From an optimization exercise on the open Yosys and OpenROAD flow, aimed at small area and a short achievable clock period; shortcuts taken in it are not production practice. Only simulation tests tie the RTL to the original design; equivalence was not proved. Not every run is shown, and edits may drop behaviour that the tests do not exercise.

==> run_1/gate_families.png <==
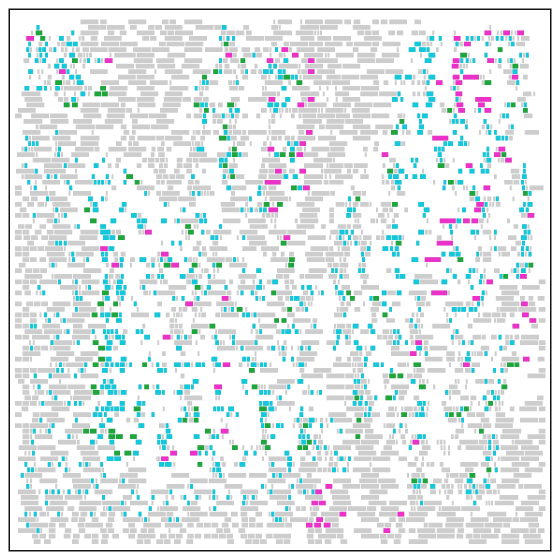
==> run_1/met3.png <==
Bar = 100 um. Cells faint in the background.
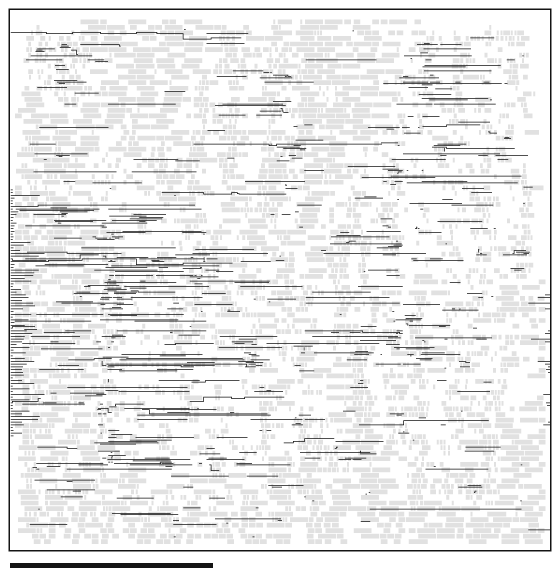
==> run_1/pdn.png <==
Pins as bars on the die edge.
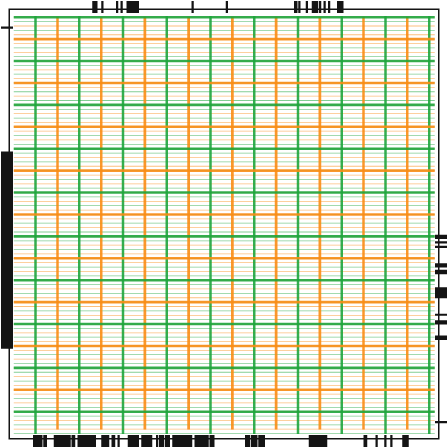
==> flow/design.v <==
module cpu (
  input clk, rst,
  output [15:0] MeAaddr, Baddr,
  output [15:0] MeMemResult,
  output [1:0] MeMemControl,
  input [15:0] AmemRead, BmemRead,
  output [175:0] registerValue
);
wire [15:0] nextPC, IfIR;
wire [3:0] registerS, registerM, IdRegisterT, MeRegisterT;
wire [15:0] ExCalResult, MeCalResult;
wire [15:0] IfPC, IdIR, IdPC;
wire [15:0] rs, rm;
wire t;
wire tWriteEnable, tToWrite;
wire [2:0] jumpControl;
wire [1:0] ExMemControl;
wire [15:0] originValueS, originValueM;
wire [15:0] sourceValueS, sourceValueM;
wire [3:0] ExRegisterT;
wire [15:0] ExAaddr;
PCadder pcAdder (
  clk, rst,
  nextPC,
  IfIR,
  rs,
  t,
  jumpControl,
  nextPC
);
instructionReader reader (
  clk, rst,
  nextPC,
  BmemRead,
  Baddr,
  IfIR
);
instructionDecoder decoder (
  clk, rst,
  IfIR,
  registerS, registerM, IdRegisterT,
  jumpControl
);
Register registerFile (
  clk, rst,
  registerS, registerM,
  tWriteEnable, tToWrite,
  MeRegisterT,
  MeCalResult,
  registerValue,
  originValueS, originValueM,
  t
);
flipflop #(16) IfPCFF (clk, rst, nextPC, IfPC);
flipflop #(16) IdIRFF (clk, rst, IfIR, IdIR);
flipflop #(4) ExRegisterTFF ( clk, rst, IdRegisterT, ExRegisterT );
flipflop #(4) MeRegisterTFF(clk, rst, ExRegisterT, MeRegisterT );
flipflop #(2) MeMemControlFF( clk, rst, ExMemControl, MeMemControl );
flipflop #(16) MeMemResultFF(clk, rst, ExCalResult, MeMemResult);
flipflop #(16) MeAaddrResultFF(clk, rst, ExAaddr, MeAaddr);
alu calculator (
  clk, rst,
  rs, rm,
  IfPC, IdIR,
  ExCalResult,
  tWriteEnable, tToWrite
);
memAddressCalculator addrCalculator(
  clk, rst,
  IdIR,
  rm,
  ExMemControl,
  ExAaddr
);
mux_B_buffered MeCalResultMux (
  clk, rst,
  MeMemControl[1],
  AmemRead,
  ExCalResult,
  MeCalResult
);
byPass MeIdByPassS (
  registerS,
  originValueS,
  MeRegisterT,
  MeCalResult,
  sourceValueS
);
byPass MeIdByPassM (
  registerM,
  originValueM,
  MeRegisterT,
  MeCalResult,
  sourceValueM
);
byPass ExIdByPassS (
  registerS,
  sourceValueS,
  ExRegisterT,
  ExCalResult,
  rs
);
byPass ExIdByPassM (
  registerM,
  sourceValueM,
  ExRegisterT,
  ExCalResult,
  rm
);
endmodule
module flipflop (clk, rst, in, out);
parameter width = 1;
input clk, rst;
input [width-1:0] in;
output reg [width-1:0] out;
reg [width-1:0] buffer;
always @ (negedge clk or negedge rst)
  if (!rst)
    buffer <= 0;
  else
    buffer <= in;
always @ (posedge clk or negedge rst)
  if (!rst)
    out <= 0;
  else
    out <= buffer;
endmodule
module mux_B_buffered (clk, rst, chooseA, opA, opB, result);
parameter width = 16;
input clk, rst, chooseA;
input [width-1:0] opA, opB;
output [width-1:0] result;
reg [width:0] opBbuffer;
always @ (negedge clk or negedge rst)
  if (!rst)
    opBbuffer <= 0;
  else
    opBbuffer <= opB;
assign result = chooseA? opA : opBbuffer;
endmodule
module byPass (
  input [3:0] sourceIndex,
  input [15:0] sourceValue,
  input [3:0] updateIndex,
  input [15:0] updateValue,
  output [15:0] selectedValue
);
assign selectedValue = updateIndex == sourceIndex? updateValue : sourceValue;
endmodule
module PCadder (
  input clk, rst,
  input [15:0] currentPCIn,
  input [15:0] instructionIn,
  input [15:0] rs,
  input t,
  input [2:0] jumpControl,
  output [15:0] nextPC
);
reg [15:0] currentPC;
localparam  IDLE = 3'b000,
  EQZ = 3'b001,
  NEZ = 3'b010,
  TEQZ = 3'b011,
  TNEZ = 3'b100,
  JUMP = 3'b101,
  DB = 3'b110;
reg [15:0] instruction, jumpPC;
reg jump;
wire [15:0] imm16s = {instruction[7] ? 8'hff : 8'h00, instruction[7:0]};
wire [15:0] imm16sfrom10 = {instruction[10] ? 5'b11111 : 5'b00000, instruction[10:0]};
always @ (negedge clk or negedge rst)
  if (!rst)
  begin
    instruction <= 16'h0800;
    currentPC <= 16'hffff;
  end
  else
  begin
    instruction <= instructionIn;
    currentPC <= currentPCIn;
  end
always @ (*)
begin
  jumpPC = 0;
  jump = 0;
  if (!rst)
  begin
    jumpPC = 0;
    jump = 0;
  end
  else
  begin
    case (jumpControl)
      EQZ:
        if (rs == 0)
        begin
          jumpPC = currentPC + imm16s;
          jump = 1;
        end
      NEZ:
        if (rs != 0)
        begin
          jumpPC = currentPC + imm16s;
          jump = 1;
        end
      TEQZ:
        if (t == 0)
        begin
          jumpPC = currentPC + imm16s;
          jump = 1;
        end
      TNEZ:
        if (t != 0)
        begin
          jumpPC = currentPC + imm16s;
          jump = 1;
        end
      JUMP:
        begin
          jumpPC = rs;
          jump = 1;
        end
      DB:
        begin
          jumpPC = currentPC + imm16sfrom10;
          jump = 1;
        end
      default: ;
    endcase
  end
end
assign nextPC = jump? jumpPC : currentPC + 1;
endmodule
module instructionReader (
  input clk, rst,
  input [15:0] currentPC,
  input [15:0] memRead,
  output reg [15:0] IRaddr,
  output reg [15:0] currentIR
);
always @ (negedge clk)
  IRaddr <= currentPC;
always @ (negedge rst or posedge clk)
  if (!rst)
    currentIR <= 16'h0800; 
  else
    currentIR <= memRead;
endmodule
module instructionDecoder (
  input clk, rst,
  input [15:0] instruction,
  output reg [3:0] id_registerX, id_registerY, id_registerZ,
  output reg [2:0] jumpControl
);
localparam  IDLE = 3'b000,
  EQZ = 3'b001,
  NEZ = 3'b010,
  TEQZ = 3'b011,
  TNEZ = 3'b100,
  JUMP = 3'b101,
  DB = 3'b110;
reg [15:0] instructionBuffer;
always @ (negedge clk or negedge rst)
  if (!rst)
    instructionBuffer <= 16'b0000100000000000;  
  else
    instructionBuffer <= instruction;
reg [3:0] x_n, y_n, z_n;
reg [2:0] jc_n;
always @ (*)
begin
  x_n = 0;
  y_n = 0;
  z_n = 4'hf;
  jc_n = 0;
    case (instructionBuffer[15:11])
      5'b00000:                          
      begin
        x_n = 4'b1001;             
        z_n = instructionBuffer[10:8];
      end
      5'b00010:                          
        jc_n = DB;
      5'b00100:                          
      begin
        x_n = instructionBuffer[10:8];
        jc_n = EQZ;
      end
      5'b00101:                          
      begin
        x_n = instructionBuffer[10:8];
        jc_n = NEZ;
      end
      5'b00110:                          
      begin
        x_n = instructionBuffer[7:5];
        z_n = instructionBuffer[10:8];
      end
      5'b01000:                          
      begin
        x_n = instructionBuffer[10:8];
        z_n = instructionBuffer[7:5];
      end
      5'b01001:                          
      begin
        x_n = instructionBuffer[10:8];
        z_n = instructionBuffer[10:8];
      end
      5'b01010:                          
        x_n = instructionBuffer[10:8];
      5'b01100:                          
        case (instructionBuffer[10:8])
          3'b000:                        
            jc_n = TEQZ;
          3'b001:                        
            jc_n = TNEZ;
          3'b011:                        
          begin
            x_n = 4'b1001;         
            z_n = 4'b1001;         
          end
          3'b100:                        
          begin
            x_n = instructionBuffer[7:5];
            z_n = 4'b1001;         
          end
        endcase
      5'b01101:                          
        z_n = instructionBuffer[10:8];
      5'b01111:                          
      begin
        x_n = instructionBuffer[7:5];
        z_n = instructionBuffer[10:8];
      end
      5'b10010:                          
      begin
        y_n = 4'b1001;             
        z_n = instructionBuffer[10:8];
      end
      5'b10011:                          
      begin
        y_n = instructionBuffer[10:8];
        z_n = instructionBuffer[7:5];
      end
      5'b11010:                          
      begin
        x_n = instructionBuffer[10:8];
        y_n = 4'b1001;             
      end
      5'b11011:                          
      begin
        x_n = instructionBuffer[7:5];
        y_n = instructionBuffer[10:8];
      end
      5'b11100:                          
      begin
        x_n = instructionBuffer[10:8];
        y_n = instructionBuffer[7:5];
        z_n = instructionBuffer[4:2];
      end
      5'b11101:                          
        case (instructionBuffer[4:0])
          5'b00000:                      
            case (instructionBuffer[7:5])
              3'b000:                    
              begin
                x_n = instructionBuffer[10:8];
                jc_n = JUMP;
              end
              3'b010:                    
                z_n = instructionBuffer[10:8];
            endcase
          5'b00110:                      
          begin
            x_n = instructionBuffer[7:5];
            y_n = instructionBuffer[10:8];
            z_n = instructionBuffer[7:5];
          end
          5'b00111:                      
          begin
            x_n = instructionBuffer[7:5];
            y_n = instructionBuffer[10:8];
            z_n = instructionBuffer[7:5];
          end
          5'b01010:                      
          begin
            x_n = instructionBuffer[7:5];
            y_n = instructionBuffer[10:8];
          end
          5'b01100:                      
          begin
            x_n = instructionBuffer[7:5];
            y_n = instructionBuffer[10:8];
            z_n = instructionBuffer[10:8];
          end
          5'b01101:                      
          begin
            x_n = instructionBuffer[7:5];
            y_n = instructionBuffer[10:8];
            z_n = instructionBuffer[10:8];
          end
        endcase
      5'b11110:                          
        case (instructionBuffer[0])
          1'b0:                          
          begin
            x_n = 4'b1000;         
            z_n = instructionBuffer[10:8];
          end
          1'b1:                          
          begin
            x_n = instructionBuffer[10:8];
            z_n = 4'b1000;         
          end
        endcase
      default:
      begin
        x_n = 0;
        y_n = 0;
        z_n = 4'hF;
        jc_n = 0;
      end
    endcase
end
always @ (posedge clk or negedge rst)
  if (!rst)  
  begin
    id_registerX <= 0;
    id_registerY <= 0;
    id_registerZ <= 4'hf;
    jumpControl <= 0;
  end
  else
  begin
    id_registerX <= x_n;
    id_registerY <= y_n;
    id_registerZ <= z_n;
    jumpControl <= jc_n;
  end
endmodule
module Register (
  input clk, rst,
  input [3:0] readIndexS, readIndexM,
  input tWriteEnable, tToWrite,
  input [3:0] writeIndex,
  input [15:0] dataToWrite,
  output [175:0] registersVGA,
  output [15:0] readResultS, readResultM,
  output tResuit
);
wire [15:0] registers [0:4'b1010];
reg tHold;
assign registersVGA = {
  registers[0],
  registers[1],
  registers[2],
  registers[3],
  registers[4],
  registers[5],
  registers[6],
  registers[7],
  registers[8],
  registers[9],
  registers[10]
  };
assign readResultS = readIndexS <= 10 ? registers[readIndexS] : 16'h0000;
assign readResultM = readIndexM <= 10 ? registers[readIndexM] : 16'h0000;
assign tResuit = tWriteEnable ? tHold : tToWrite;
always @ (posedge clk or negedge rst)
  if (!rst)
    tHold <= 0;
  else
    tHold <= tResuit;
genvar i;
generate
  for (i = 0; i <= 10; i = i + 1)
  begin : regs
    reg [15:0] q;
    always @ (negedge clk or negedge rst)
      if (!rst)
        q <= 0;
      else if (writeIndex == i)
        q <= dataToWrite;
    assign registers[i] = q;
  end
endgenerate
endmodule
module alu(
  input clk, rst,
  input[15:0] opXin, opYin,
  input[15:0] currentPCIn, instructionIn,
  output reg[15:0] res,
  output reg t_written, t
);
reg [15:0] currentPC, instruction, opX, opY;
wire[15:0] imm16 = {8'd0, instruction[7:0]};
wire[15:0] imm16s = { {8{instruction[7]}}, instruction[7:0]};
wire[15:0] imm16from4s = { {12{instruction[3]}}, instruction[3:0]};
wire[3:0] shift_imm4 = instruction[4:2] ? instruction[4:2] : 8;
always @ (negedge clk or negedge rst)
begin
  if (!rst)
  begin
    currentPC <= 0;
   instruction <= 16'b0000100000000000;  
   opX <= 0;
   opY <= 0;
  end
  else
  begin
    currentPC <= currentPCIn;
   instruction <= instructionIn;
   opX <= opXin;
   opY <= opYin;
  end
end
reg [15:0] res_n;
reg tw_n, t_n;
always @ (*)
begin
  tw_n = 1;
  t_n = 0;
  res_n = 0;
    case (instruction[15:11])
      5'b00000:                          
        res_n = opX + imm16s;
      5'b00110:                          
        case (instruction[1:0])
          2'b00:   res_n = opX << shift_imm4;   
          2'b10:   res_n = opX >> shift_imm4;   
          2'b11:   res_n = opX >>> shift_imm4;  
        endcase
      5'b01000:                          
        res_n = opX + imm16from4s;
      5'b01001:                          
        res_n = opX + imm16s;
      5'b01010:                          
      begin
        tw_n = 0;
        t_n = $signed(opX) < imm16s;
      end
      5'b01100:                          
        case (instruction[10:8])
          3'b011:                        
            res_n = opX + imm16s;
          3'b100:                        
            res_n = opX;
        endcase
      5'b01101:                          
        res_n = imm16;
      5'b01111:                          
        res_n = opX;
      5'b11010:                          
        res_n = opX;
      5'b11011:                          
        res_n = opX;
      5'b11100:                          
        case (instruction[1:0])
          2'b01:   res_n = opX + opY;            
          2'b11:   res_n = opX - opY;            
        endcase
      5'b11101:                          
        case (instruction[4:0])
          5'b00000:                      
            case (instruction[7:5])
              3'b010:                    
                res_n = currentPC;
            endcase
          5'b00010:                      
          begin
            tw_n = 0;
            t_n = $signed(opX) < $signed(opY);
          end
          5'b00110:                      
            res_n = opX >> opY;
          5'b00111:                      
            res_n = opX >>> opY;
          5'b01010:                      
          begin
            tw_n = 0;
            t_n = opX != opY;
          end
          5'b01100:                      
            res_n = opX & opY;
          5'b01101:                      
            res_n = opX | opY;
        endcase
      5'b11110:                          
        case (instruction[0])
          1'b0:                          
            res_n = opX;
          1'b1:                          
            res_n = opX;
        endcase
    endcase
end
always @(posedge clk or negedge rst)
  if (!rst)  
  begin
    t_written <= 1;
    t <= 0;
    res <= 0;
  end
  else
  begin
    t_written <= tw_n;
    t <= t_n;
    res <= res_n;
  end
endmodule
module memAddressCalculator (
  input clk, rst,
  input [15:0] instructionIn,
  input [15:0] opMem,
  output reg [1:0] memControl,
  output reg [15:0] memAddr
);
wire [15:0] imm16sfrom5, imm16sfrom8;
reg [15:0] instruction, rm;
assign imm16sfrom5 = { {11{instruction[4]}}, instruction[4:0]};
assign imm16sfrom8 = { {8{instruction[7]}}, instruction[7:0]};
always @ (negedge clk or negedge rst)
  if (!rst)
  begin
    instruction <= 16'b0000100000000000;
    rm <= 0;
  end
  else
  begin
    instruction <= instructionIn;
    rm <= opMem;
  end
reg [15:0] addr_n;
reg [1:0] ctl_n;
always @ (*)
begin
  addr_n = 16'hFFFF;
  ctl_n = 2'b00;
    case (instruction[15:11])
      5'b10010:                          
      begin
        addr_n = rm + imm16sfrom8;
        ctl_n = 2'b10;  
      end
      5'b10011:                          
      begin
        addr_n = rm + imm16sfrom5;
        ctl_n = 2'b10;  
      end
      5'b11010:                          
      begin
        addr_n = rm + imm16sfrom8;
        ctl_n = 2'b01;  
      end
      5'b11011:                          
      begin
        addr_n = rm + imm16sfrom5;
        ctl_n = 2'b01;  
      end
    endcase
end
always @ (posedge clk or negedge rst)
  if (!rst)
  begin
    memAddr <= 16'hFFFF;
    memControl <= 2'b00;
  end
  else
  begin
    memAddr <= addr_n;
    memControl <= ctl_n;
  end
endmodule
==> flow/run.sh <==
#!/bin/bash
# synth_recipe.tcl (not shown) runs the flow's synth.tcl, then flattens the netlist and writes it again
# the make line also repeats each setting of config.mk as NAME=value (left out here)
make -C /OpenROAD-flow-scripts/flow DESIGN_CONFIG=/design/flow/config.mk WORK_HOME=/design/flow/orfs CLKGATE_MAP_FILE= SYNTH_SCRIPT=/design/flow/synth_recipe.tcl finish
==> flow/config.mk <==
export PLATFORM = sky130hd
export DESIGN_NAME = cpu
export DESIGN_NICKNAME = cpu
export VERILOG_FILES = /design/flow/design.v
export SDC_FILE = /design/flow/constraint.sdc
export NUM_CORES = 4
export LEC_CHECK = 0
export CAP_MARGIN = 20
export CORE_MARGIN = 2
export CORE_UTILIZATION = 40
export SLEW_MARGIN = 20
==> flow/constraint.sdc <==
create_clock -name core_clock -period 10.5 [get_ports {clk}]
set_input_delay 2.1000 -clock core_clock [delete_from_list [all_inputs] [get_ports {clk}]]
set_output_delay 2.1000 -clock core_clock [all_outputs]
set_load 0.01 [all_outputs]
==> results.cfg, run 1 <==
[finish]
multi_input_area_um2 = 14000
largest_register_ffs = 176
diodes = 1
multi_input_area_share_pct = 42.1
finalInstanceArea_um2 = 33300
final_nets = 3439
n_clock_buffer = 72
top_register = registerFile.regs.q
final_common_cell = a21oi_1
seqAreaFraction_pct = 36.7
fill_cells = 6255

[flow_run]
drv_cap = 0

[timing]
hold_ws_ns = 0.538
max-slew-margin-rel_pct = 28.3
tns_ns = 0
setup_viol = 0
maxSlewViolCount = 0
grt_setup_unrepaired = no
fin_skew_ns = 0.0638
fin_ws_ns = 0.661

[yosys]
yosysTopAreaCell = dfrtn_1
netlist_instances = 2997
ys_seq_elements = 489
synth_cell_types = 92
synth_edf_count = 0
postSynthAreaPerCell_um2 = 9.13
muxShareOfSynthArea_pct = 3.89
synth_most_common_cell = a21oi_1
ys_warn_count = 10
synth_top_family_by_area = compound AO/OA/AOI/OAI gates
synth.top_cell.area_share_pct = 28.6
yosys-top-cells-count = 383 x a21oi_1, 340 x nor2_1, 313 x dfrtn_1
ys_seq_area_share_pct = 44.6

[power]
switching_share_pct = 43.2
clkPwrFrac_pct = 20.8
top_power_group = combinational logic
power_mw = 9.82
power_switching_mw = 4.24
peakVddDrop_v = 0.000221
p_per_area_nw_per_um2 = 295
p_seq_mw = 3.51

[worst_setup_path]
cp_num_buf_inv = 4
endpoint = reader.IRaddr[14]
cpLargestDelayFamily = simple AND/OR/NAND/NOR gates
arrival_ns = 5.10
startpoint_type = input pin
r2r_setup_slack_ns = 0.90
end_kind = flop
crit_fanout = 7
r2r_end = reader.IRaddr[14]
rr_startpoint = decoder.id_registerX[3]

[routing]
drt_first_pass_iters = 8
postRouteAntennaNets = 0
met2_length_mm = 56.3
wl_per_cell_um = 28.8

[floorplanning]
core.rowCount = 95
die_area_um2 = 70500
nWellTaps = 873

[cts]
cts.path.max_buffers = 3
cts-root-buf = clkbuf_16
cts_tree = done
ctsHoldBuffers = 0
cts_setup_buffers = 0
cts_made_buffers = 53
ctsResizeCount = 0
cts.sink_count = 489
h-tree-depth = 2
insertion_delay_ns = 0.63

[global_route]
grt_antenna_before_repair = 4
grt_pass1_wl_mm = 175
grt_start_max_net_pins = 144
use_met3_pct = 4.98
grtUsageMet1_pct = 45.0
grt_pass1_vias = 24900

[hold_path]
hp-class = flop to flop
hold_path_depth = 2

[placement]
routabilityCongestion = 1.05
pre_cts_ws_ns = 0.0405

[outcome]
status = finished clean
Notes on gate_families.png above:
magenta -> multiplexers  # cells 94, where widely spread
cyan -> inverting AOI/OAI gates  # cells 843, where widely spread
green -> AND-OR and OR-AND gates  # cells 135, where widely spread

Notes on met3.png above:
wire length on this layer = 8280 um
main direction = horizontal
share of all routed wire = 6.9%
longest straight run = 77.0 um

Notes on pdn.png above:
orange -> VDD
green -> VSS
met1 rails = 96
met5 straps = 19

==> run_1/wire_density.png <==
Bar = 100 um. The die is cut into 27 by 27 equal tiles; dark blue is low, red is high, scaled to the fullest tile. Values are wire area over tile area, all layers added.
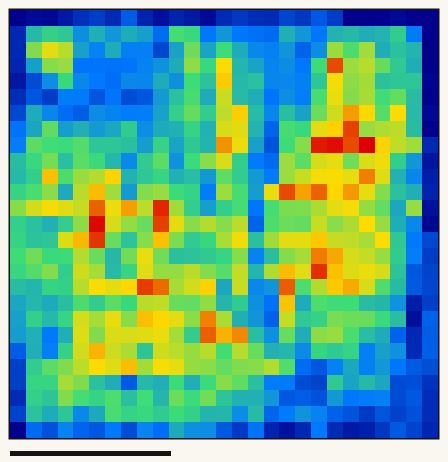

==> run 2: a larger rewrite; changed files in full <==
==> flow/design.v <==
module cpu (
  input clk, rst,
  output [15:0] MeAaddr, Baddr,
  output [15:0] MeMemResult,
  output [1:0] MeMemControl,
  input [15:0] AmemRead, BmemRead,
  output [175:0] registerValue
);
localparam NOP = 5'b00001;
localparam IDLE = 3'd0, EQZ = 3'd1, NEZ = 3'd2, TEQZ = 3'd3, TNEZ = 3'd4,
           JUMP = 3'd5, DB = 3'd6;
reg [4:0]  ifop, op;       
reg [10:0] iflo, lo;       
reg [15:0] pc;             
reg        s1, s2;         
always @(posedge clk or negedge rst)
  if (!rst) begin
    ifop <= NOP;
    op <= NOP;
    pc <= 16'h0000;
    s1 <= 1'b0;
    s2 <= 1'b0;
  end else begin
    ifop <= BmemRead[15:11];
    op <= ifop;
    pc <= Baddr;
    s1 <= 1'b1;
    s2 <= s1;
  end
always @(posedge clk) begin
  iflo <= BmemRead[10:0];
  lo <= iflo;
end
reg [3:0] xi, yi, zi;
reg [2:0] jc;
always @(*) begin
  xi = 0;
  yi = 0;
  zi = 4'hf;
  jc = IDLE;
  case (op)
    5'b00000: begin xi = 4'd9; zi = lo[10:8]; end                  
    5'b00010: jc = DB;                                             
    5'b00100: begin xi = lo[10:8]; jc = EQZ; end                   
    5'b00101: begin xi = lo[10:8]; jc = NEZ; end                   
    5'b00110: begin xi = lo[7:5]; zi = lo[10:8]; end               
    5'b01000: begin xi = lo[10:8]; zi = lo[7:5]; end               
    5'b01001: begin xi = lo[10:8]; zi = lo[10:8]; end              
    5'b01010: xi = lo[10:8];                                       
    5'b01100:
      case (lo[10:8])
        3'b000: jc = TEQZ;                                         
        3'b001: jc = TNEZ;                                         
        3'b011: begin xi = 4'd9; zi = 4'd9; end                    
        3'b100: begin xi = lo[7:5]; zi = 4'd9; end                 
        default: ;
      endcase
    5'b01101: zi = lo[10:8];                                       
    5'b01111: begin xi = lo[7:5]; zi = lo[10:8]; end               
    5'b10010: begin yi = 4'd9; zi = lo[10:8]; end                  
    5'b10011: begin yi = lo[10:8]; zi = lo[7:5]; end               
    5'b11010: begin xi = lo[10:8]; yi = 4'd9; end                  
    5'b11011: begin xi = lo[7:5]; yi = lo[10:8]; end               
    5'b11100: begin xi = lo[10:8]; yi = lo[7:5]; zi = lo[4:2]; end  
    5'b11101:
      case (lo[4:0])
        5'b00000:
          case (lo[7:5])
            3'b000: begin xi = lo[10:8]; jc = JUMP; end            
            3'b010: zi = lo[10:8];                                 
            default: ;
          endcase
        5'b00110, 5'b00111:                                        
          begin xi = lo[7:5]; yi = lo[10:8]; zi = lo[7:5]; end
        5'b01010: begin xi = lo[7:5]; yi = lo[10:8]; end           
        5'b01100, 5'b01101:                                        
          begin xi = lo[7:5]; yi = lo[10:8]; zi = lo[10:8]; end
        default: ;
      endcase
    5'b11110:
      if (lo[0]) begin xi = lo[10:8]; zi = 4'd8; end               
      else begin xi = 4'd8; zi = lo[10:8]; end                     
    default: ;
  endcase
end
reg  [15:0] exRes, meRes, exAddr, meAddr;
reg  [3:0]  exZ, meZ;
reg  [1:0]  exCtl, meCtl;
reg         tf;
wire [15:0] meVal = meCtl[1] ? AmemRead : meRes;
reg  [15:0] q [0:9];       
wire [15:0] rv [0:9];      
genvar i;
generate
  for (i = 0; i < 10; i = i + 1) begin : regs
    assign rv[i] = (meZ == i) ? meVal : q[i];
    always @(posedge clk or negedge rst)
      if (!rst)
        q[i] <= 16'h0000;
      else
        q[i] <= rv[i];
  end
endgenerate
assign registerValue = {rv[0], rv[1], rv[2], rv[3], rv[4], rv[5], rv[6], rv[7],
                        rv[8], rv[9], 16'h0000};
reg [15:0] qx, qy;
always @(*) begin
  qx = 16'h0000;
  qy = 16'h0000;
  case (xi)
    4'd0: qx = q[0]; 4'd1: qx = q[1]; 4'd2: qx = q[2]; 4'd3: qx = q[3];
    4'd4: qx = q[4]; 4'd5: qx = q[5]; 4'd6: qx = q[6]; 4'd7: qx = q[7];
    4'd8: qx = q[8]; 4'd9: qx = q[9];
    default: ;
  endcase
  case (yi)
    4'd0: qy = q[0]; 4'd1: qy = q[1]; 4'd2: qy = q[2]; 4'd3: qy = q[3];
    4'd4: qy = q[4]; 4'd5: qy = q[5]; 4'd6: qy = q[6]; 4'd7: qy = q[7];
    4'd9: qy = q[9];
    default: ;
  endcase
end
wire [15:0] opX = (exZ == xi) ? exRes : (meZ == xi) ? meVal : qx;
wire [15:0] opY = (exZ == yi) ? exRes : (meZ == yi) ? meVal : qy;
wire [15:0] sext8 = {{8{lo[7]}}, lo[7:0]};
wire [15:0] sext11 = {{5{lo[10]}}, lo[10:0]};
wire xZero = ~|opX;
reg take;
always @(*)
  case (jc)
    EQZ:  take = xZero;
    NEZ:  take = ~xZero;
    TEQZ: take = ~tf;
    TNEZ: take = tf;
    JUMP: take = 1'b1;
    DB:   take = 1'b1;
    default: take = 1'b0;
  endcase
wire [15:0] relPC = pc + ((jc == DB) ? sext11 : sext8);
wire [15:0] seqPC = pc + {15'd0, s2};
assign Baddr = take ? ((jc == JUMP) ? opX : relPC) : seqPC;
wire is11101 = (op == 5'b11101);
wire isSub = (op == 5'b11100 && lo[1]) || op == 5'b01010 || is11101;
wire [15:0] addB = (op == 5'b11100 || is11101) ? opY :
                   (op == 5'b01000) ? {{12{lo[3]}}, lo[3:0]} : sext8;
wire [16:0] sum = {1'b0, opX} + {1'b0, isSub ? ~addB : addB} + {16'd0, isSub};
wire [3:0] shImm = (lo[4:2] == 3'd0) ? 4'd8 : {1'b0, lo[4:2]};
wire [3:0] shrAmt = (op == 5'b00110) ? shImm : opY[3:0];
wire [15:0] shr = (is11101 && |opY[15:4]) ? 16'h0000 : (opX >> shrAmt);
wire [15:0] shl = opX << shImm;
wire selAdd = op == 5'b00000 || op == 5'b01000 || op == 5'b01001 ||
              (op == 5'b01100 && lo[10:8] == 3'b011) || (op == 5'b11100 && lo[0]);
wire selX = (op == 5'b01100 && lo[10:8] == 3'b100) || op == 5'b01111 ||
            op == 5'b11010 || op == 5'b11011 || op == 5'b11110;
wire selLi = op == 5'b01101;
wire selShl = op == 5'b00110 && lo[1:0] == 2'b00;
wire selShr = (op == 5'b00110 && lo[1]) || (is11101 && lo[4:1] == 4'b0011);
wire selPC = is11101 && lo[7:0] == 8'b01000000;
wire selAnd = is11101 && lo[4:0] == 5'b01100;
wire selOr = is11101 && lo[4:0] == 5'b01101;
wire [15:0] res = ({16{selAdd}} & sum[15:0]) | ({16{selX}} & opX) |
                  ({16{selLi}} & {8'd0, lo[7:0]}) | ({16{selShl}} & shl) |
                  ({16{selShr}} & shr) | ({16{selPC}} & pc) |
                  ({16{selAnd}} & (opX & opY)) | ({16{selOr}} & (opX | opY));
wire tSlti = op == 5'b01010;
wire tSlt = is11101 && lo[4:0] == 5'b00010;
wire tCmp = is11101 && lo[4:0] == 5'b01010;
wire tNext = tSlti ? ~sum[16] : tCmp ? |sum[15:0] : tSlt ? 1'b0 : tf;
wire isMem = op[4] && !op[2] && op[1];           
wire [1:0] ctl = isMem ? (op[3] ? 2'b01 : 2'b10) : 2'b00;
wire [15:0] addr = opY + (op[0] ? {{11{lo[4]}}, lo[4:0]} : sext8);
always @(posedge clk or negedge rst)
  if (!rst) begin
    exZ <= 4'hf;
    meZ <= 4'hf;
    exCtl <= 2'b00;
    meCtl <= 2'b00;
    tf <= 1'b0;
  end else begin
    exZ <= zi;
    meZ <= exZ;
    exCtl <= ctl;
    meCtl <= exCtl;
    tf <= tNext;
  end
always @(posedge clk) begin
  exRes <= res;
  meRes <= exRes;
  exAddr <= addr;
  meAddr <= exAddr;
end
assign MeAaddr = meAddr;
assign MeMemResult = meRes;
assign MeMemControl = meCtl;
endmodule
==> flow/config.mk <==
export PLATFORM = sky130hd
export DESIGN_NAME = cpu
export DESIGN_NICKNAME = cpu
export VERILOG_FILES = /design/flow/design.v
export SDC_FILE = /design/flow/constraint.sdc
export NUM_CORES = 4
export LEC_CHECK = 0
export ABC_CLOCK_PERIOD_IN_PS = 5000
export CAP_MARGIN = 20
export CORE_MARGIN = 2
export CORE_UTILIZATION = 40
export SETUP_SLACK_MARGIN = 4.5
export SLEW_MARGIN = 20
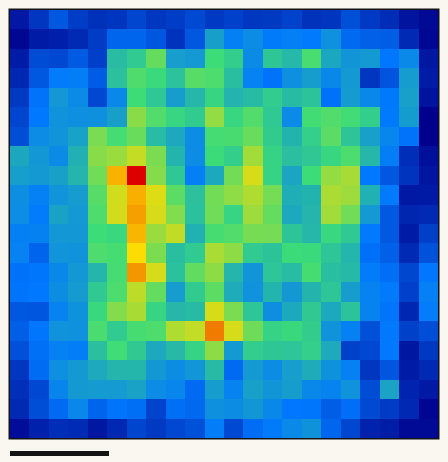
(run_2/wire_density.png)
Bar = 50 um. The die is cut into 22 by 22 equal tiles; dark blue is low, red is high, scaled to the fullest tile. Values are wire area over tile area, all layers added.
mean over tiles = 0.33
emptiest ninth of the die = south-east
tiles over half the peak = 19%
fullest tile = 0.98
densest ninth of the die = center

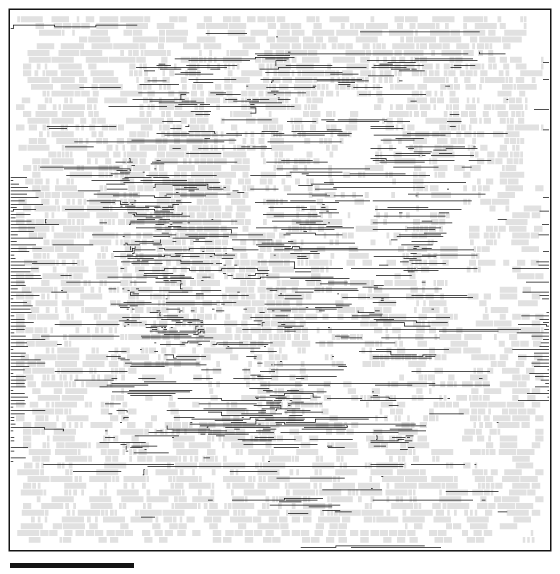
(run_2/met3.png)
Bar = 50 um. Cells faint in the background.
nets with wire on the layer = 522
share of all routed wire = 10%
main direction = horizontal
longest straight run = 130 um

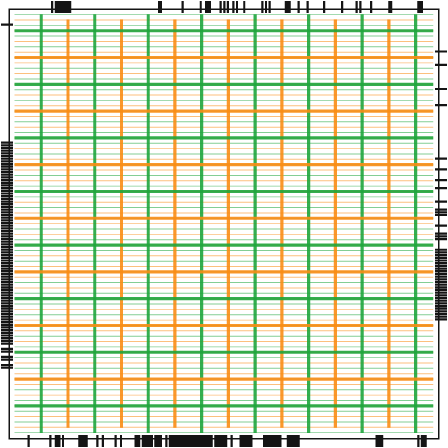
(run_2/pdn.png)
Pins as bars on the die edge.
green -> VSS
orange -> VDD
met1 rails = 79
rows = 78
met5 straps = 15
met4 straps = 15

==> results.cfg, run 2 <==
[outcome]
status = finished clean

[yosys]
ys_seq_elements = 287
synth_edf_count = 0
muxShareOfSynthArea_pct = 9.29
ys_warn_count = 2
yosys-top-cells-count = 271 x a21oi_1, 245 x nor2_1, 191 x dfrtp_1
yosysTopAreaCell = dfrtp_1
synth_top_family_by_area = compound AO/OA/AOI/OAI gates
synth_most_common_cell = a21oi_1
postSynthAreaPerCell_um2 = 8.59
synth_cell_types = 103
ys_seq_area_share_pct = 37.2
synth.top_cell.area_share_pct = 26.3
netlist_instances = 2117

[finish]
diodes = 2
fill_cells = 4136
final_nets = 2569
multi_input_area_share_pct = 46.6
n_clock_buffer = 48
multi_input_area_um2 = 11800
final_common_cell = a21oi_1
finalInstanceArea_um2 = 25300

[worst_setup_path]
end_kind = output port
crit_fanout = 6
startpoint_type = flop
rr_startpoint = op[0]
cp_num_buf_inv = 8
endpoint = Baddr[2]
arrival_ns = 5.49
cpLargestDelayFamily = simple AND/OR/NAND/NOR gates

[cts]
cts_setup_buffers = 106
cts-root-buf = clkbuf_16
ctsResizeCount = 254
ctsHoldBuffers = 0
cts.path.max_buffers = 3
h-tree-depth = 1
cts_tree = done
cts_made_buffers = 31
cts.sink_count = 287

[placement]
routabilityCongestion = 1.02
pre_cts_ws_ns = 1.67
io_buffers = 243

[routing]
postRouteAntennaNets = 0
drt_first_pass_iters = 9
met3_length_mm = 9.48
wl_per_cell_um = 29.8
met2_length_mm = 40.4

[power]
clkPwrFrac_pct = 15.0
power_mw = 7.18
p_per_area_nw_per_um2 = 284
top_power_group = combinational logic
switching_share_pct = 44.9
power_switching_mw = 3.22
p_seq_mw = 2.09
peakVddDrop_v = 0.000177

[global_route]
grt_start_max_net_pins = 82
grtUsageMet1_pct = 52.3
grt_antenna_before_repair = 1
grt_pass1_wl_mm = 131
grt_pass1_vias = 18560

[floorplanning]
die_area_um2 = 47200
core.rowCount = 78
nWellTaps = 600

[timing]
fin_skew_ns = 0.0215
setup_viol = 0
maxSlewViolCount = 0
max-slew-margin-rel_pct = 33.1
hold_ws_ns = 0.325
grt_setup_unrepaired = yes
fin_ws_ns = 2.91

[flow_run]
drv_cap = 0

[hold_path]
hold_path_depth = 0
hp-class = flop to flop
==> run_2/gate_families.png <==
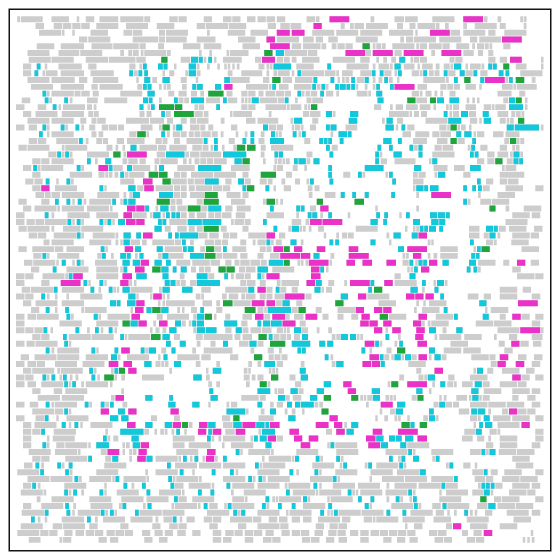

==> run 2 -> run 3 <==
==> flow/config.mk (replaced) <==
export PLATFORM = sky130hd
export DESIGN_NAME = cpu
export DESIGN_NICKNAME = cpu
export VERILOG_FILES = /design/flow/design.v
export SDC_FILE = /design/flow/constraint.sdc
export NUM_CORES = 4
export LEC_CHECK = 0
export CAP_MARGIN = 20
export CORE_MARGIN = 2
export CORE_UTILIZATION = 40
export SLEW_MARGIN = 20
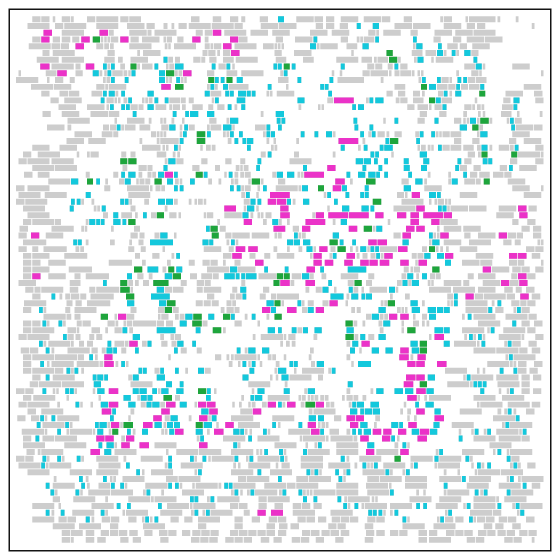
(run_3/gate_families.png)
green -> AND-OR and OR-AND gates  # cells 72
magenta -> multiplexers  # cells 154, where widely spread
cyan -> inverting AOI/OAI gates  # cells 597, where widely spread

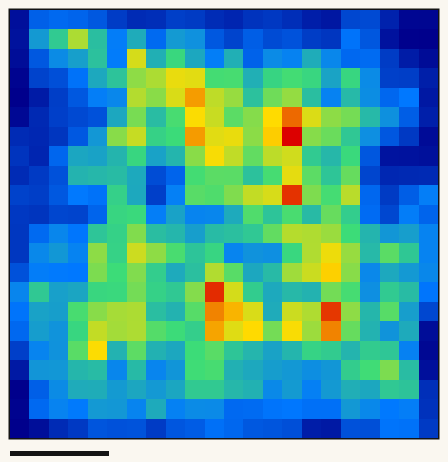
(run_3/wire_density.png)
Bar = 50 um. The die is cut into 22 by 22 equal tiles; dark blue is low, red is high, scaled to the fullest tile. Values are wire area over tile area, all layers added.
fullest tile = 0.80
tiles over half the peak = 26%
mean over tiles = 0.29
nearly empty tiles = 2.3%

==> results.cfg, run 3 <==
[worst_setup_path]
cp_num_buf_inv = 1
startpoint_type = flop
end_kind = output port
arrival_ns = 7.91
endpoint = Baddr[6]
crit_fanout = 35
cpLargestDelayFamily = simple AND/OR/NAND/NOR gates

[timing]
maxSlewViolCount = 0
max-slew-margin-rel_pct = 23.6
fin_ws_ns = 0.491
fin_skew_ns = 0.0212
grt_setup_unrepaired = no
setup_viol = 0

[global_route]
grt_start_max_net_pins = 120
grtUsageMet1_pct = 48.4
grt_antenna_before_repair = 1
grt_pass1_vias = 17511

[finish]
finalInstanceArea_um2 = 22400
final_nets = 2400
final_common_cell = a21oi_1
n_clock_buffer = 48
diodes = 0
fill_cells = 4367
multi_input_area_um2 = 10600

[yosys]
ys_seq_area_share_pct = 37.2
synth_cell_types = 103
ys_warn_count = 2
synth_edf_count = 0
muxShareOfSynthArea_pct = 9.29
synth_top_family_by_area = compound AO/OA/AOI/OAI gates
synth_most_common_cell = a21oi_1
postSynthAreaPerCell_um2 = 8.59
netlist_instances = 2117
yosysTopAreaCell = dfrtp_1
yosys-top-cells-count = 271 x a21oi_1, 245 x nor2_1, 191 x dfrtp_1
ys_seq_elements = 287

[floorplanning]
die_area_um2 = 47200
core.rowCount = 78

[routing]
wl_per_cell_um = 28.0
met3_length_mm = 7.92
postRouteAntennaNets = 0
met2_length_mm = 35.8

[placement]
io_buffers = 243
pre_cts_ws_ns = 1.20

[power]
switching_share_pct = 43.9
clkPwrFrac_pct = 18.0
peakVddDrop_v = 0.000201
top_power_group = combinational logic
power_mw = 6.85
power_switching_mw = 3.01
p_per_area_nw_per_um2 = 305

[cts]
ctsResizeCount = 0
h-tree-depth = 2
cts-root-buf = clkbuf_16
ctsHoldBuffers = 0
cts_tree = done
cts_made_buffers = 34
cts.path.max_buffers = 3

[outcome]
status = finished clean

[hold_path]
hold_path_depth = 0
hp-class = flop to flop
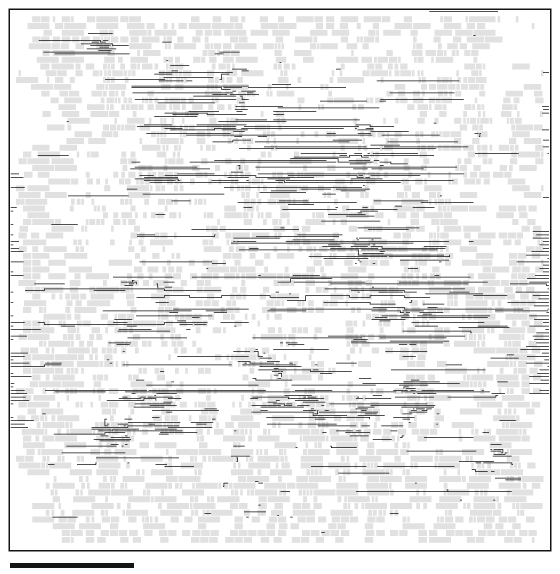
(run_3/met3.png)
Bar = 50 um. Cells faint in the background.
main direction = horizontal
nets with wire on the layer = 405

==> run_3/pdn.png <==
Pins as bars on the die edge.
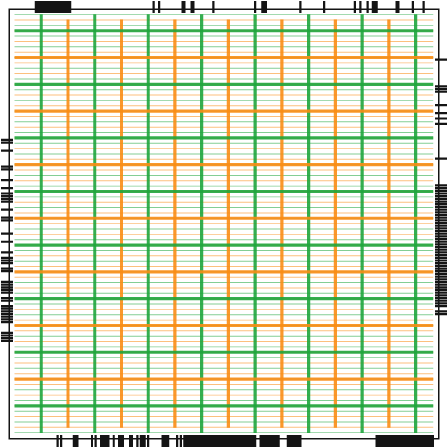

==> run 4: a larger rewrite; changed files in full <==
==> flow/design.v <==
module cpu (
  input clk, rst,
  output [15:0] MeAaddr, Baddr,
  output [15:0] MeMemResult,
  output [1:0] MeMemControl,
  input [15:0] AmemRead, BmemRead,
  output [175:0] registerValue
);
localparam NOP = 5'b00001;
localparam IDLE = 3'd0, EQZ = 3'd1, NEZ = 3'd2, TEQZ = 3'd3, TNEZ = 3'd4,
           JUMP = 3'd5, DB = 3'd6;
reg [4:0]  ifop, op;       
reg [10:0] iflo, lo;       
reg [15:0] pc;             
reg        s1, s2;         
always @(posedge clk or negedge rst)
  if (!rst) begin
    ifop <= NOP;
    op <= NOP;
    pc <= 16'h0000;
    s1 <= 1'b0;
    s2 <= 1'b0;
  end else begin
    ifop <= BmemRead[15:11];
    op <= ifop;
    pc <= Baddr;
    s1 <= 1'b1;
    s2 <= s1;
  end
always @(posedge clk) begin
  iflo <= BmemRead[10:0];
  lo <= iflo;
end
reg [3:0] xd, yd, zd;
reg [2:0] jc;
always @(*) begin
  xd = 0;
  yd = 0;
  zd = 4'hf;
  jc = IDLE;
  case (ifop)
    5'b00000: begin xd = 4'd9; zd = iflo[10:8]; end                  
    5'b00010: jc = DB;                                             
    5'b00100: begin xd = iflo[10:8]; jc = EQZ; end                   
    5'b00101: begin xd = iflo[10:8]; jc = NEZ; end                   
    5'b00110: begin xd = iflo[7:5]; zd = iflo[10:8]; end               
    5'b01000: begin xd = iflo[10:8]; zd = iflo[7:5]; end               
    5'b01001: begin xd = iflo[10:8]; zd = iflo[10:8]; end              
    5'b01010: xd = iflo[10:8];                                       
    5'b01100:
      case (iflo[10:8])
        3'b000: jc = TEQZ;                                         
        3'b001: jc = TNEZ;                                         
        3'b011: begin xd = 4'd9; zd = 4'd9; end                    
        3'b100: begin xd = iflo[7:5]; zd = 4'd9; end                 
        default: ;
      endcase
    5'b01101: zd = iflo[10:8];                                       
    5'b01111: begin xd = iflo[7:5]; zd = iflo[10:8]; end               
    5'b10010: begin yd = 4'd9; zd = iflo[10:8]; end                  
    5'b10011: begin yd = iflo[10:8]; zd = iflo[7:5]; end               
    5'b11010: begin xd = iflo[10:8]; yd = 4'd9; end                  
    5'b11011: begin xd = iflo[7:5]; yd = iflo[10:8]; end               
    5'b11100: begin xd = iflo[10:8]; yd = iflo[7:5]; zd = iflo[4:2]; end  
    5'b11101:
      case (iflo[4:0])
        5'b00000:
          case (iflo[7:5])
            3'b000: begin xd = iflo[10:8]; jc = JUMP; end            
            3'b010: zd = iflo[10:8];                                 
            default: ;
          endcase
        5'b00110, 5'b00111:                                        
          begin xd = iflo[7:5]; yd = iflo[10:8]; zd = iflo[7:5]; end
        5'b01010: begin xd = iflo[7:5]; yd = iflo[10:8]; end           
        5'b01100, 5'b01101:                                        
          begin xd = iflo[7:5]; yd = iflo[10:8]; zd = iflo[10:8]; end
        default: ;
      endcase
    5'b11110:
      if (iflo[0]) begin xd = iflo[10:8]; zd = 4'd8; end               
      else begin xd = 4'd8; zd = iflo[10:8]; end                     
    default: ;
  endcase
end
reg [3:0]  xi, yi, zi;      
reg        jEqz, jNez, jTeqz, jTnez, jJr, jB;
reg        fxE, fxM, fyE, fyM;  
reg  [15:0] exRes, meRes, exAddr, meAddr;
reg         exZero, meZero;
reg  [3:0]  exZ;
reg  [9:0]  meSel;          
reg  [1:0]  exCtl, meCtl;
reg         tf;
always @(posedge clk or negedge rst)
  if (!rst) begin
    xi <= 4'd0;
    yi <= 4'd0;
    zi <= 4'hf;
    {jEqz, jNez, jTeqz, jTnez, jJr, jB} <= 6'b000000;
    {fxE, fxM, fyE, fyM} <= 4'b0000;
  end else begin
    xi <= xd;
    yi <= yd;
    zi <= zd;
    jEqz <= jc == EQZ;
    jNez <= jc == NEZ;
    jTeqz <= jc == TEQZ;
    jTnez <= jc == TNEZ;
    jJr <= jc == JUMP;
    jB <= jc == DB;
    fxE <= xd == zi;
    fxM <= xd == exZ;
    fyE <= yd == zi;
    fyM <= yd == exZ;
  end
wire [15:0] meVal = meCtl[1] ? AmemRead : meRes;
reg  [15:0] q [0:9];       
wire [15:0] rv [0:9];      
genvar i;
generate
  for (i = 0; i < 10; i = i + 1) begin : regs
    assign rv[i] = meSel[i] ? meVal : q[i];
    always @(posedge clk)
      q[i] <= rv[i];
  end
endgenerate
assign registerValue = {rv[0], rv[1], rv[2], rv[3], rv[4], rv[5], rv[6], rv[7],
                        rv[8], rv[9], 16'h0000};
reg [15:0] qx, qy;
always @(*) begin
  qx = 16'h0000;
  qy = 16'h0000;
  case (xi)
    4'd0: qx = q[0]; 4'd1: qx = q[1]; 4'd2: qx = q[2]; 4'd3: qx = q[3];
    4'd4: qx = q[4]; 4'd5: qx = q[5]; 4'd6: qx = q[6]; 4'd7: qx = q[7];
    4'd8: qx = q[8]; 4'd9: qx = q[9];
    default: ;
  endcase
  case (yi)
    4'd0: qy = q[0]; 4'd1: qy = q[1]; 4'd2: qy = q[2]; 4'd3: qy = q[3];
    4'd4: qy = q[4]; 4'd5: qy = q[5]; 4'd6: qy = q[6]; 4'd7: qy = q[7];
    4'd9: qy = q[9];
    default: ;
  endcase
end
wire [15:0] opX = fxE ? exRes : fxM ? meVal : qx;
wire [15:0] opY = fyE ? exRes : fyM ? meVal : qy;
wire [15:0] sext8 = {{8{lo[7]}}, lo[7:0]};
wire [15:0] sext11 = {{5{lo[10]}}, lo[10:0]};
wire xZero = fxE ? exZero : fxM ? (meCtl[1] ? ~|AmemRead : meZero) : ~|qx;
wire tTake = (jTeqz & ~tf) | (jTnez & tf) | jJr | jB;
wire takeZ = tTake | jEqz;      
wire takeNz = tTake | jNez;     
wire [15:0] relPC = pc + (jB ? sext11 : sext8);
wire [15:0] seqPC = pc + {15'd0, s2};
wire [15:0] target = jJr ? opX : relPC;
wire [15:0] pcZ = takeZ ? target : seqPC;
wire [15:0] pcNz = takeNz ? target : seqPC;
assign Baddr = xZero ? pcZ : pcNz;
wire is11101 = (op == 5'b11101);
wire isSub = (op == 5'b11100 && lo[1]) || op == 5'b01010 || is11101;
wire [15:0] addB = (op == 5'b11100 || is11101) ? opY :
                   (op == 5'b01000) ? {{12{lo[3]}}, lo[3:0]} : sext8;
wire [16:0] sum = {1'b0, opX} + {1'b0, isSub ? ~addB : addB} + {16'd0, isSub};
wire [3:0] shImm = (lo[4:2] == 3'd0) ? 4'd8 : {1'b0, lo[4:2]};
wire [3:0] shrAmt = (op == 5'b00110) ? shImm : opY[3:0];
wire [15:0] shr = (is11101 && |opY[15:4]) ? 16'h0000 : (opX >> shrAmt);
wire [15:0] shl = opX << shImm;
wire selAdd = op == 5'b00000 || op == 5'b01000 || op == 5'b01001 ||
              (op == 5'b01100 && lo[10:8] == 3'b011) || (op == 5'b11100 && lo[0]);
wire selX = (op == 5'b01100 && lo[10:8] == 3'b100) || op == 5'b01111 ||
            op == 5'b11010 || op == 5'b11011 || op == 5'b11110;
wire selLi = op == 5'b01101;
wire selShl = op == 5'b00110 && lo[1:0] == 2'b00;
wire selShr = (op == 5'b00110 && lo[1]) || (is11101 && lo[4:1] == 4'b0011);
wire selPC = is11101 && lo[7:0] == 8'b01000000;
wire selAnd = is11101 && lo[4:0] == 5'b01100;
wire selOr = is11101 && lo[4:0] == 5'b01101;
wire [15:0] res = ({16{selAdd}} & sum[15:0]) | ({16{selX}} & opX) |
                  ({16{selLi}} & {8'd0, lo[7:0]}) | ({16{selShl}} & shl) |
                  ({16{selShr}} & shr) | ({16{selPC}} & pc) |
                  ({16{selAnd}} & (opX & opY)) | ({16{selOr}} & (opX | opY));
wire tSlti = op == 5'b01010;
wire tSlt = is11101 && lo[4:0] == 5'b00010;
wire tCmp = is11101 && lo[4:0] == 5'b01010;
wire tNext = tSlti ? ~sum[16] : tCmp ? |sum[15:0] : tSlt ? 1'b0 : tf;
wire isMem = op[4] && !op[2] && op[1];           
wire [1:0] ctl = isMem ? (op[3] ? 2'b01 : 2'b10) : 2'b00;
wire [15:0] addr = opY + (op[0] ? {{11{lo[4]}}, lo[4:0]} : sext8);
always @(posedge clk or negedge rst)
  if (!rst) begin
    exZ <= 4'hf;
    meSel <= 10'h3ff;
    exCtl <= 2'b00;
    meCtl <= 2'b00;
    tf <= 1'b0;
    meRes <= 16'h0000;
  end else begin
    exZ <= zi;
    meSel <= 10'd1 << exZ;
    exCtl <= ctl;
    meCtl <= exCtl;
    tf <= tNext;
    meRes <= exRes;
  end
always @(posedge clk) begin
  exRes <= res;
  exZero <= ~|res;
  meZero <= exZero;
  exAddr <= addr;
  meAddr <= exAddr;
end
assign MeAaddr = meAddr;
assign MeMemResult = meRes;
assign MeMemControl = meCtl;
endmodule
==> flow/config.mk <==
export PLATFORM = sky130hd
export DESIGN_NAME = cpu
export DESIGN_NICKNAME = cpu
export VERILOG_FILES = /design/flow/design.v
export SDC_FILE = /design/flow/constraint.sdc
export NUM_CORES = 4
export LEC_CHECK = 0
export ABC_CLOCK_PERIOD_IN_PS = 5000
export CAP_MARGIN = 20
export CORE_MARGIN = 2
export CORE_UTILIZATION = 40
export SETUP_SLACK_MARGIN = 4.5
export SLEW_MARGIN = 20
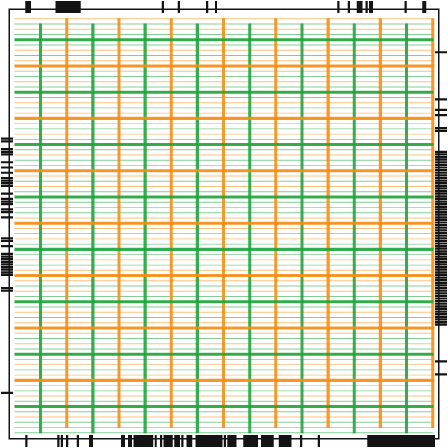
(run_4/pdn.png)
Pins as bars on the die edge.
orange -> VDD
green -> VSS
met5 straps = 15
signal pins = 260

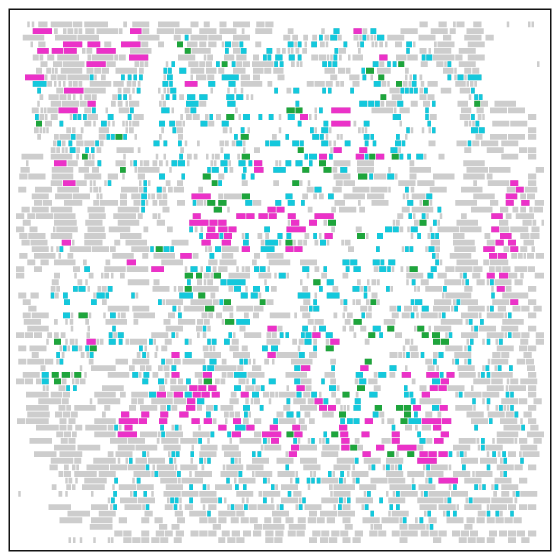
(run_4/gate_families.png)
green -> AND-OR and OR-AND gates  # cells 81
magenta -> multiplexers  # cells 156, where widely spread
cyan -> inverting AOI/OAI gates  # cells 569, where widely spread

==> results.cfg, run 4 <==
[outcome]
status = finished clean

[yosys]
synth_most_common_cell = nor2_1
synth-xor-area-share_pct = 3.73
synth_edf_count = 0
postSynthAreaPerCell_um2 = 8.53
synth_top_family_by_area = compound AO/OA/AOI/OAI gates
yosysTopAreaCell = dfxtp_1
synthArstFlopShare_pct = 26.8
ys_seq_area_share_pct = 35.7
synth.top_cell.area_share_pct = 24.4
muxShareOfSynthArea_pct = 9.30
ys_seq_elements = 317
yosys-top-cells-count = 274 x nor2_1, 263 x a21oi_1, 232 x dfxtp_1
netlist_instances = 2233
ys_warn_count = 2
synth_cell_types = 108

[worst_setup_path]
cpLargestDelayFamily = simple AND/OR/NAND/NOR gates
crit_type = input pin to output port
crit_required_ns = 8.40
end_kind = output port
crit_fanout = 8
cp.depth = 14
arrival_ns = 4.77
startpoint_type = input pin
path_cells = buf_2, nor4b_2, nand4_1, nor4_4, o21ai_1, o31a_1, o21ai_2, mux2_4, nor4_4, buf_4, buf_6, buf_16, mux2i_2, buf_2
cp_num_buf_inv = 5
endpoint = Baddr[10]

[routing]
wl_per_cell_um = 27.8
postRouteAntennaNets = 0
met2_length_mm = 37.6
met3_length_mm = 8.08
drc = 0
drt_iter0_markers = 2302

[finish]
final_nets = 2536
fill_cells = 4439
inv_count = 63
finalInstanceArea_um2 = 24100
nNonClkBuffers = 340
multi_input_area_um2 = 11700
diodes = 1
largest_cell_class = multi-input gates
seq_cell_count = 317
final-clk-cell-share_pct = 5.11
area.sequential_um2 = 6810
buf_share_pct = 14.0
n_clock_buffer = 46
final_common_cell = nor2_1

[power]
p_per_area_nw_per_um2 = 318
powerComb_mw = 4.04
comb_power_share_pct = 52.8
clk-power_mw = 1.33
top_power_group = combinational logic
peakVddDrop_v = 0.000187
switching_share_pct = 44.3
power_mw = 7.66
clkPwrFrac_pct = 17.4
power_switching_mw = 3.40

[placement]
pre_cts_ws_ns = 2.55
dpl.cell_count = 2970
io_buffers = 243

[timing]
hold_ws_ns = 0.323
fmax_ghz = 0.146
max-slew-margin-rel_pct = 28.7
fin_ws_ns = 3.63
setup_viol = 0
fin_skew_ns = 0.0470
maxSlewViolCount = 0
period_share_pct = 65.4
grt_setup_unrepaired = yes

[cts]
cts_made_buffers = 36
ctsHoldBuffers = 0
ctsResizeCount = 183
cts.path.max_buffers = 3
cts_tree = done
cts_setup_buffers = 27
cts-root-buf = clkbuf_16
h-tree-depth = 2
clk_pin_slew_ns = 0.06

[floorplanning]
core.rowCount = 79
die_h_um = 222
nWellTaps = 607
die_area_um2 = 49400

[hold_path]
hold_path_depth = 0
hp-class = flop to flop

[global_route]
grt_antenna_before_repair = 1
grtUsageMet1_pct = 47.5
busiest_layer = met2
grt_start_max_net_pins = 70
grt_pass1_vias = 18112
use_met2_pct = 50.4
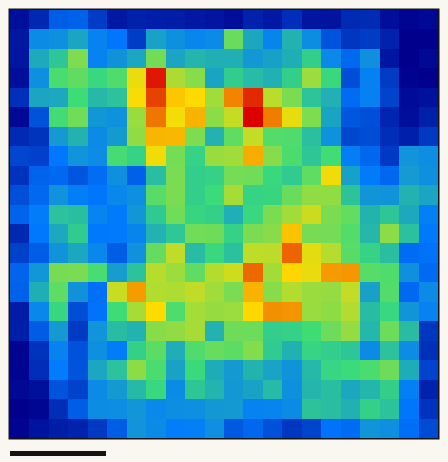
(run_4/wire_density.png)
Bar = 50 um. The die is cut into 22 by 22 equal tiles; dark blue is low, red is high, scaled to the fullest tile. Values are wire area over tile area, all layers added.
densest ninth of the die = center
tiles over half the peak = 30%
fullest tile = 0.75
nearly empty tiles = 3.1%
emptiest ninth of the die = north-east

==> run_4/met3.png <==
Bar = 50 um. Cells faint in the background.
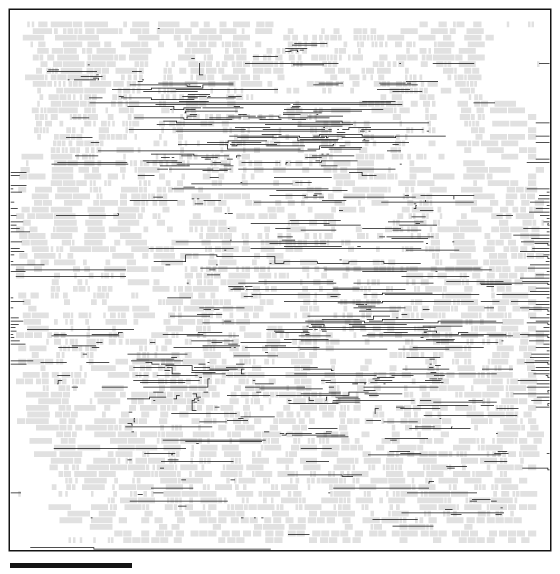

==> run 4 -> run 5 <==
--- a/flow/design.v
+++ b/flow/design.v
@@ -83,7 +83,7 @@
     default: ;
   endcase
 end
-reg [3:0]  xi, yi, zi;      
+reg [3:0]  zi;              
 reg        jEqz, jNez, jTeqz, jTnez, jJr, jB;
 reg        fxE, fxM, fyE, fyM;  
 reg  [15:0] exRes, meRes, exAddr, meAddr;
@@ -94,14 +94,10 @@
 reg         tf;
 always @(posedge clk or negedge rst)
   if (!rst) begin
-    xi <= 4'd0;
-    yi <= 4'd0;
     zi <= 4'hf;
     {jEqz, jNez, jTeqz, jTnez, jJr, jB} <= 6'b000000;
     {fxE, fxM, fyE, fyM} <= 4'b0000;
   end else begin
-    xi <= xd;
-    yi <= yd;
     zi <= zd;
     jEqz <= jc == EQZ;
     jNez <= jc == NEZ;
@@ -127,28 +123,35 @@
 endgenerate
 assign registerValue = {rv[0], rv[1], rv[2], rv[3], rv[4], rv[5], rv[6], rv[7],
                         rv[8], rv[9], 16'h0000};
-reg [15:0] qx, qy;
+reg [15:0] rx, ry;
 always @(*) begin
-  qx = 16'h0000;
-  qy = 16'h0000;
-  case (xi)
-    4'd0: qx = q[0]; 4'd1: qx = q[1]; 4'd2: qx = q[2]; 4'd3: qx = q[3];
-    4'd4: qx = q[4]; 4'd5: qx = q[5]; 4'd6: qx = q[6]; 4'd7: qx = q[7];
-    4'd8: qx = q[8]; 4'd9: qx = q[9];
+  rx = 16'h0000;
+  ry = 16'h0000;
+  case (xd)
+    4'd0: rx = rv[0]; 4'd1: rx = rv[1]; 4'd2: rx = rv[2]; 4'd3: rx = rv[3];
+    4'd4: rx = rv[4]; 4'd5: rx = rv[5]; 4'd6: rx = rv[6]; 4'd7: rx = rv[7];
+    4'd8: rx = rv[8]; 4'd9: rx = rv[9];
     default: ;
   endcase
-  case (yi)
-    4'd0: qy = q[0]; 4'd1: qy = q[1]; 4'd2: qy = q[2]; 4'd3: qy = q[3];
-    4'd4: qy = q[4]; 4'd5: qy = q[5]; 4'd6: qy = q[6]; 4'd7: qy = q[7];
-    4'd9: qy = q[9];
+  case (yd)
+    4'd0: ry = rv[0]; 4'd1: ry = rv[1]; 4'd2: ry = rv[2]; 4'd3: ry = rv[3];
+    4'd4: ry = rv[4]; 4'd5: ry = rv[5]; 4'd6: ry = rv[6]; 4'd7: ry = rv[7];
+    4'd9: ry = rv[9];
     default: ;
   endcase
+end
+reg [15:0] qx, qy;
+reg        qxZero;
+always @(posedge clk) begin
+  qx <= rx;
+  qy <= ry;
+  qxZero <= ~|rx;
 end
 wire [15:0] opX = fxE ? exRes : fxM ? meVal : qx;
 wire [15:0] opY = fyE ? exRes : fyM ? meVal : qy;
 wire [15:0] sext8 = {{8{lo[7]}}, lo[7:0]};
 wire [15:0] sext11 = {{5{lo[10]}}, lo[10:0]};
-wire xZero = fxE ? exZero : fxM ? (meCtl[1] ? ~|AmemRead : meZero) : ~|qx;
+wire xZero = fxE ? exZero : fxM ? (meCtl[1] ? ~|AmemRead : meZero) : qxZero;
 wire tTake = (jTeqz & ~tf) | (jTnez & tf) | jJr | jB;
 wire takeZ = tTake | jEqz;      
 wire takeNz = tTake | jNez;     
==> flow/flow/run.sh (new file) <==
#!/bin/bash
# The standard layout, with the smallest buffer (buf_1) on the ports instead of
# the one buffer_ports picks by itself; repair_timing upsizes those on slow paths.
set -euo pipefail
bash standard.sh "BUFFER_PORTS_ARGS=-buffer_cell sky130_fd_sc_hd__buf_1" finish > make.log 2>&1
==> flow/standard.sh (new file) <==
#!/bin/bash
# synth_recipe.tcl (not shown) runs the flow's synth.tcl, then flattens the netlist and writes it again
# the make line also repeats each setting of config.mk as NAME=value (left out here)
make -C /OpenROAD-flow-scripts/flow DESIGN_CONFIG=/design/flow/config.mk WORK_HOME=/design/flow/orfs CLKGATE_MAP_FILE= SYNTH_SCRIPT=/design/flow/synth_recipe.tcl "${@:-finish}"
removed: flow/run.sh
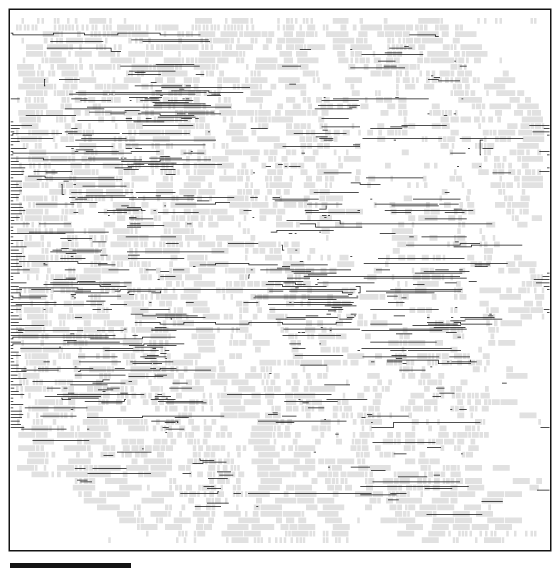
(run_5/met3.png)
Bar = 50 um. Cells faint in the background.
wire length on this layer = 7350 um
longest straight run = 97.8 um
share of all routed wire = 8.3%
nets with wire on the layer = 428

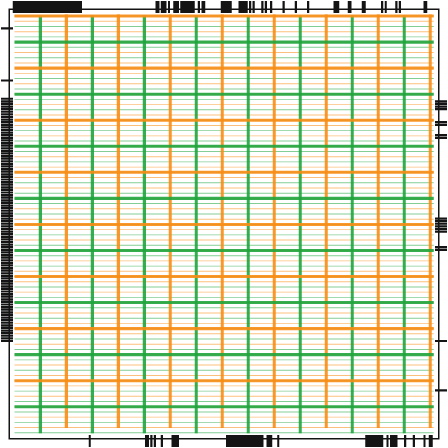
(run_5/pdn.png)
Pins as bars on the die edge.
green -> VSS
orange -> VDD
met1 rails = 81
met4 straps = 16
signal pins = 260
met5 straps = 16
rows = 80

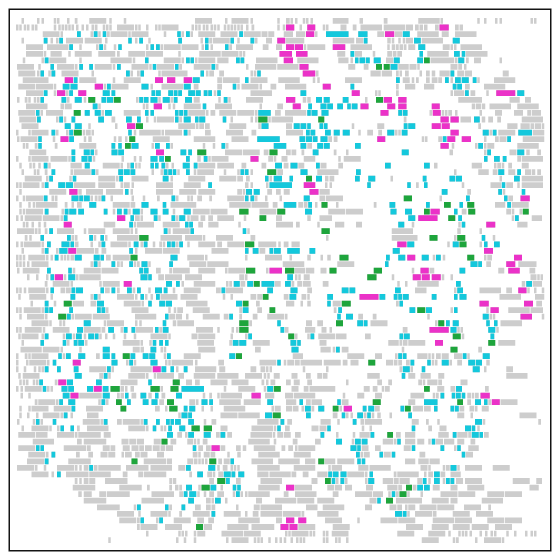
(run_5/gate_families.png)
cyan -> inverting AOI/OAI gates  # cells 668, where widely spread
green -> AND-OR and OR-AND gates  # cells 91, where widely spread
magenta -> multiplexers  # cells 94, where widely spread

==> results.cfg, run 5 <==
[yosys]
synth.top_cell.area_share_pct = 27.5
netlist_instances = 2343
synth_top_family_by_area = compound AO/OA/AOI/OAI gates
muxShareOfSynthArea_pct = 5.27
synth_cell_types = 93
ys_warn_count = 2
ys_seq_elements = 342
synth_edf_count = 0
yosysTopAreaCell = dfxtp_1
synth_most_common_cell = dfxtp_1
ys_seq_area_share_pct = 37.7
postSynthAreaPerCell_um2 = 8.22
yosys-top-cells-count = 265 x dfxtp_1, 244 x nor2_1, 210 x a21oi_1
synth-xor-area-share_pct = 3.64
synthArstFlopShare_pct = 22.5

[finish]
seqAreaFraction_pct = 31.9
fill_cells = 4695
largest_cell_class = multi-input gates
final_nets = 2629
final-clk-cell-share_pct = 6.45
area.sequential_um2 = 7260
multi_input_area_um2 = 11200
n_clock_buffer = 60
buf_share_pct = 7.07
final_common_cell = dfxtp_1
largest_register_ffs = 160
seq_cell_count = 342
diodes = 1
nNonClkBuffers = 314
finalInstanceArea_um2 = 22700
inv_count = 116

[timing]
maxSlewViolCount = 0
grt_setup_unrepaired = yes
tns_ns = 0
hold_ws_ns = 0.325
setup_viol = 0
fin_skew_ns = 0.0520
fin_ws_ns = 3.78
fmax_ghz = 0.149
max-slew-margin-rel_pct = 25.2
period_share_pct = 64.0

[worst_setup_path]
crit_fanout = 3
endpoint = Baddr[14]
cp.depth = 14
crit_required_ns = 8.40
end_kind = output port
cpLargestDelayFamily = simple AND/OR/NAND/NOR gates
arrival_ns = 4.62
crit_type = input pin to output port
cp_num_buf_inv = 4
startpoint_type = input pin
path_cells = buf_8, nor4_4, buf_4, nand3_2, o221ai_2, o21ai_1, o21ai_2, mux2_4, nor4_4, buf_12, nor3b_4, mux2_4, a221oi_4, buf_2

[routing]
drt_iter0_markers = 2318
drc = 0
wl_per_cell_um = 27.6
met3_length_mm = 7.35
met2_length_mm = 40.6
postRouteAntennaNets = 0

[cts]
h-tree-depth = 2
cts_made_buffers = 40
cts_setup_buffers = 8
cts_tree = done
cts-root-buf = clkbuf_16
clk_pin_slew_ns = 0.05
ctsResizeCount = 48
ctsHoldBuffers = 0
cts.path.max_buffers = 3

[outcome]
status = finished clean

[placement]
io_buffers = 243
dpl.cell_count = 3102

[floorplanning]
die_w_um = 223
start_util_pct = 40.4
nWellTaps = 615
die_h_um = 223
core.rowCount = 80
die_area_um2 = 49900

[power]
powerComb_mw = 3.80
clk-power_mw = 1.54
comb_power_share_pct = 50.5
power_switching_mw = 3.50
p_per_area_nw_per_um2 = 331
peakVddDrop_v = 0.000203
power_mw = 7.52
clkPwrFrac_pct = 20.5
switching_share_pct = 46.5
p_seq_mw = 2.18
top_power_group = combinational logic

[hold_path]
hold_path_depth = 0
hp-class = flop to flop

[global_route]
grtUsageMet1_pct = 44.9
busiest_layer = met2
grt_start_max_net_pins = 78
use_met2_pct = 55.8
grt_pass1_vias = 18560
grt_antenna_before_repair = 1
==> run_5/wire_density.png <==
Bar = 50 um. The die is cut into 22 by 22 equal tiles; dark blue is low, red is high, scaled to the fullest tile. Values are wire area over tile area, all layers added.
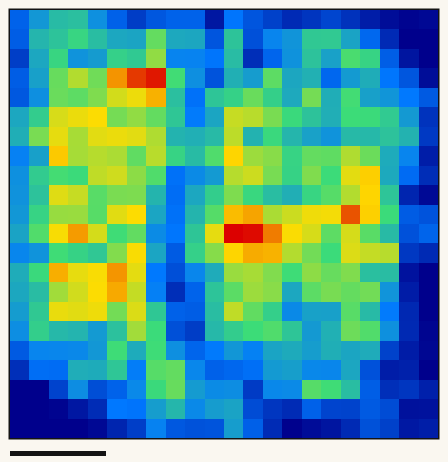

==> run 5 -> run 6 <==
--- a/flow/design.v
+++ b/flow/design.v
@@ -168,8 +168,16 @@
 wire [16:0] sum = {1'b0, opX} + {1'b0, isSub ? ~addB : addB} + {16'd0, isSub};
 wire [3:0] shImm = (lo[4:2] == 3'd0) ? 4'd8 : {1'b0, lo[4:2]};
 wire [3:0] shrAmt = (op == 5'b00110) ? shImm : opY[3:0];
-wire [15:0] shr = (is11101 && |opY[15:4]) ? 16'h0000 : (opX >> shrAmt);
-wire [15:0] shl = opX << shImm;
+function [15:0] rev16(input [15:0] v);
+  integer k;
+  for (k = 0; k < 16; k = k + 1)
+    rev16[k] = v[15 - k];
+endfunction
+wire shLeft = lo[1:0] == 2'b00;       
+wire [15:0] shIn = shLeft ? rev16(opX) : opX;
+wire [15:0] shOut = shIn >> shrAmt;
+wire [15:0] shr = (is11101 && |opY[15:4]) ? 16'h0000 : shOut;
+wire [15:0] shl = rev16(shOut);
 wire selAdd = op == 5'b00000 || op == 5'b01000 || op == 5'b01001 ||
               (op == 5'b01100 && lo[10:8] == 3'b011) || (op == 5'b11100 && lo[0]);
 wire selX = (op == 5'b01100 && lo[10:8] == 3'b100) || op == 5'b01111 ||
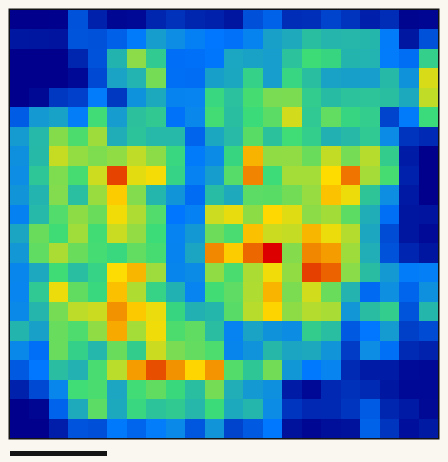
(run_6/wire_density.png)
Bar = 50 um. The die is cut into 22 by 22 equal tiles; dark blue is low, red is high, scaled to the fullest tile. Values are wire area over tile area, all layers added.
mean over tiles = 0.28
fullest tile = 0.73
nearly empty tiles = 5.8%

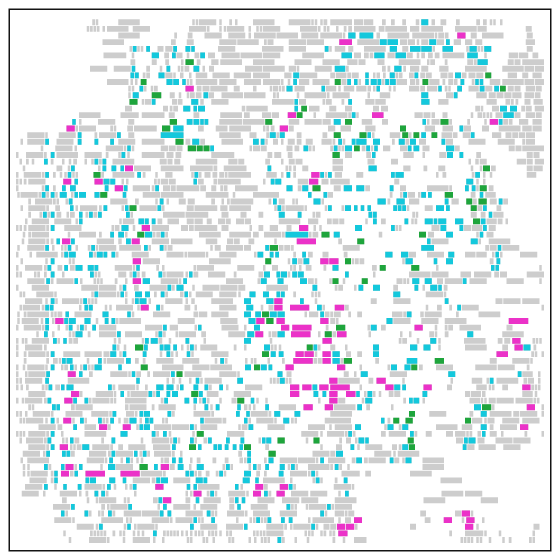
(run_6/gate_families.png)
green -> AND-OR and OR-AND gates  # cells 78, where widely spread
cyan -> inverting AOI/OAI gates  # cells 632, where widely spread
magenta -> multiplexers  # cells 94

==> results.cfg, run 6 <==
[yosys]
yosys-top-cells-count = 270 x nand2_1, 265 x dfxtp_1, 237 x nor2_1
ys_seq_area_share_pct = 38.4
netlist_instances = 2335
ys_warn_count = 2
synth_edf_count = 0
yosysTopAreaCell = dfxtp_1
postSynthAreaPerCell_um2 = 8.09
muxShareOfSynthArea_pct = 5.62
synth_most_common_cell = nand2_1
synth.top_cell.area_share_pct = 28.1
ys_seq_elements = 342
synthArstFlopShare_pct = 22.5

[finish]
final_nets = 2667
multi_input_area_um2 = 10900
fill_cells = 4560
nNonClkBuffers = 354
area.sequential_um2 = 7260
seqAreaFraction_pct = 32.1
largest_cell_class = multi-input gates
final_common_cell = nand2_1
n_clock_buffer = 56
diodes = 1
inv_count = 104
finalInstanceArea_um2 = 22600
buf_share_pct = 8.44

[worst_setup_path]
crit_fanout = 4
startpoint_type = input pin
crit_required_ns = 10.98
cpLargestDelayFamily = buffers and inverters
end_kind = flop
cp.depth = 36
endpoint = pc[15]
arrival_ns = 6.98
crit_type = input pin to flop

[timing]
fmax_ghz = 0.154
tns_ns = 0
fin_skew_ns = 0.0136
maxSlewViolCount = 0
fin_ws_ns = 3.99
max-slew-margin-rel_pct = 23.1
setup_viol = 0
period_share_pct = 62.0
grt_setup_unrepaired = yes
hold_ws_ns = 0.324

[floorplanning]
die_area_um2 = 49000
die_h_um = 221
nWellTaps = 607
die_w_um = 221
start_util_pct = 40.6

[routing]
postRouteAntennaNets = 0
met2_length_mm = 36.9
wl_per_cell_um = 25.7
drc = 0

[global_route]
use_met2_pct = 50.4
grt_pass1_vias = 18056
grt_start_max_net_pins = 54
grt_antenna_before_repair = 4
grtUsageMet1_pct = 43.5

[cts]
ctsResizeCount = 52
clk_pin_slew_ns = 0.06
cts_made_buffers = 40
cts-root-buf = clkbuf_16
cts_setup_buffers = 54
cts.path.max_buffers = 3
cts_tree = done
ctsHoldBuffers = 0

[power]
switching_share_pct = 43.9
power_switching_mw = 3.04
top_power_group = combinational logic
comb_power_share_pct = 48.8
p_per_area_nw_per_um2 = 306
clkPwrFrac_pct = 20.9
power_mw = 6.93
p_seq_mw = 2.10

[placement]
dpl.cell_count = 3081

[outcome]
status = finished clean

[hold_path]
hp-class = flop to flop
hold_path_depth = 0
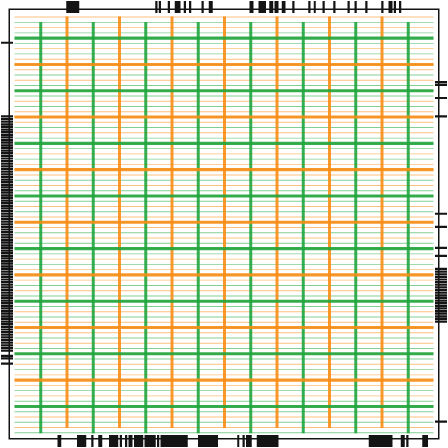
(run_6/pdn.png)
Pins as bars on the die edge.
green -> VSS
orange -> VDD
signal pins = 260
met1 rails = 80
met5 straps = 15
rows = 79

==> run_6/met3.png <==
Bar = 50 um. Cells faint in the background.
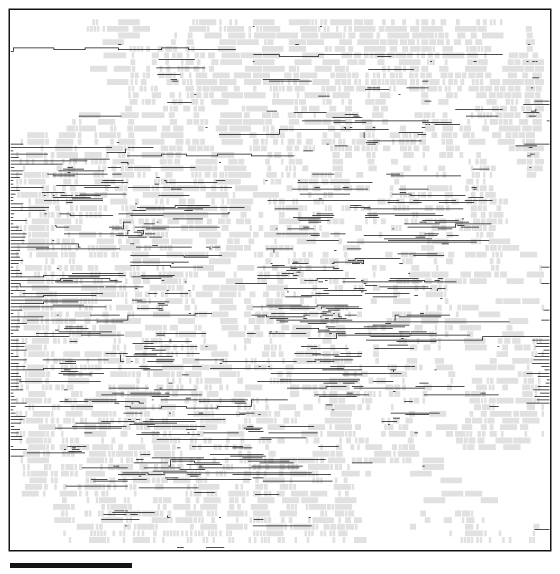

==> run 6 -> run 7 <==
--- a/flow/design.v
+++ b/flow/design.v
@@ -87,7 +87,6 @@
 reg        jEqz, jNez, jTeqz, jTnez, jJr, jB;
 reg        fxE, fxM, fyE, fyM;  
 reg  [15:0] exRes, meRes, exAddr, meAddr;
-reg         exZero, meZero;
 reg  [3:0]  exZ;
 reg  [9:0]  meSel;          
 reg  [1:0]  exCtl, meCtl;
@@ -141,17 +140,17 @@
   endcase
 end
 reg [15:0] qx, qy;
-reg        qxZero;
 always @(posedge clk) begin
   qx <= rx;
   qy <= ry;
-  qxZero <= ~|rx;
 end
 wire [15:0] opX = fxE ? exRes : fxM ? meVal : qx;
 wire [15:0] opY = fyE ? exRes : fyM ? meVal : qy;
 wire [15:0] sext8 = {{8{lo[7]}}, lo[7:0]};
 wire [15:0] sext11 = {{5{lo[10]}}, lo[10:0]};
-wire xZero = fxE ? exZero : fxM ? (meCtl[1] ? ~|AmemRead : meZero) : qxZero;
+wire useAm = fxM & ~fxE & meCtl[1];
+wire earlyZero = fxE ? ~|exRes : fxM ? ~|meRes : ~|qx;
+wire amZero = ~|AmemRead;
 wire tTake = (jTeqz & ~tf) | (jTnez & tf) | jJr | jB;
 wire takeZ = tTake | jEqz;      
 wire takeNz = tTake | jNez;     
@@ -160,7 +159,8 @@
 wire [15:0] target = jJr ? opX : relPC;
 wire [15:0] pcZ = takeZ ? target : seqPC;
 wire [15:0] pcNz = takeNz ? target : seqPC;
-assign Baddr = xZero ? pcZ : pcNz;
+wire [15:0] pcE = earlyZero ? pcZ : pcNz;
+assign Baddr = useAm ? (amZero ? pcZ : pcNz) : pcE;
 wire is11101 = (op == 5'b11101);
 wire isSub = (op == 5'b11100 && lo[1]) || op == 5'b01010 || is11101;
 wire [15:0] addB = (op == 5'b11100 || is11101) ? opY :
@@ -217,8 +217,6 @@
   end
 always @(posedge clk) begin
   exRes <= res;
-  exZero <= ~|res;
-  meZero <= exZero;
   exAddr <= addr;
   meAddr <= exAddr;
 end
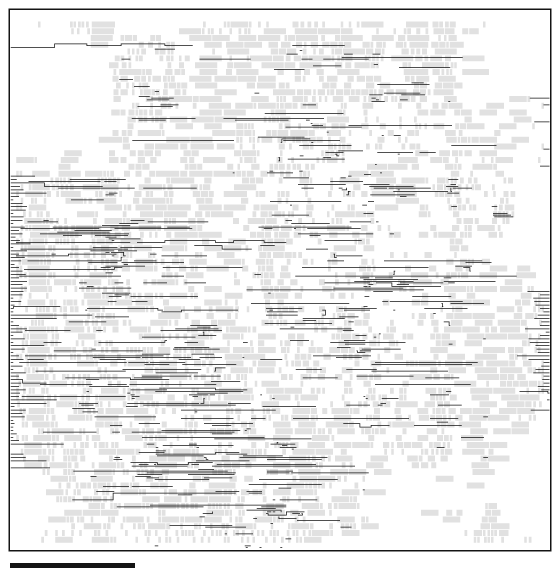
(run_7/met3.png)
Bar = 50 um. Cells faint in the background.
wire length on this layer = 6650 um
share of all routed wire = 9.2%
longest straight run = 88.6 um
main direction = horizontal

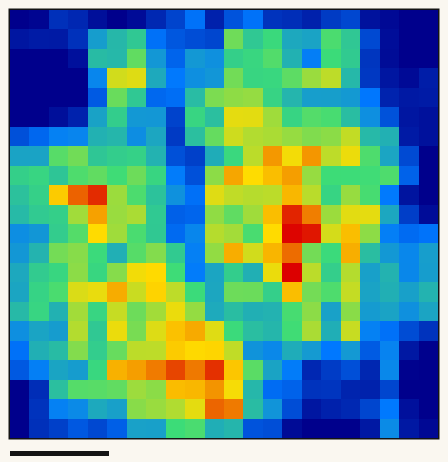
(run_7/wire_density.png)
Bar = 50 um. The die is cut into 22 by 22 equal tiles; dark blue is low, red is high, scaled to the fullest tile. Values are wire area over tile area, all layers added.
tiles over half the peak = 36%
fullest tile = 0.64
mean over tiles = 0.26
nearly empty tiles = 8.1%

==> results.cfg, run 7 <==
[finish]
n_clock_buffer = 55
diodes = 0
inv_count = 120
largest_register_ffs = 160
finalInstanceArea_um2 = 21300
area.sequential_um2 = 7200
layoutNonFillerInstCount = 3010
multi_input_area_um2 = 10100
largest_cell_class = multi-input gates
buf_share_pct = 6.46
nNonClkBuffers = 298
fill_cells = 4348
final_nets = 2474
seqAreaFraction_pct = 33.8
final_common_cell = nor2_1

[hold_path]
hp-start = exAddr[1]
hp-class = flop to flop
hold_path_depth = 0

[timing]
max-slew-margin-rel_pct = 26.3
fmax_ghz = 0.160
maxSlewViolCount = 0
setup_viol = 0
grt_setup_unrepaired = yes
fin_ws_ns = 4.23
fin_skew_ns = 0.0267
tns_ns = 0
hold_ws_ns = 0.325
period_share_pct = 59.7

[yosys]
yosys-top-cells-count = 268 x nor2_1, 262 x dfxtp_1, 246 x a21oi_1
synth-simple-area-share_pct = 16.7
synth_most_common_cell = nor2_1
synth_compound_area_share_pct = 23.7
synthArstFlopShare_pct = 22.7
synth_area_um2 = 18100
ys_seq_elements = 339
ys_seq_area_share_pct = 39.8
yosysTopAreaCell = dfxtp_1
synth-main-ff-cell = dfxtp_1
netlist_instances = 2192
ys_warn_count = 2
muxShareOfSynthArea_pct = 5.74
postSynthAreaPerCell_um2 = 8.25
synth_edf_count = 0
synth.top_cell.area_share_pct = 29.0

[routing]
wl_per_cell_um = 24.1
drc = 0
met2_length_mm = 31.8
postRouteAntennaNets = 0
route.top_layer_used = met4

[power]
p_per_area_nw_per_um2 = 338
switching_share_pct = 45.6
clkPwrFrac_pct = 20.1
power.internal_mw = 3.92
p_seq_mw = 2.14
power_mw = 7.20
power_switching_mw = 3.28
comb_power_share_pct = 50.2
top_power_group = combinational logic
clk-power_mw = 1.45

[global_route]
use_met2_pct = 45.5
grtUsageMet1_pct = 42.8
grt_antenna_before_repair = 0
grt_pass1_vias = 16215
grt_start_max_net_pins = 78

[cts]
clk_pin_slew_ns = 0.05
cts_tree = done
cts_made_buffers = 39
cts_setup_buffers = 4
ctsResizeCount = 48
cts-root-buf = clkbuf_16
ctsHoldBuffers = 0
cts.path.max_buffers = 3

[floorplanning]
die_area_um2 = 46900
start_util_pct = 40.7
die_w_um = 217
io_pins = 260
die_h_um = 217
nWellTaps = 592

[worst_setup_path]
crit_type = input pin to output port
arrival_ns = 4.17
cpLargestDelayFamily = simple AND/OR/NAND/NOR gates
r2r_end = tf
crit_fanout = 5
endpoint = Baddr[15]
end_kind = output port
crit_required_ns = 8.40
startpoint_type = input pin
cp.depth = 12
max_stage_delay_ns = 0.33

[outcome]
status = finished clean

[placement]
dpl.cell_count = 2925
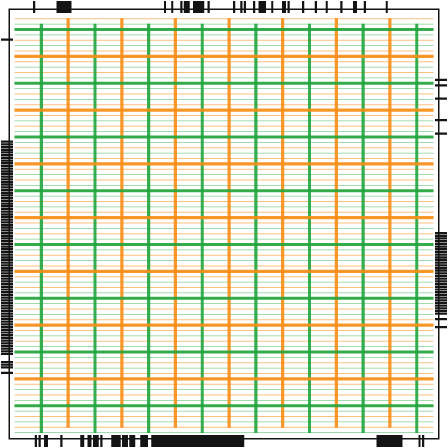
(run_7/pdn.png)
Pins as bars on the die edge.
orange -> VDD
green -> VSS
met4 straps = 15
met1 rails = 78

==> run_7/gate_families.png <==
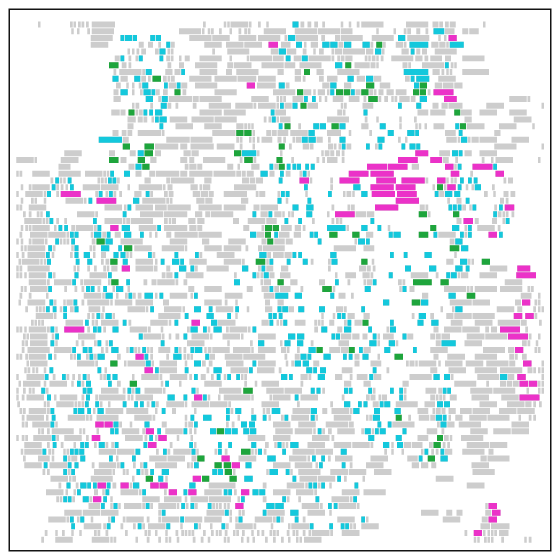

==> run 7 -> run 8 <==
--- a/flow/design.v
+++ b/flow/design.v
@@ -150,7 +150,13 @@
 wire [15:0] sext11 = {{5{lo[10]}}, lo[10:0]};
 wire useAm = fxM & ~fxE & meCtl[1];
 wire earlyZero = fxE ? ~|exRes : fxM ? ~|meRes : ~|qx;
-wire amZero = ~|AmemRead;
+wire xZero;
+zeroSelect xZeroSelect (
+  .am(AmemRead),
+  .useAm(useAm),
+  .early(earlyZero),
+  .zero(xZero)
+);
 wire tTake = (jTeqz & ~tf) | (jTnez & tf) | jJr | jB;
 wire takeZ = tTake | jEqz;      
 wire takeNz = tTake | jNez;     
@@ -159,8 +165,12 @@
 wire [15:0] target = jJr ? opX : relPC;
 wire [15:0] pcZ = takeZ ? target : seqPC;
 wire [15:0] pcNz = takeNz ? target : seqPC;
-wire [15:0] pcE = earlyZero ? pcZ : pcNz;
-assign Baddr = useAm ? (amZero ? pcZ : pcNz) : pcE;
+mux16 baddrMux (
+  .sel(xZero),
+  .a(pcZ),
+  .b(pcNz),
+  .y(Baddr)
+);
 wire is11101 = (op == 5'b11101);
 wire isSub = (op == 5'b11100 && lo[1]) || op == 5'b01010 || is11101;
 wire [15:0] addB = (op == 5'b11100 || is11101) ? opY :
@@ -224,3 +234,17 @@
 assign MeMemResult = meRes;
 assign MeMemControl = meCtl;
 endmodule
+module zeroSelect (
+  input [15:0] am,
+  input useAm, early,
+  output zero
+);
+assign zero = useAm ? ~|am : early;
+endmodule
+module mux16 (
+  input sel,
+  input [15:0] a, b,
+  output [15:0] y
+);
+assign y = sel ? a : b;
+endmodule
==> flow/config.mk (replaced) <==
export PLATFORM = sky130hd
export DESIGN_NAME = cpu
export DESIGN_NICKNAME = cpu
export VERILOG_FILES = /design/flow/design.v
export SDC_FILE = /design/flow/constraint.sdc
export NUM_CORES = 4
export LEC_CHECK = 0
export CAP_MARGIN = 20
export CORE_MARGIN = 2
export CORE_UTILIZATION = 55
export SETUP_SLACK_MARGIN = 5
export SLEW_MARGIN = 20
export SYNTH_HIERARCHICAL = 1
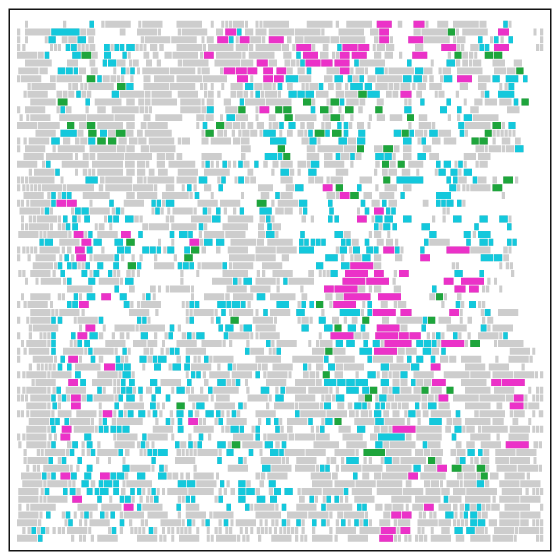
(run_8/gate_families.png)
cyan -> inverting AOI/OAI gates  # cells 611, where widely spread
green -> AND-OR and OR-AND gates  # cells 74
magenta -> multiplexers  # cells 111, where widely spread

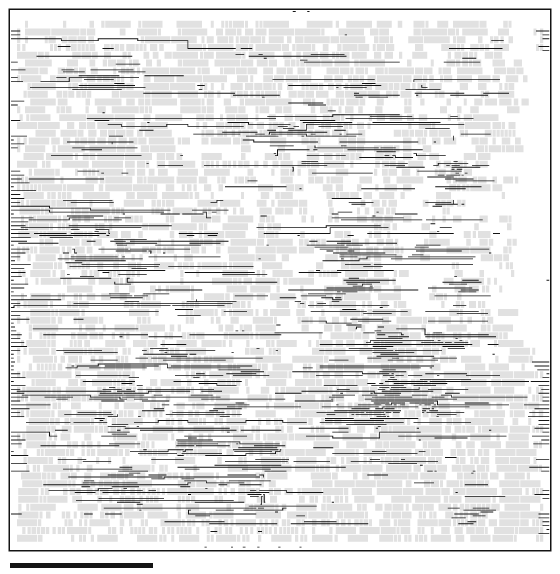
(run_8/met3.png)
Bar = 50 um. Cells faint in the background.
main direction = horizontal
nets with wire on the layer = 527
longest straight run = 65.8 um
wire length on this layer = 8540 um
share of all routed wire = 12%

==> results.cfg, run 8 <==
[power]
power_switching_mw = 3.43
comb_power_share_pct = 52.2
p_per_area_nw_per_um2 = 342
switching_share_pct = 45.6
p_seq_mw = 2.17
clk-power_mw = 1.43
power_mw = 7.51

[worst_setup_path]
end_kind = output port
startpoint_type = input pin
max_stage_delay_ns = 0.40
cpLargestDelayFamily = buffers and inverters
arrival_ns = 3.76

[hold_path]
hp-class = flop to flop

[outcome]
status = finished clean

[floorplanning]
io_pins = 260
die_area_um2 = 35500
die_w_um = 189
nWellTaps = 448

[cts]
cts-root-buf = clkbuf_16
cts_made_buffers = 38
clk_pin_slew_ns = 0.06

[timing]
fin_skew_ns = 0.0181
hold_ws_ns = 0.325
period_share_pct = 55.8
grt_setup_unrepaired = yes
tns_ns = 0
max-slew-margin-rel_pct = 21.1
fmax_ghz = 0.171

[finish]
final_nets = 2534
largest_register_ffs = 160
diodes = 0
fill_cells = 2858

[routing]
wl_per_cell_um = 25.2
route.top_layer_used = met4

[yosys]
yosys-top-cells-count = 262 x dfxtp_1, 252 x nor2_1, 229 x a21oi_1
synth_area_um2 = 18700
synth_compound_area_share_pct = 23.5
ys_seq_area_share_pct = 38.4
muxShareOfSynthArea_pct = 7.53
synth-simple-area-share_pct = 16.6
postSynthAreaPerCell_um2 = 8.42
ys_warn_count = 8

[placement]
dpl.cell_count = 2810
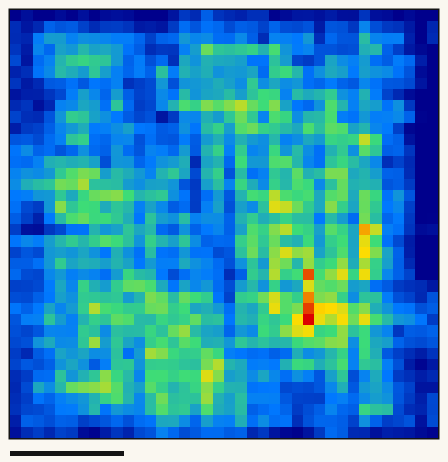
(run_8/wire_density.png)
Bar = 50 um. The die is cut into 38 by 38 equal tiles; dark blue is low, red is high, scaled to the fullest tile. Values are wire area over tile area, all layers added.
tiles over half the peak = 11%
mean over tiles = 0.36
nearly empty tiles = 4.0%
densest ninth of the die = south

==> run 8 -> run 9 <==
==> flow/flow/run.sh (replaced) <==
#!/bin/bash
# The standard layout, with the smallest buffer (buf_1) on the ports, and
# clock tree synthesis without dummy loads.
set -euo pipefail
bash standard.sh "BUFFER_PORTS_ARGS=-buffer_cell sky130_fd_sc_hd__buf_1" "CTS_ARGS=-sink_clustering_enable -repair_clock_nets -dont_use_dummy_load" finish > make.log 2>&1
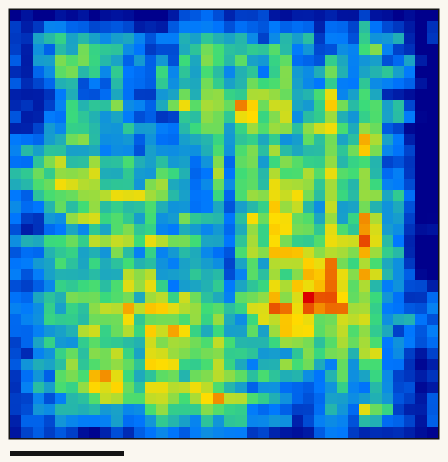
(run_9/wire_density.png)
Bar = 50 um. The die is cut into 38 by 38 equal tiles; dark blue is low, red is high, scaled to the fullest tile. Values are wire area over tile area, all layers added.
fullest tile = 0.93
tiles over half the peak = 30%
densest ninth of the die = south

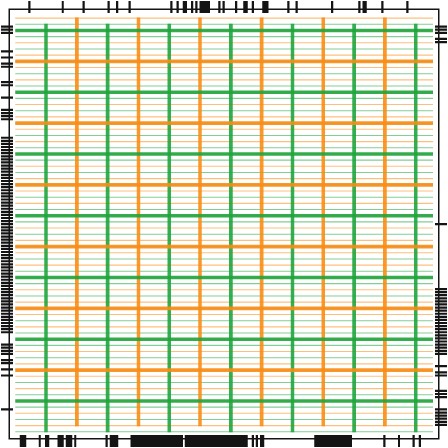
(run_9/pdn.png)
Pins as bars on the die edge.
green -> VSS
orange -> VDD
rows = 67
met4 straps = 13

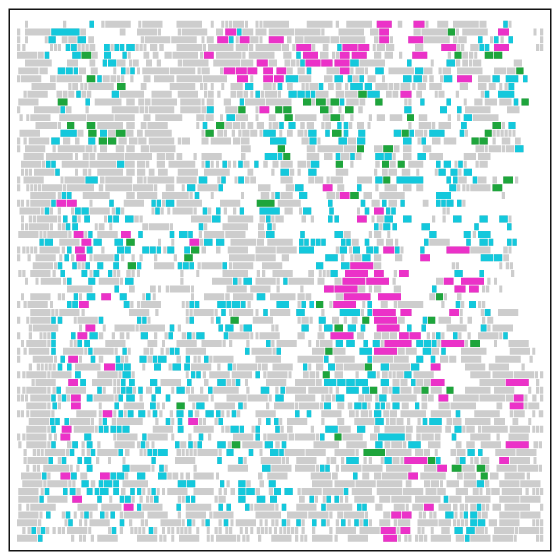
(run_9/gate_families.png)
cyan -> inverting AOI/OAI gates  # cells 611, where widely spread
magenta -> multiplexers  # cells 111, where widely spread
green -> AND-OR and OR-AND gates  # cells 74

==> results.cfg, run 9 <==
[timing]
grt_setup_unrepaired = yes
hold_ws_ns = 0.324
tns_ns = 0
fmax_ghz = 0.171
period_share_pct = 55.8
max-slew-margin-rel_pct = 26.8
fin_skew_ns = 0.0491
tightest_slew_ns = 1.09

[cts]
h-tree-depth = 2
cts-root-buf = clkbuf_16
cts_made_buffers = 38
clk_pin_slew_ns = 0.05

[yosys]
synth-simple-area-share_pct = 16.6
ys_warn_count = 8
ys_seq_area_share_pct = 38.4
yosysTopAreaCell = dfxtp_1
yosys-top-cells-count = 262 x dfxtp_1, 252 x nor2_1, 229 x a21oi_1
synth-main-ff-cell = dfxtp_1
synth_compound_area_share_pct = 23.5
synth_area_um2 = 18700
synth_edf_count = 0
muxShareOfSynthArea_pct = 7.53
postSynthAreaPerCell_um2 = 8.42
synth.top_cell.area_share_pct = 28.0
yosys-top-cells-area = dfxtp_1 28%, dfrtp_1 7.6%, a21oi_1 6.1%

[routing]
met2_length_mm = 31.8
dr_total_vias = 18916
route.top_layer_used = met4
wl_per_cell_um = 25.4
drt_iter0_markers = 2428

[power]
powerComb_mw = 3.96
clk-power_mw = 1.14
power_mw = 7.27
comb_power_share_pct = 54.5
power_switching_mw = 3.36
p_seq_mw = 2.17
p_per_area_nw_per_um2 = 335
switching_share_pct = 46.2

[finish]
diodes = 1
layout-drive-gt1-share_pct = 13.2
syn_to_final_growth_pct = 15.9
fill_cells = 2914
final_common_cell = dfxtp_1
finalInstanceArea_um2 = 21700
largest_register_ffs = 160
area.sequential_um2 = 7210
final_nets = 2546
nNonClkBuffers = 335

[worst_setup_path]
cpLargestDelayFamily = buffers and inverters
r2r_end = tf
max_stage_delay_ns = 0.40
startpoint_type = input pin
path_cells = buf_2, nor4_1, nand4_1, o22ai_2, buf_6, mux2_2, buf_2
end_kind = output port
crit_type = input pin to output port
arrival_ns = 3.75

[global_route]
grtUsageMet1_pct = 55.4
track_usage_pct = 40.3
grt_antenna_before_repair = 0

[floorplanning]
io_pins = 260
core.rowCount = 67
core_um2 = 33500
die_area_um2 = 35500
start_util_pct = 55.9
die_w_um = 189
nWellTaps = 448

[hold_path]
hp-start = exAddr[7]
hold_path_depth = 0
hp-class = flop to flop

[flow_run]
drv_cap = 0

[placement]
dpl.cell_count = 2810
pre_cts_ws_ns = 4.03
io_buffers = 243

[outcome]
status = finished clean
==> run_9/met3.png <==
Bar = 50 um. Cells faint in the background.
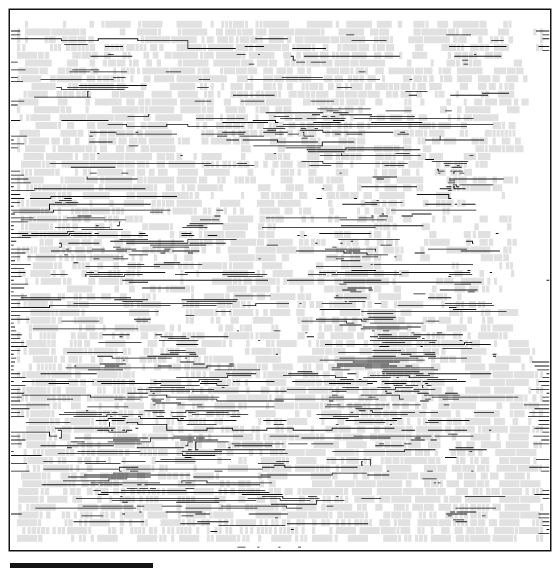

==> run 9 -> run 10 <==
--- a/flow/config.mk
+++ b/flow/config.mk
@@ -7,7 +7,7 @@
 export LEC_CHECK = 0
 export CAP_MARGIN = 20
 export CORE_MARGIN = 2
-export CORE_UTILIZATION = 55
+export CORE_UTILIZATION = 45
 export SETUP_SLACK_MARGIN = 5
 export SLEW_MARGIN = 20
 export SYNTH_HIERARCHICAL = 1
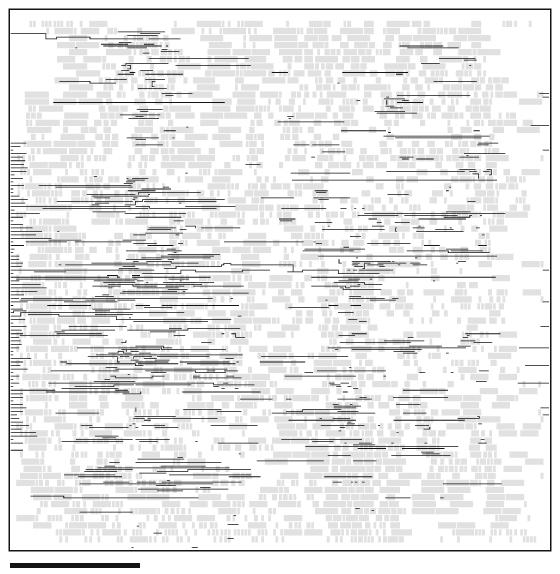
(run_10/met3.png)
Bar = 50 um. Cells faint in the background.
longest straight run = 78.7 um
nets with wire on the layer = 418
main direction = horizontal
share of all routed wire = 8.7%
wire length on this layer = 6620 um

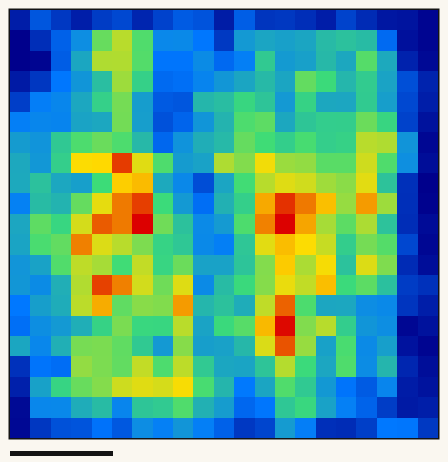
(run_10/wire_density.png)
Bar = 50 um. The die is cut into 21 by 21 equal tiles; dark blue is low, red is high, scaled to the fullest tile. Values are wire area over tile area, all layers added.
nearly empty tiles = 2.9%
emptiest ninth of the die = south-east
mean over tiles = 0.29

==> results.cfg, run 10 <==
[finish]
fill_cells = 3879
area.sequential_um2 = 7210
largest_register_ffs = 160
final_nets = 2543
syn_to_final_growth_pct = 16.7
nNonClkBuffers = 332
layout-drive-gt1-share_pct = 13.2
final_common_cell = dfxtp_1
diodes = 0
final-clk-cell-share_pct = 4.35

[placement]
dpl.cell_count = 2893
pre_cts_ws_ns = 4.00
placed_area_um2 = 20000
io_buffers = 243

[worst_setup_path]
startpoint_type = input pin
crit_type = input pin to output port
end_kind = output port
cpLargestDelayFamily = multiplexers
arrival_ns = 3.73
max_stage_delay_ns = 0.28
r2r_end = tf

[yosys]
synth_area_um2 = 18700
yosys-top-cells-count = 262 x dfxtp_1, 252 x nor2_1, 229 x a21oi_1
postSynthAreaPerCell_um2 = 8.42
ys_seq_area_share_pct = 38.4
yosysTopAreaCell = dfxtp_1
yosys-top-cells-area = dfxtp_1 28%, dfrtp_1 7.6%, a21oi_1 6.1%
synth_edf_count = 0
synth.top_cell.area_share_pct = 28.0
muxShareOfSynthArea_pct = 7.53
ys_warn_count = 8
synth-simple-area-share_pct = 16.6
synth_compound_area_share_pct = 23.5

[routing]
drt_iter0_markers = 2108
route.top_layer_used = met4
wl_per_cell_um = 25.4
met2_length_mm = 34.1
dr_total_vias = 18353

[floorplanning]
core_um2 = 40900
start_util_pct = 45.8
io_pins = 260
die_w_um = 208
nWellTaps = 532
die_area_um2 = 43300

[power]
powerComb_mw = 3.97
comb_power_share_pct = 54.5
p_per_area_nw_per_um2 = 333
clk-power_mw = 1.14
power_mw = 7.28

[timing]
tns_ns = 0
fmax_ghz = 0.172
grt_setup_unrepaired = yes
hold_ws_ns = 0.314
tightest_slew_ns = 1.12
fin_skew_ns = 0.0538

[flow_run]
drv_cap = 0

[cts]
cts_tree = done
cts-root-buf = clkbuf_16
clk_pin_slew_ns = 0.07
cts_made_buffers = 38

[hold_path]
hp-class = flop to flop
hold_path_depth = 0

[global_route]
grt_antenna_before_repair = 0
track_usage_pct = 33.5
grtUsageMet1_pct = 45.6
grt_start_max_net_pins = 65

[outcome]
status = finished clean
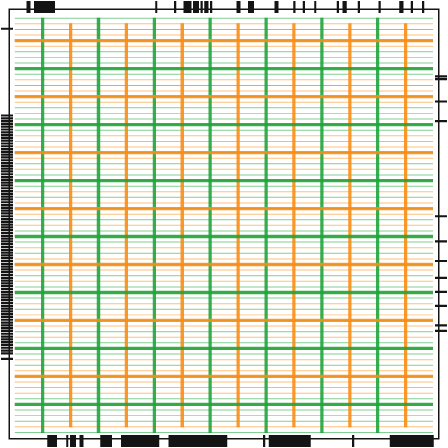
(run_10/pdn.png)
Pins as bars on the die edge.
orange -> VDD
green -> VSS
signal pins = 260
met5 straps = 14

==> run_10/gate_families.png <==
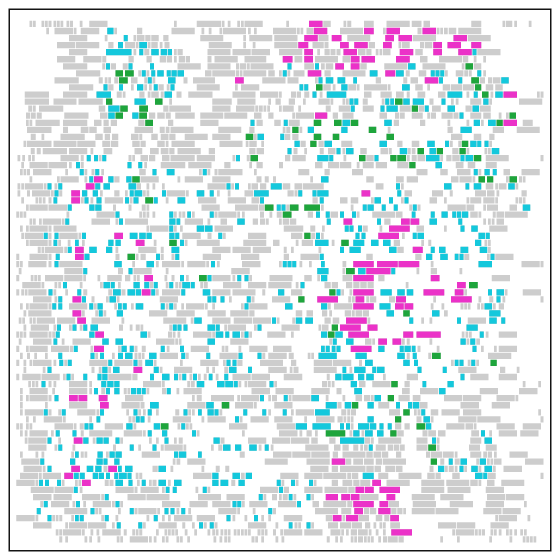

==> run 10 -> run 11 <==
==> flow/flow/run.sh (replaced) <==
#!/bin/bash
# The standard layout with three changes to how it is made: the smallest
# buffer (buf_1) on the ports, clock tree synthesis without dummy loads, and
# timing repair free to resize a cell into one of another footprint.
set -euo pipefail
bash standard.sh "BUFFER_PORTS_ARGS=-buffer_cell sky130_fd_sc_hd__buf_1" \
  "CTS_ARGS=-sink_clustering_enable -repair_clock_nets -dont_use_dummy_load" \
  "MATCH_CELL_FOOTPRINT=0" finish > make.log 2>&1
--- a/flow/config.mk
+++ b/flow/config.mk
@@ -7,7 +7,7 @@
 export LEC_CHECK = 0
 export CAP_MARGIN = 20
 export CORE_MARGIN = 2
-export CORE_UTILIZATION = 45
+export CORE_UTILIZATION = 55
 export SETUP_SLACK_MARGIN = 5
 export SLEW_MARGIN = 20
 export SYNTH_HIERARCHICAL = 1
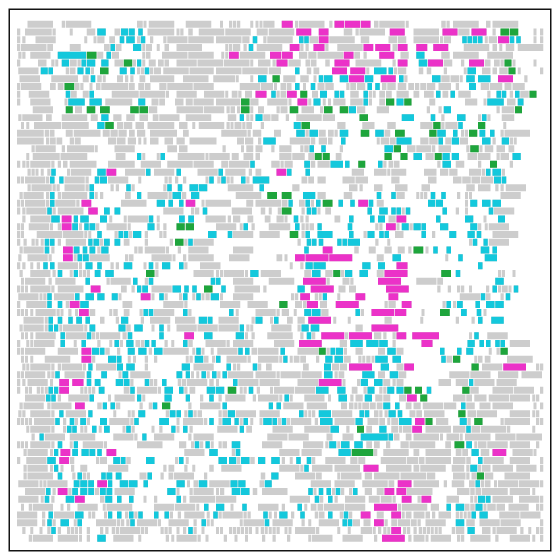
(run_11/gate_families.png)
cyan -> inverting AOI/OAI gates  # cells 611, where widely spread
magenta -> multiplexers  # cells 111, where widely spread
green -> AND-OR and OR-AND gates  # cells 74

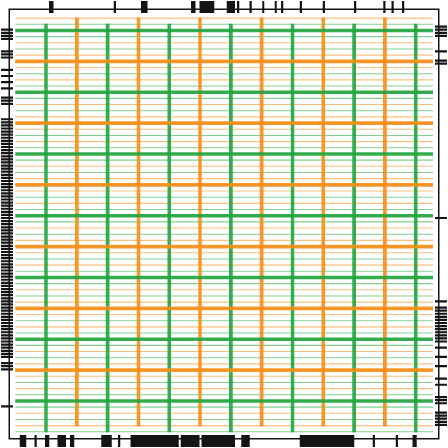
(run_11/pdn.png)
Pins as bars on the die edge.
green -> VSS
orange -> VDD
met5 straps = 13
signal pins = 260
met1 rails = 68
rows = 67
met4 straps = 13

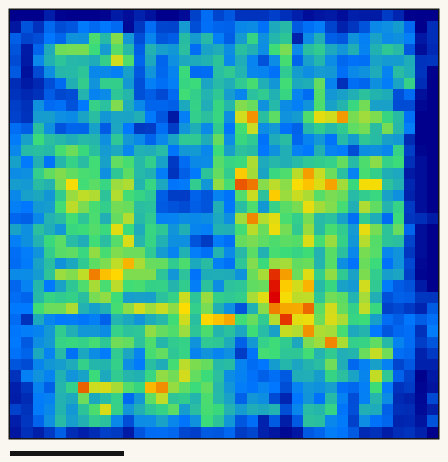
(run_11/wire_density.png)
Bar = 50 um. The die is cut into 38 by 38 equal tiles; dark blue is low, red is high, scaled to the fullest tile. Values are wire area over tile area, all layers added.
nearly empty tiles = 3.1%
mean over tiles = 0.36
fullest tile = 0.99

==> results.cfg, run 11 <==
[timing]
tns_ns = 0
grt_setup_unrepaired = yes
fmax_ghz = 0.171
hold_ws_ns = 0.319
fin_skew_ns = 0.0522
tightest_slew_ns = 1.13

[floorplanning]
die_area_um2 = 35500
die_w_um = 189
io_pins = 260
nWellTaps = 448
core_um2 = 33500
start_util_pct = 55.9

[finish]
final-clk-cell-share_pct = 4.31
fill_cells = 2898
largest_register_ffs = 160
syn_to_final_growth_pct = 14.7
nNonClkBuffers = 324
multi_input_area_share_pct = 50.2
final_nets = 2534
layout-drive-gt1-share_pct = 12.3
area.sequential_um2 = 7210
diodes = 0
layout_common_cells = 258 x dfxtp_1, 252 x nor2_1, 234 x buf_1
final_common_cell = dfxtp_1

[worst_setup_path]
cp_num_buf_inv = 3
end_kind = output port
crit_required_ns = 8.40
r2r_end = tf
arrival_ns = 3.75
max_stage_delay_ns = 0.30
crit_type = input pin to output port
startpoint_type = input pin
cpLargestDelayFamily = multiplexers

[cts]
cts_tree = done
cts-root-buf = clkbuf_16
cts_made_buffers = 37
clk_pin_slew_ns = 0.05

[global_route]
grtUsageMet1_pct = 54.8
grt_antenna_before_repair = 2
grt_pass1_wl_mm = 108
grt_start_max_net_pins = 59
track_usage_pct = 40.0
grt-ovfl-total = 0

[flow_run]
drv_cap = 0

[power]
power_mw = 7.17
p_per_area_nw_per_um2 = 334
powerComb_mw = 3.88
comb_power_share_pct = 54.2
clk-power_mw = 1.11

[routing]
met2_length_mm = 31.7
routed_wl_mm = 72.8
drt_iter0_markers = 2305
route.top_layer_used = met5
dr_total_vias = 18810
wl_per_cell_um = 25.2
drc = 0

[yosys]
synth_area_um2 = 18700
ys_seq_area_share_pct = 38.4
synth_most_common_cell = dfxtp_1
synth_compound_area_share_pct = 23.5
muxShareOfSynthArea_pct = 7.53
synth-simple-area-share_pct = 16.6
postSynthAreaPerCell_um2 = 8.42
yosys-top-cells-count = 262 x dfxtp_1, 252 x nor2_1, 229 x a21oi_1
synth_edf_count = 0
ys_warn_count = 8
synth.top_cell.area_share_pct = 28.0
synth_top_family_by_area = compound AO/OA/AOI/OAI gates
yosys-top-cells-area = dfxtp_1 28%, dfrtp_1 7.6%, a21oi_1 6.1%
yosysTopAreaCell = dfxtp_1

[hold_path]
hold_path_depth = 0
hp-class = flop to flop

[placement]
dpl.cell_count = 2809
io_buffers = 243
pre_cts_ws_ns = 4.01
placed_area_um2 = 19900

[outcome]
status = finished clean
==> run_11/met3.png <==
Bar = 50 um. Cells faint in the background.
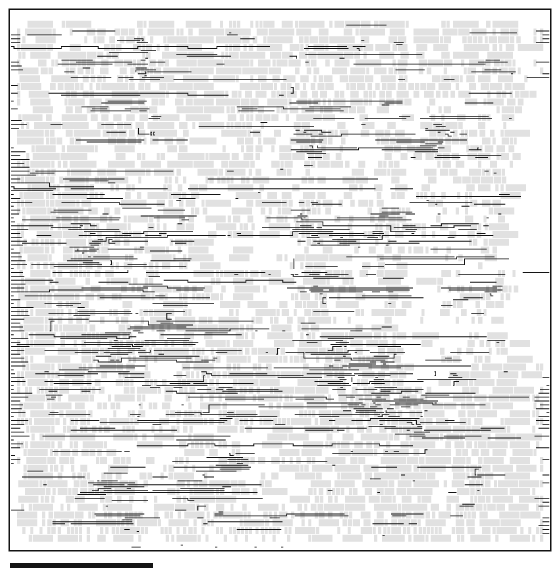

==> run 11 -> run 12 <==
--- a/flow/design.v
+++ b/flow/design.v
@@ -86,6 +86,8 @@
 reg [3:0]  zi;              
 reg        jEqz, jNez, jTeqz, jTnez, jJr, jB;
 reg        fxE, fxM, fyE, fyM;  
+reg        aSub, aBy, aB4;      
+reg        tSlti, tSlt, tCmp;   
 reg  [15:0] exRes, meRes, exAddr, meAddr;
 reg  [3:0]  exZ;
 reg  [9:0]  meSel;          
@@ -96,6 +98,8 @@
     zi <= 4'hf;
     {jEqz, jNez, jTeqz, jTnez, jJr, jB} <= 6'b000000;
     {fxE, fxM, fyE, fyM} <= 4'b0000;
+    {aSub, aBy, aB4} <= 3'b000;
+    {tSlti, tSlt, tCmp} <= 3'b000;
   end else begin
     zi <= zd;
     jEqz <= jc == EQZ;
@@ -108,6 +112,12 @@
     fxM <= xd == exZ;
     fyE <= yd == zi;
     fyM <= yd == exZ;
+    aSub <= (ifop == 5'b11100 && iflo[1]) || ifop == 5'b01010 || ifop == 5'b11101;
+    aBy <= ifop == 5'b11100 || ifop == 5'b11101;
+    aB4 <= ifop == 5'b01000;
+    tSlti <= ifop == 5'b01010;
+    tSlt <= ifop == 5'b11101 && iflo[4:0] == 5'b00010;
+    tCmp <= ifop == 5'b11101 && iflo[4:0] == 5'b01010;
   end
 wire [15:0] meVal = meCtl[1] ? AmemRead : meRes;
 reg  [15:0] q [0:9];       
@@ -144,12 +154,13 @@
   qx <= rx;
   qy <= ry;
 end
-wire [15:0] opX = fxE ? exRes : fxM ? meVal : qx;
+wire useAm = fxM & ~fxE & meCtl[1];
+wire [15:0] opXEarly = fxE ? exRes : fxM ? meRes : qx;
+wire [15:0] opX = useAm ? AmemRead : opXEarly;
 wire [15:0] opY = fyE ? exRes : fyM ? meVal : qy;
 wire [15:0] sext8 = {{8{lo[7]}}, lo[7:0]};
 wire [15:0] sext11 = {{5{lo[10]}}, lo[10:0]};
-wire useAm = fxM & ~fxE & meCtl[1];
-wire earlyZero = fxE ? ~|exRes : fxM ? ~|meRes : ~|qx;
+wire earlyZero = ~|opXEarly;
 wire xZero;
 zeroSelect xZeroSelect (
   .am(AmemRead),
@@ -162,20 +173,20 @@
 wire takeNz = tTake | jNez;     
 wire [15:0] relPC = pc + (jB ? sext11 : sext8);
 wire [15:0] seqPC = pc + {15'd0, s2};
-wire [15:0] target = jJr ? opX : relPC;
+wire [15:0] target = jJr ? opXEarly : relPC;
 wire [15:0] pcZ = takeZ ? target : seqPC;
 wire [15:0] pcNz = takeNz ? target : seqPC;
-mux16 baddrMux (
+baddrMux baddrSelect (
+  .am(AmemRead),
+  .useAm(jJr & useAm),
   .sel(xZero),
   .a(pcZ),
   .b(pcNz),
   .y(Baddr)
 );
 wire is11101 = (op == 5'b11101);
-wire isSub = (op == 5'b11100 && lo[1]) || op == 5'b01010 || is11101;
-wire [15:0] addB = (op == 5'b11100 || is11101) ? opY :
-                   (op == 5'b01000) ? {{12{lo[3]}}, lo[3:0]} : sext8;
-wire [16:0] sum = {1'b0, opX} + {1'b0, isSub ? ~addB : addB} + {16'd0, isSub};
+wire [15:0] addB = aBy ? opY : aB4 ? {{12{lo[3]}}, lo[3:0]} : sext8;
+wire [16:0] sum = {1'b0, opX} + {1'b0, aSub ? ~addB : addB} + {16'd0, aSub};
 wire [3:0] shImm = (lo[4:2] == 3'd0) ? 4'd8 : {1'b0, lo[4:2]};
 wire [3:0] shrAmt = (op == 5'b00110) ? shImm : opY[3:0];
 function [15:0] rev16(input [15:0] v);
@@ -202,9 +213,6 @@
                   ({16{selLi}} & {8'd0, lo[7:0]}) | ({16{selShl}} & shl) |
                   ({16{selShr}} & shr) | ({16{selPC}} & pc) |
                   ({16{selAnd}} & (opX & opY)) | ({16{selOr}} & (opX | opY));
-wire tSlti = op == 5'b01010;
-wire tSlt = is11101 && lo[4:0] == 5'b00010;
-wire tCmp = is11101 && lo[4:0] == 5'b01010;
 wire tNext = tSlti ? ~sum[16] : tCmp ? |sum[15:0] : tSlt ? 1'b0 : tf;
 wire isMem = op[4] && !op[2] && op[1];           
 wire [1:0] ctl = isMem ? (op[3] ? 2'b01 : 2'b10) : 2'b00;
@@ -241,10 +249,11 @@
 );
 assign zero = useAm ? ~|am : early;
 endmodule
-module mux16 (
-  input sel,
+module baddrMux (
+  input [15:0] am,
+  input useAm, sel,
   input [15:0] a, b,
   output [15:0] y
 );
-assign y = sel ? a : b;
+assign y = useAm ? am : sel ? a : b;
 endmodule
==> flow/flow/run.sh (replaced) <==
#!/bin/bash
# The standard layout, with the smallest buffer (buf_1) on the ports instead of
# the one buffer_ports picks by itself; repair_timing upsizes those on slow paths.
set -euo pipefail
bash standard.sh "BUFFER_PORTS_ARGS=-buffer_cell sky130_fd_sc_hd__buf_1" finish > make.log 2>&1
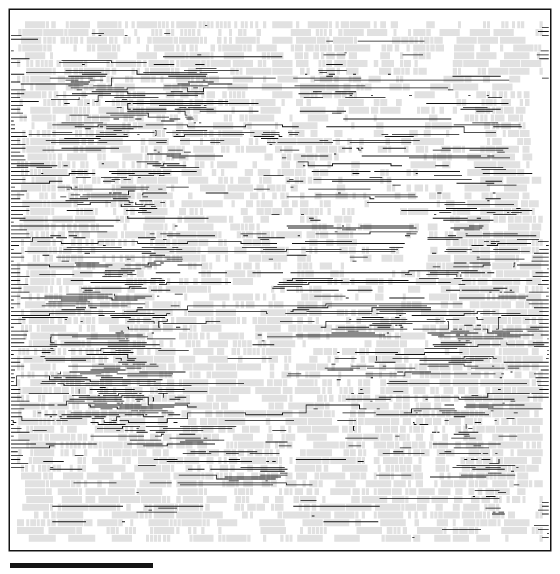
(run_12/met3.png)
Bar = 50 um. Cells faint in the background.
longest straight run = 85.3 um
nets with wire on the layer = 564
main direction = horizontal
wire length on this layer = 9730 um

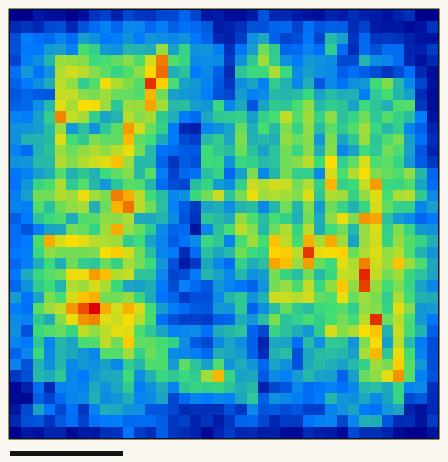
(run_12/wire_density.png)
Bar = 50 um. The die is cut into 38 by 38 equal tiles; dark blue is low, red is high, scaled to the fullest tile. Values are wire area over tile area, all layers added.
mean over tiles = 0.40
nearly empty tiles = 0.80%
fullest tile = 1.0
tiles over half the peak = 30%

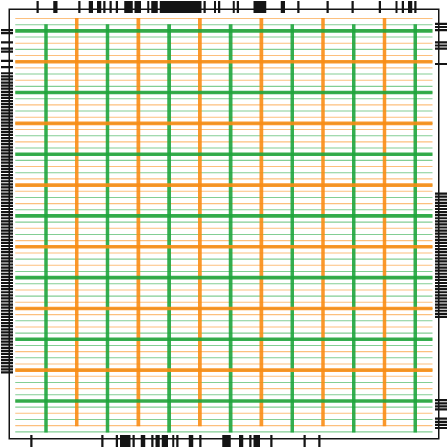
(run_12/pdn.png)
Pins as bars on the die edge.
green -> VSS
orange -> VDD
rows = 67
met5 straps = 13
signal pins = 260
met1 rails = 68
met4 straps = 13

==> results.cfg, run 12 <==
[timing]
grt_setup_unrepaired = yes
hold_ws_ns = 0.305
min_period_ns = 5.94
hold_viol = 0
fin_skew_ns = 0.0440
tns_ns = 0
fmax_ghz = 0.168
tightest_slew_ns = 1.20

[yosys]
yosys-top-cells-count = 262 x dfxtp_1, 259 x nand2_1, 234 x nor2_1
postSynthAreaPerCell_um2 = 8.34
synth_edf_count = 0
synth_top_family_by_area = compound AO/OA/AOI/OAI gates
synth_compound_area_share_pct = 22.3
synth.top_cell.area_share_pct = 27.9
synth-simple-area-share_pct = 16.0
ys_warn_count = 8
yosys-top-cells-area = dfxtp_1 28%, dfrtp_1 8.4%, mux2i_1 5.5%
yosysTopAreaCell = dfxtp_1
synth_area_um2 = 18800
muxShareOfSynthArea_pct = 8.75
ys_seq_area_share_pct = 39.1
synth_most_common_cell = dfxtp_1
synthAdderAreaFrac_pct = 3.45

[power]
clk-power_mw = 1.34
comb_power_share_pct = 50.7
p_per_area_nw_per_um2 = 318
power_mw = 7.10
powerComb_mw = 3.60
peakVddDrop_v = 0.000228

[finish]
diodes = 0
multi_input_area_share_pct = 48.2
final_common_cell = nand2_1
fill_cells = 2817
final_nets = 2591
final-clk-cell-share_pct = 5.58
area.sequential_um2 = 7360
multi_input_cells = 1642
largest_register_ffs = 160
syn_to_final_growth_pct = 18.9
layout_common_cells = 259 x nand2_1, 257 x dfxtp_1, 231 x nor2_1
nNonClkBuffers = 350
layout-drive-gt1-share_pct = 13.7

[routing]
wl_per_cell_um = 26.8
postRouteAntennaNets = 0
route.top_layer_used = met4
dr_total_vias = 19595
met2_length_mm = 34.1
routed_wl_mm = 79.9
drc = 0
drt_iter0_markers = 2679

[worst_setup_path]
max_stage_delay_ns = 0.95
end_kind = flop
arrival_ns = 6.42
cpLargestDelayFamily = buffers and inverters
cp_num_buf_inv = 27
startpoint_type = flop
crit_fanout = 17
crit_type = flop to flop
r2r_end = pc[13]
crit_required_ns = 10.98

[global_route]
grtUsageMet1_pct = 56.5
grt_antenna_before_repair = 0
grt_pass1_wl_mm = 116
use_met3_pct = 10.7
grt_start_max_net_pins = 50
track_usage_pct = 43.6
grt-ovfl-total = 0

[floorplanning]
nWellTaps = 448
die_w_um = 189
io_pins = 260
core_um2 = 33500
die_area_um2 = 35600
start_util_pct = 56.0

[cts]
cts_tree = done
h-tree-depth = 2
cts.path.max_buffers = 3
cts_made_buffers = 38
cts-root-buf = clkbuf_16

[hold_path]
hp-class = flop to flop
hold_path_depth = 0

[placement]
dpl.cell_count = 2858
placed_area_um2 = 20000
io_buffers = 243
pre_cts_ws_ns = 4.09

[outcome]
status = finished clean

[flow_run]
drv_cap = 0

[afterwards: timing with drivers on the ports]
The flow's constraints put no driver on any port. The routed layouts listed below were extracted and timed again, unchanged, in two steps.
Step 1 sets driving cells, clkbuf_16 on the clock port and buf_2 on the other inputs (assumed; they add their load-dependent delay and slew).
Step 2 moves the port delays by t, midway between the first and last clock arrival at a register: inputs arrive t later, outputs are due t later. That takes back most of the time a late clock gives input paths.
Three values: no drivers, after step 1, after step 2; two values: the first two.
run | shift t [ns] | setup WS [ns] | worst data-port slew with drivers (ns)
run 2 | 0.655 | 2.912 / 2.850 / 3.124 | 0.08
run 3 | 0.607 | 0.491 / 0.431 / 1.038 | 0.05
run 4 | 0.611 | 3.632 / 3.586 / 3.596 | 0.05
run 5 | 0.646 | 3.782 / 3.743 / 3.699 | 0.05
run 6 | 0.629 | 3.991 / 4.013 / 3.384 | 0.09
run 7 | 0.616 | 4.234 / 4.201 / 3.972 | 0.04
run 8 | 0.621 | 4.641 / 4.623 / 4.317 | 0.06
run 9 | 0.600 | 4.646 / 4.628 / 4.318 | 0.05
run 10 | 0.609 | 4.672 / 4.637 / 4.246 | 0.04
run 11 | 0.595 | 4.648 / 4.617 / 4.199 | 0.04
run 12 | 0.619 | 4.558 / 4.511 / 4.003 | 0.07
After both steps every run listed still meets setup and hold. For run 6, which loses most, drivers alone change the setup slack by +0.022 ns; drivers and shift together by -0.607 ns.
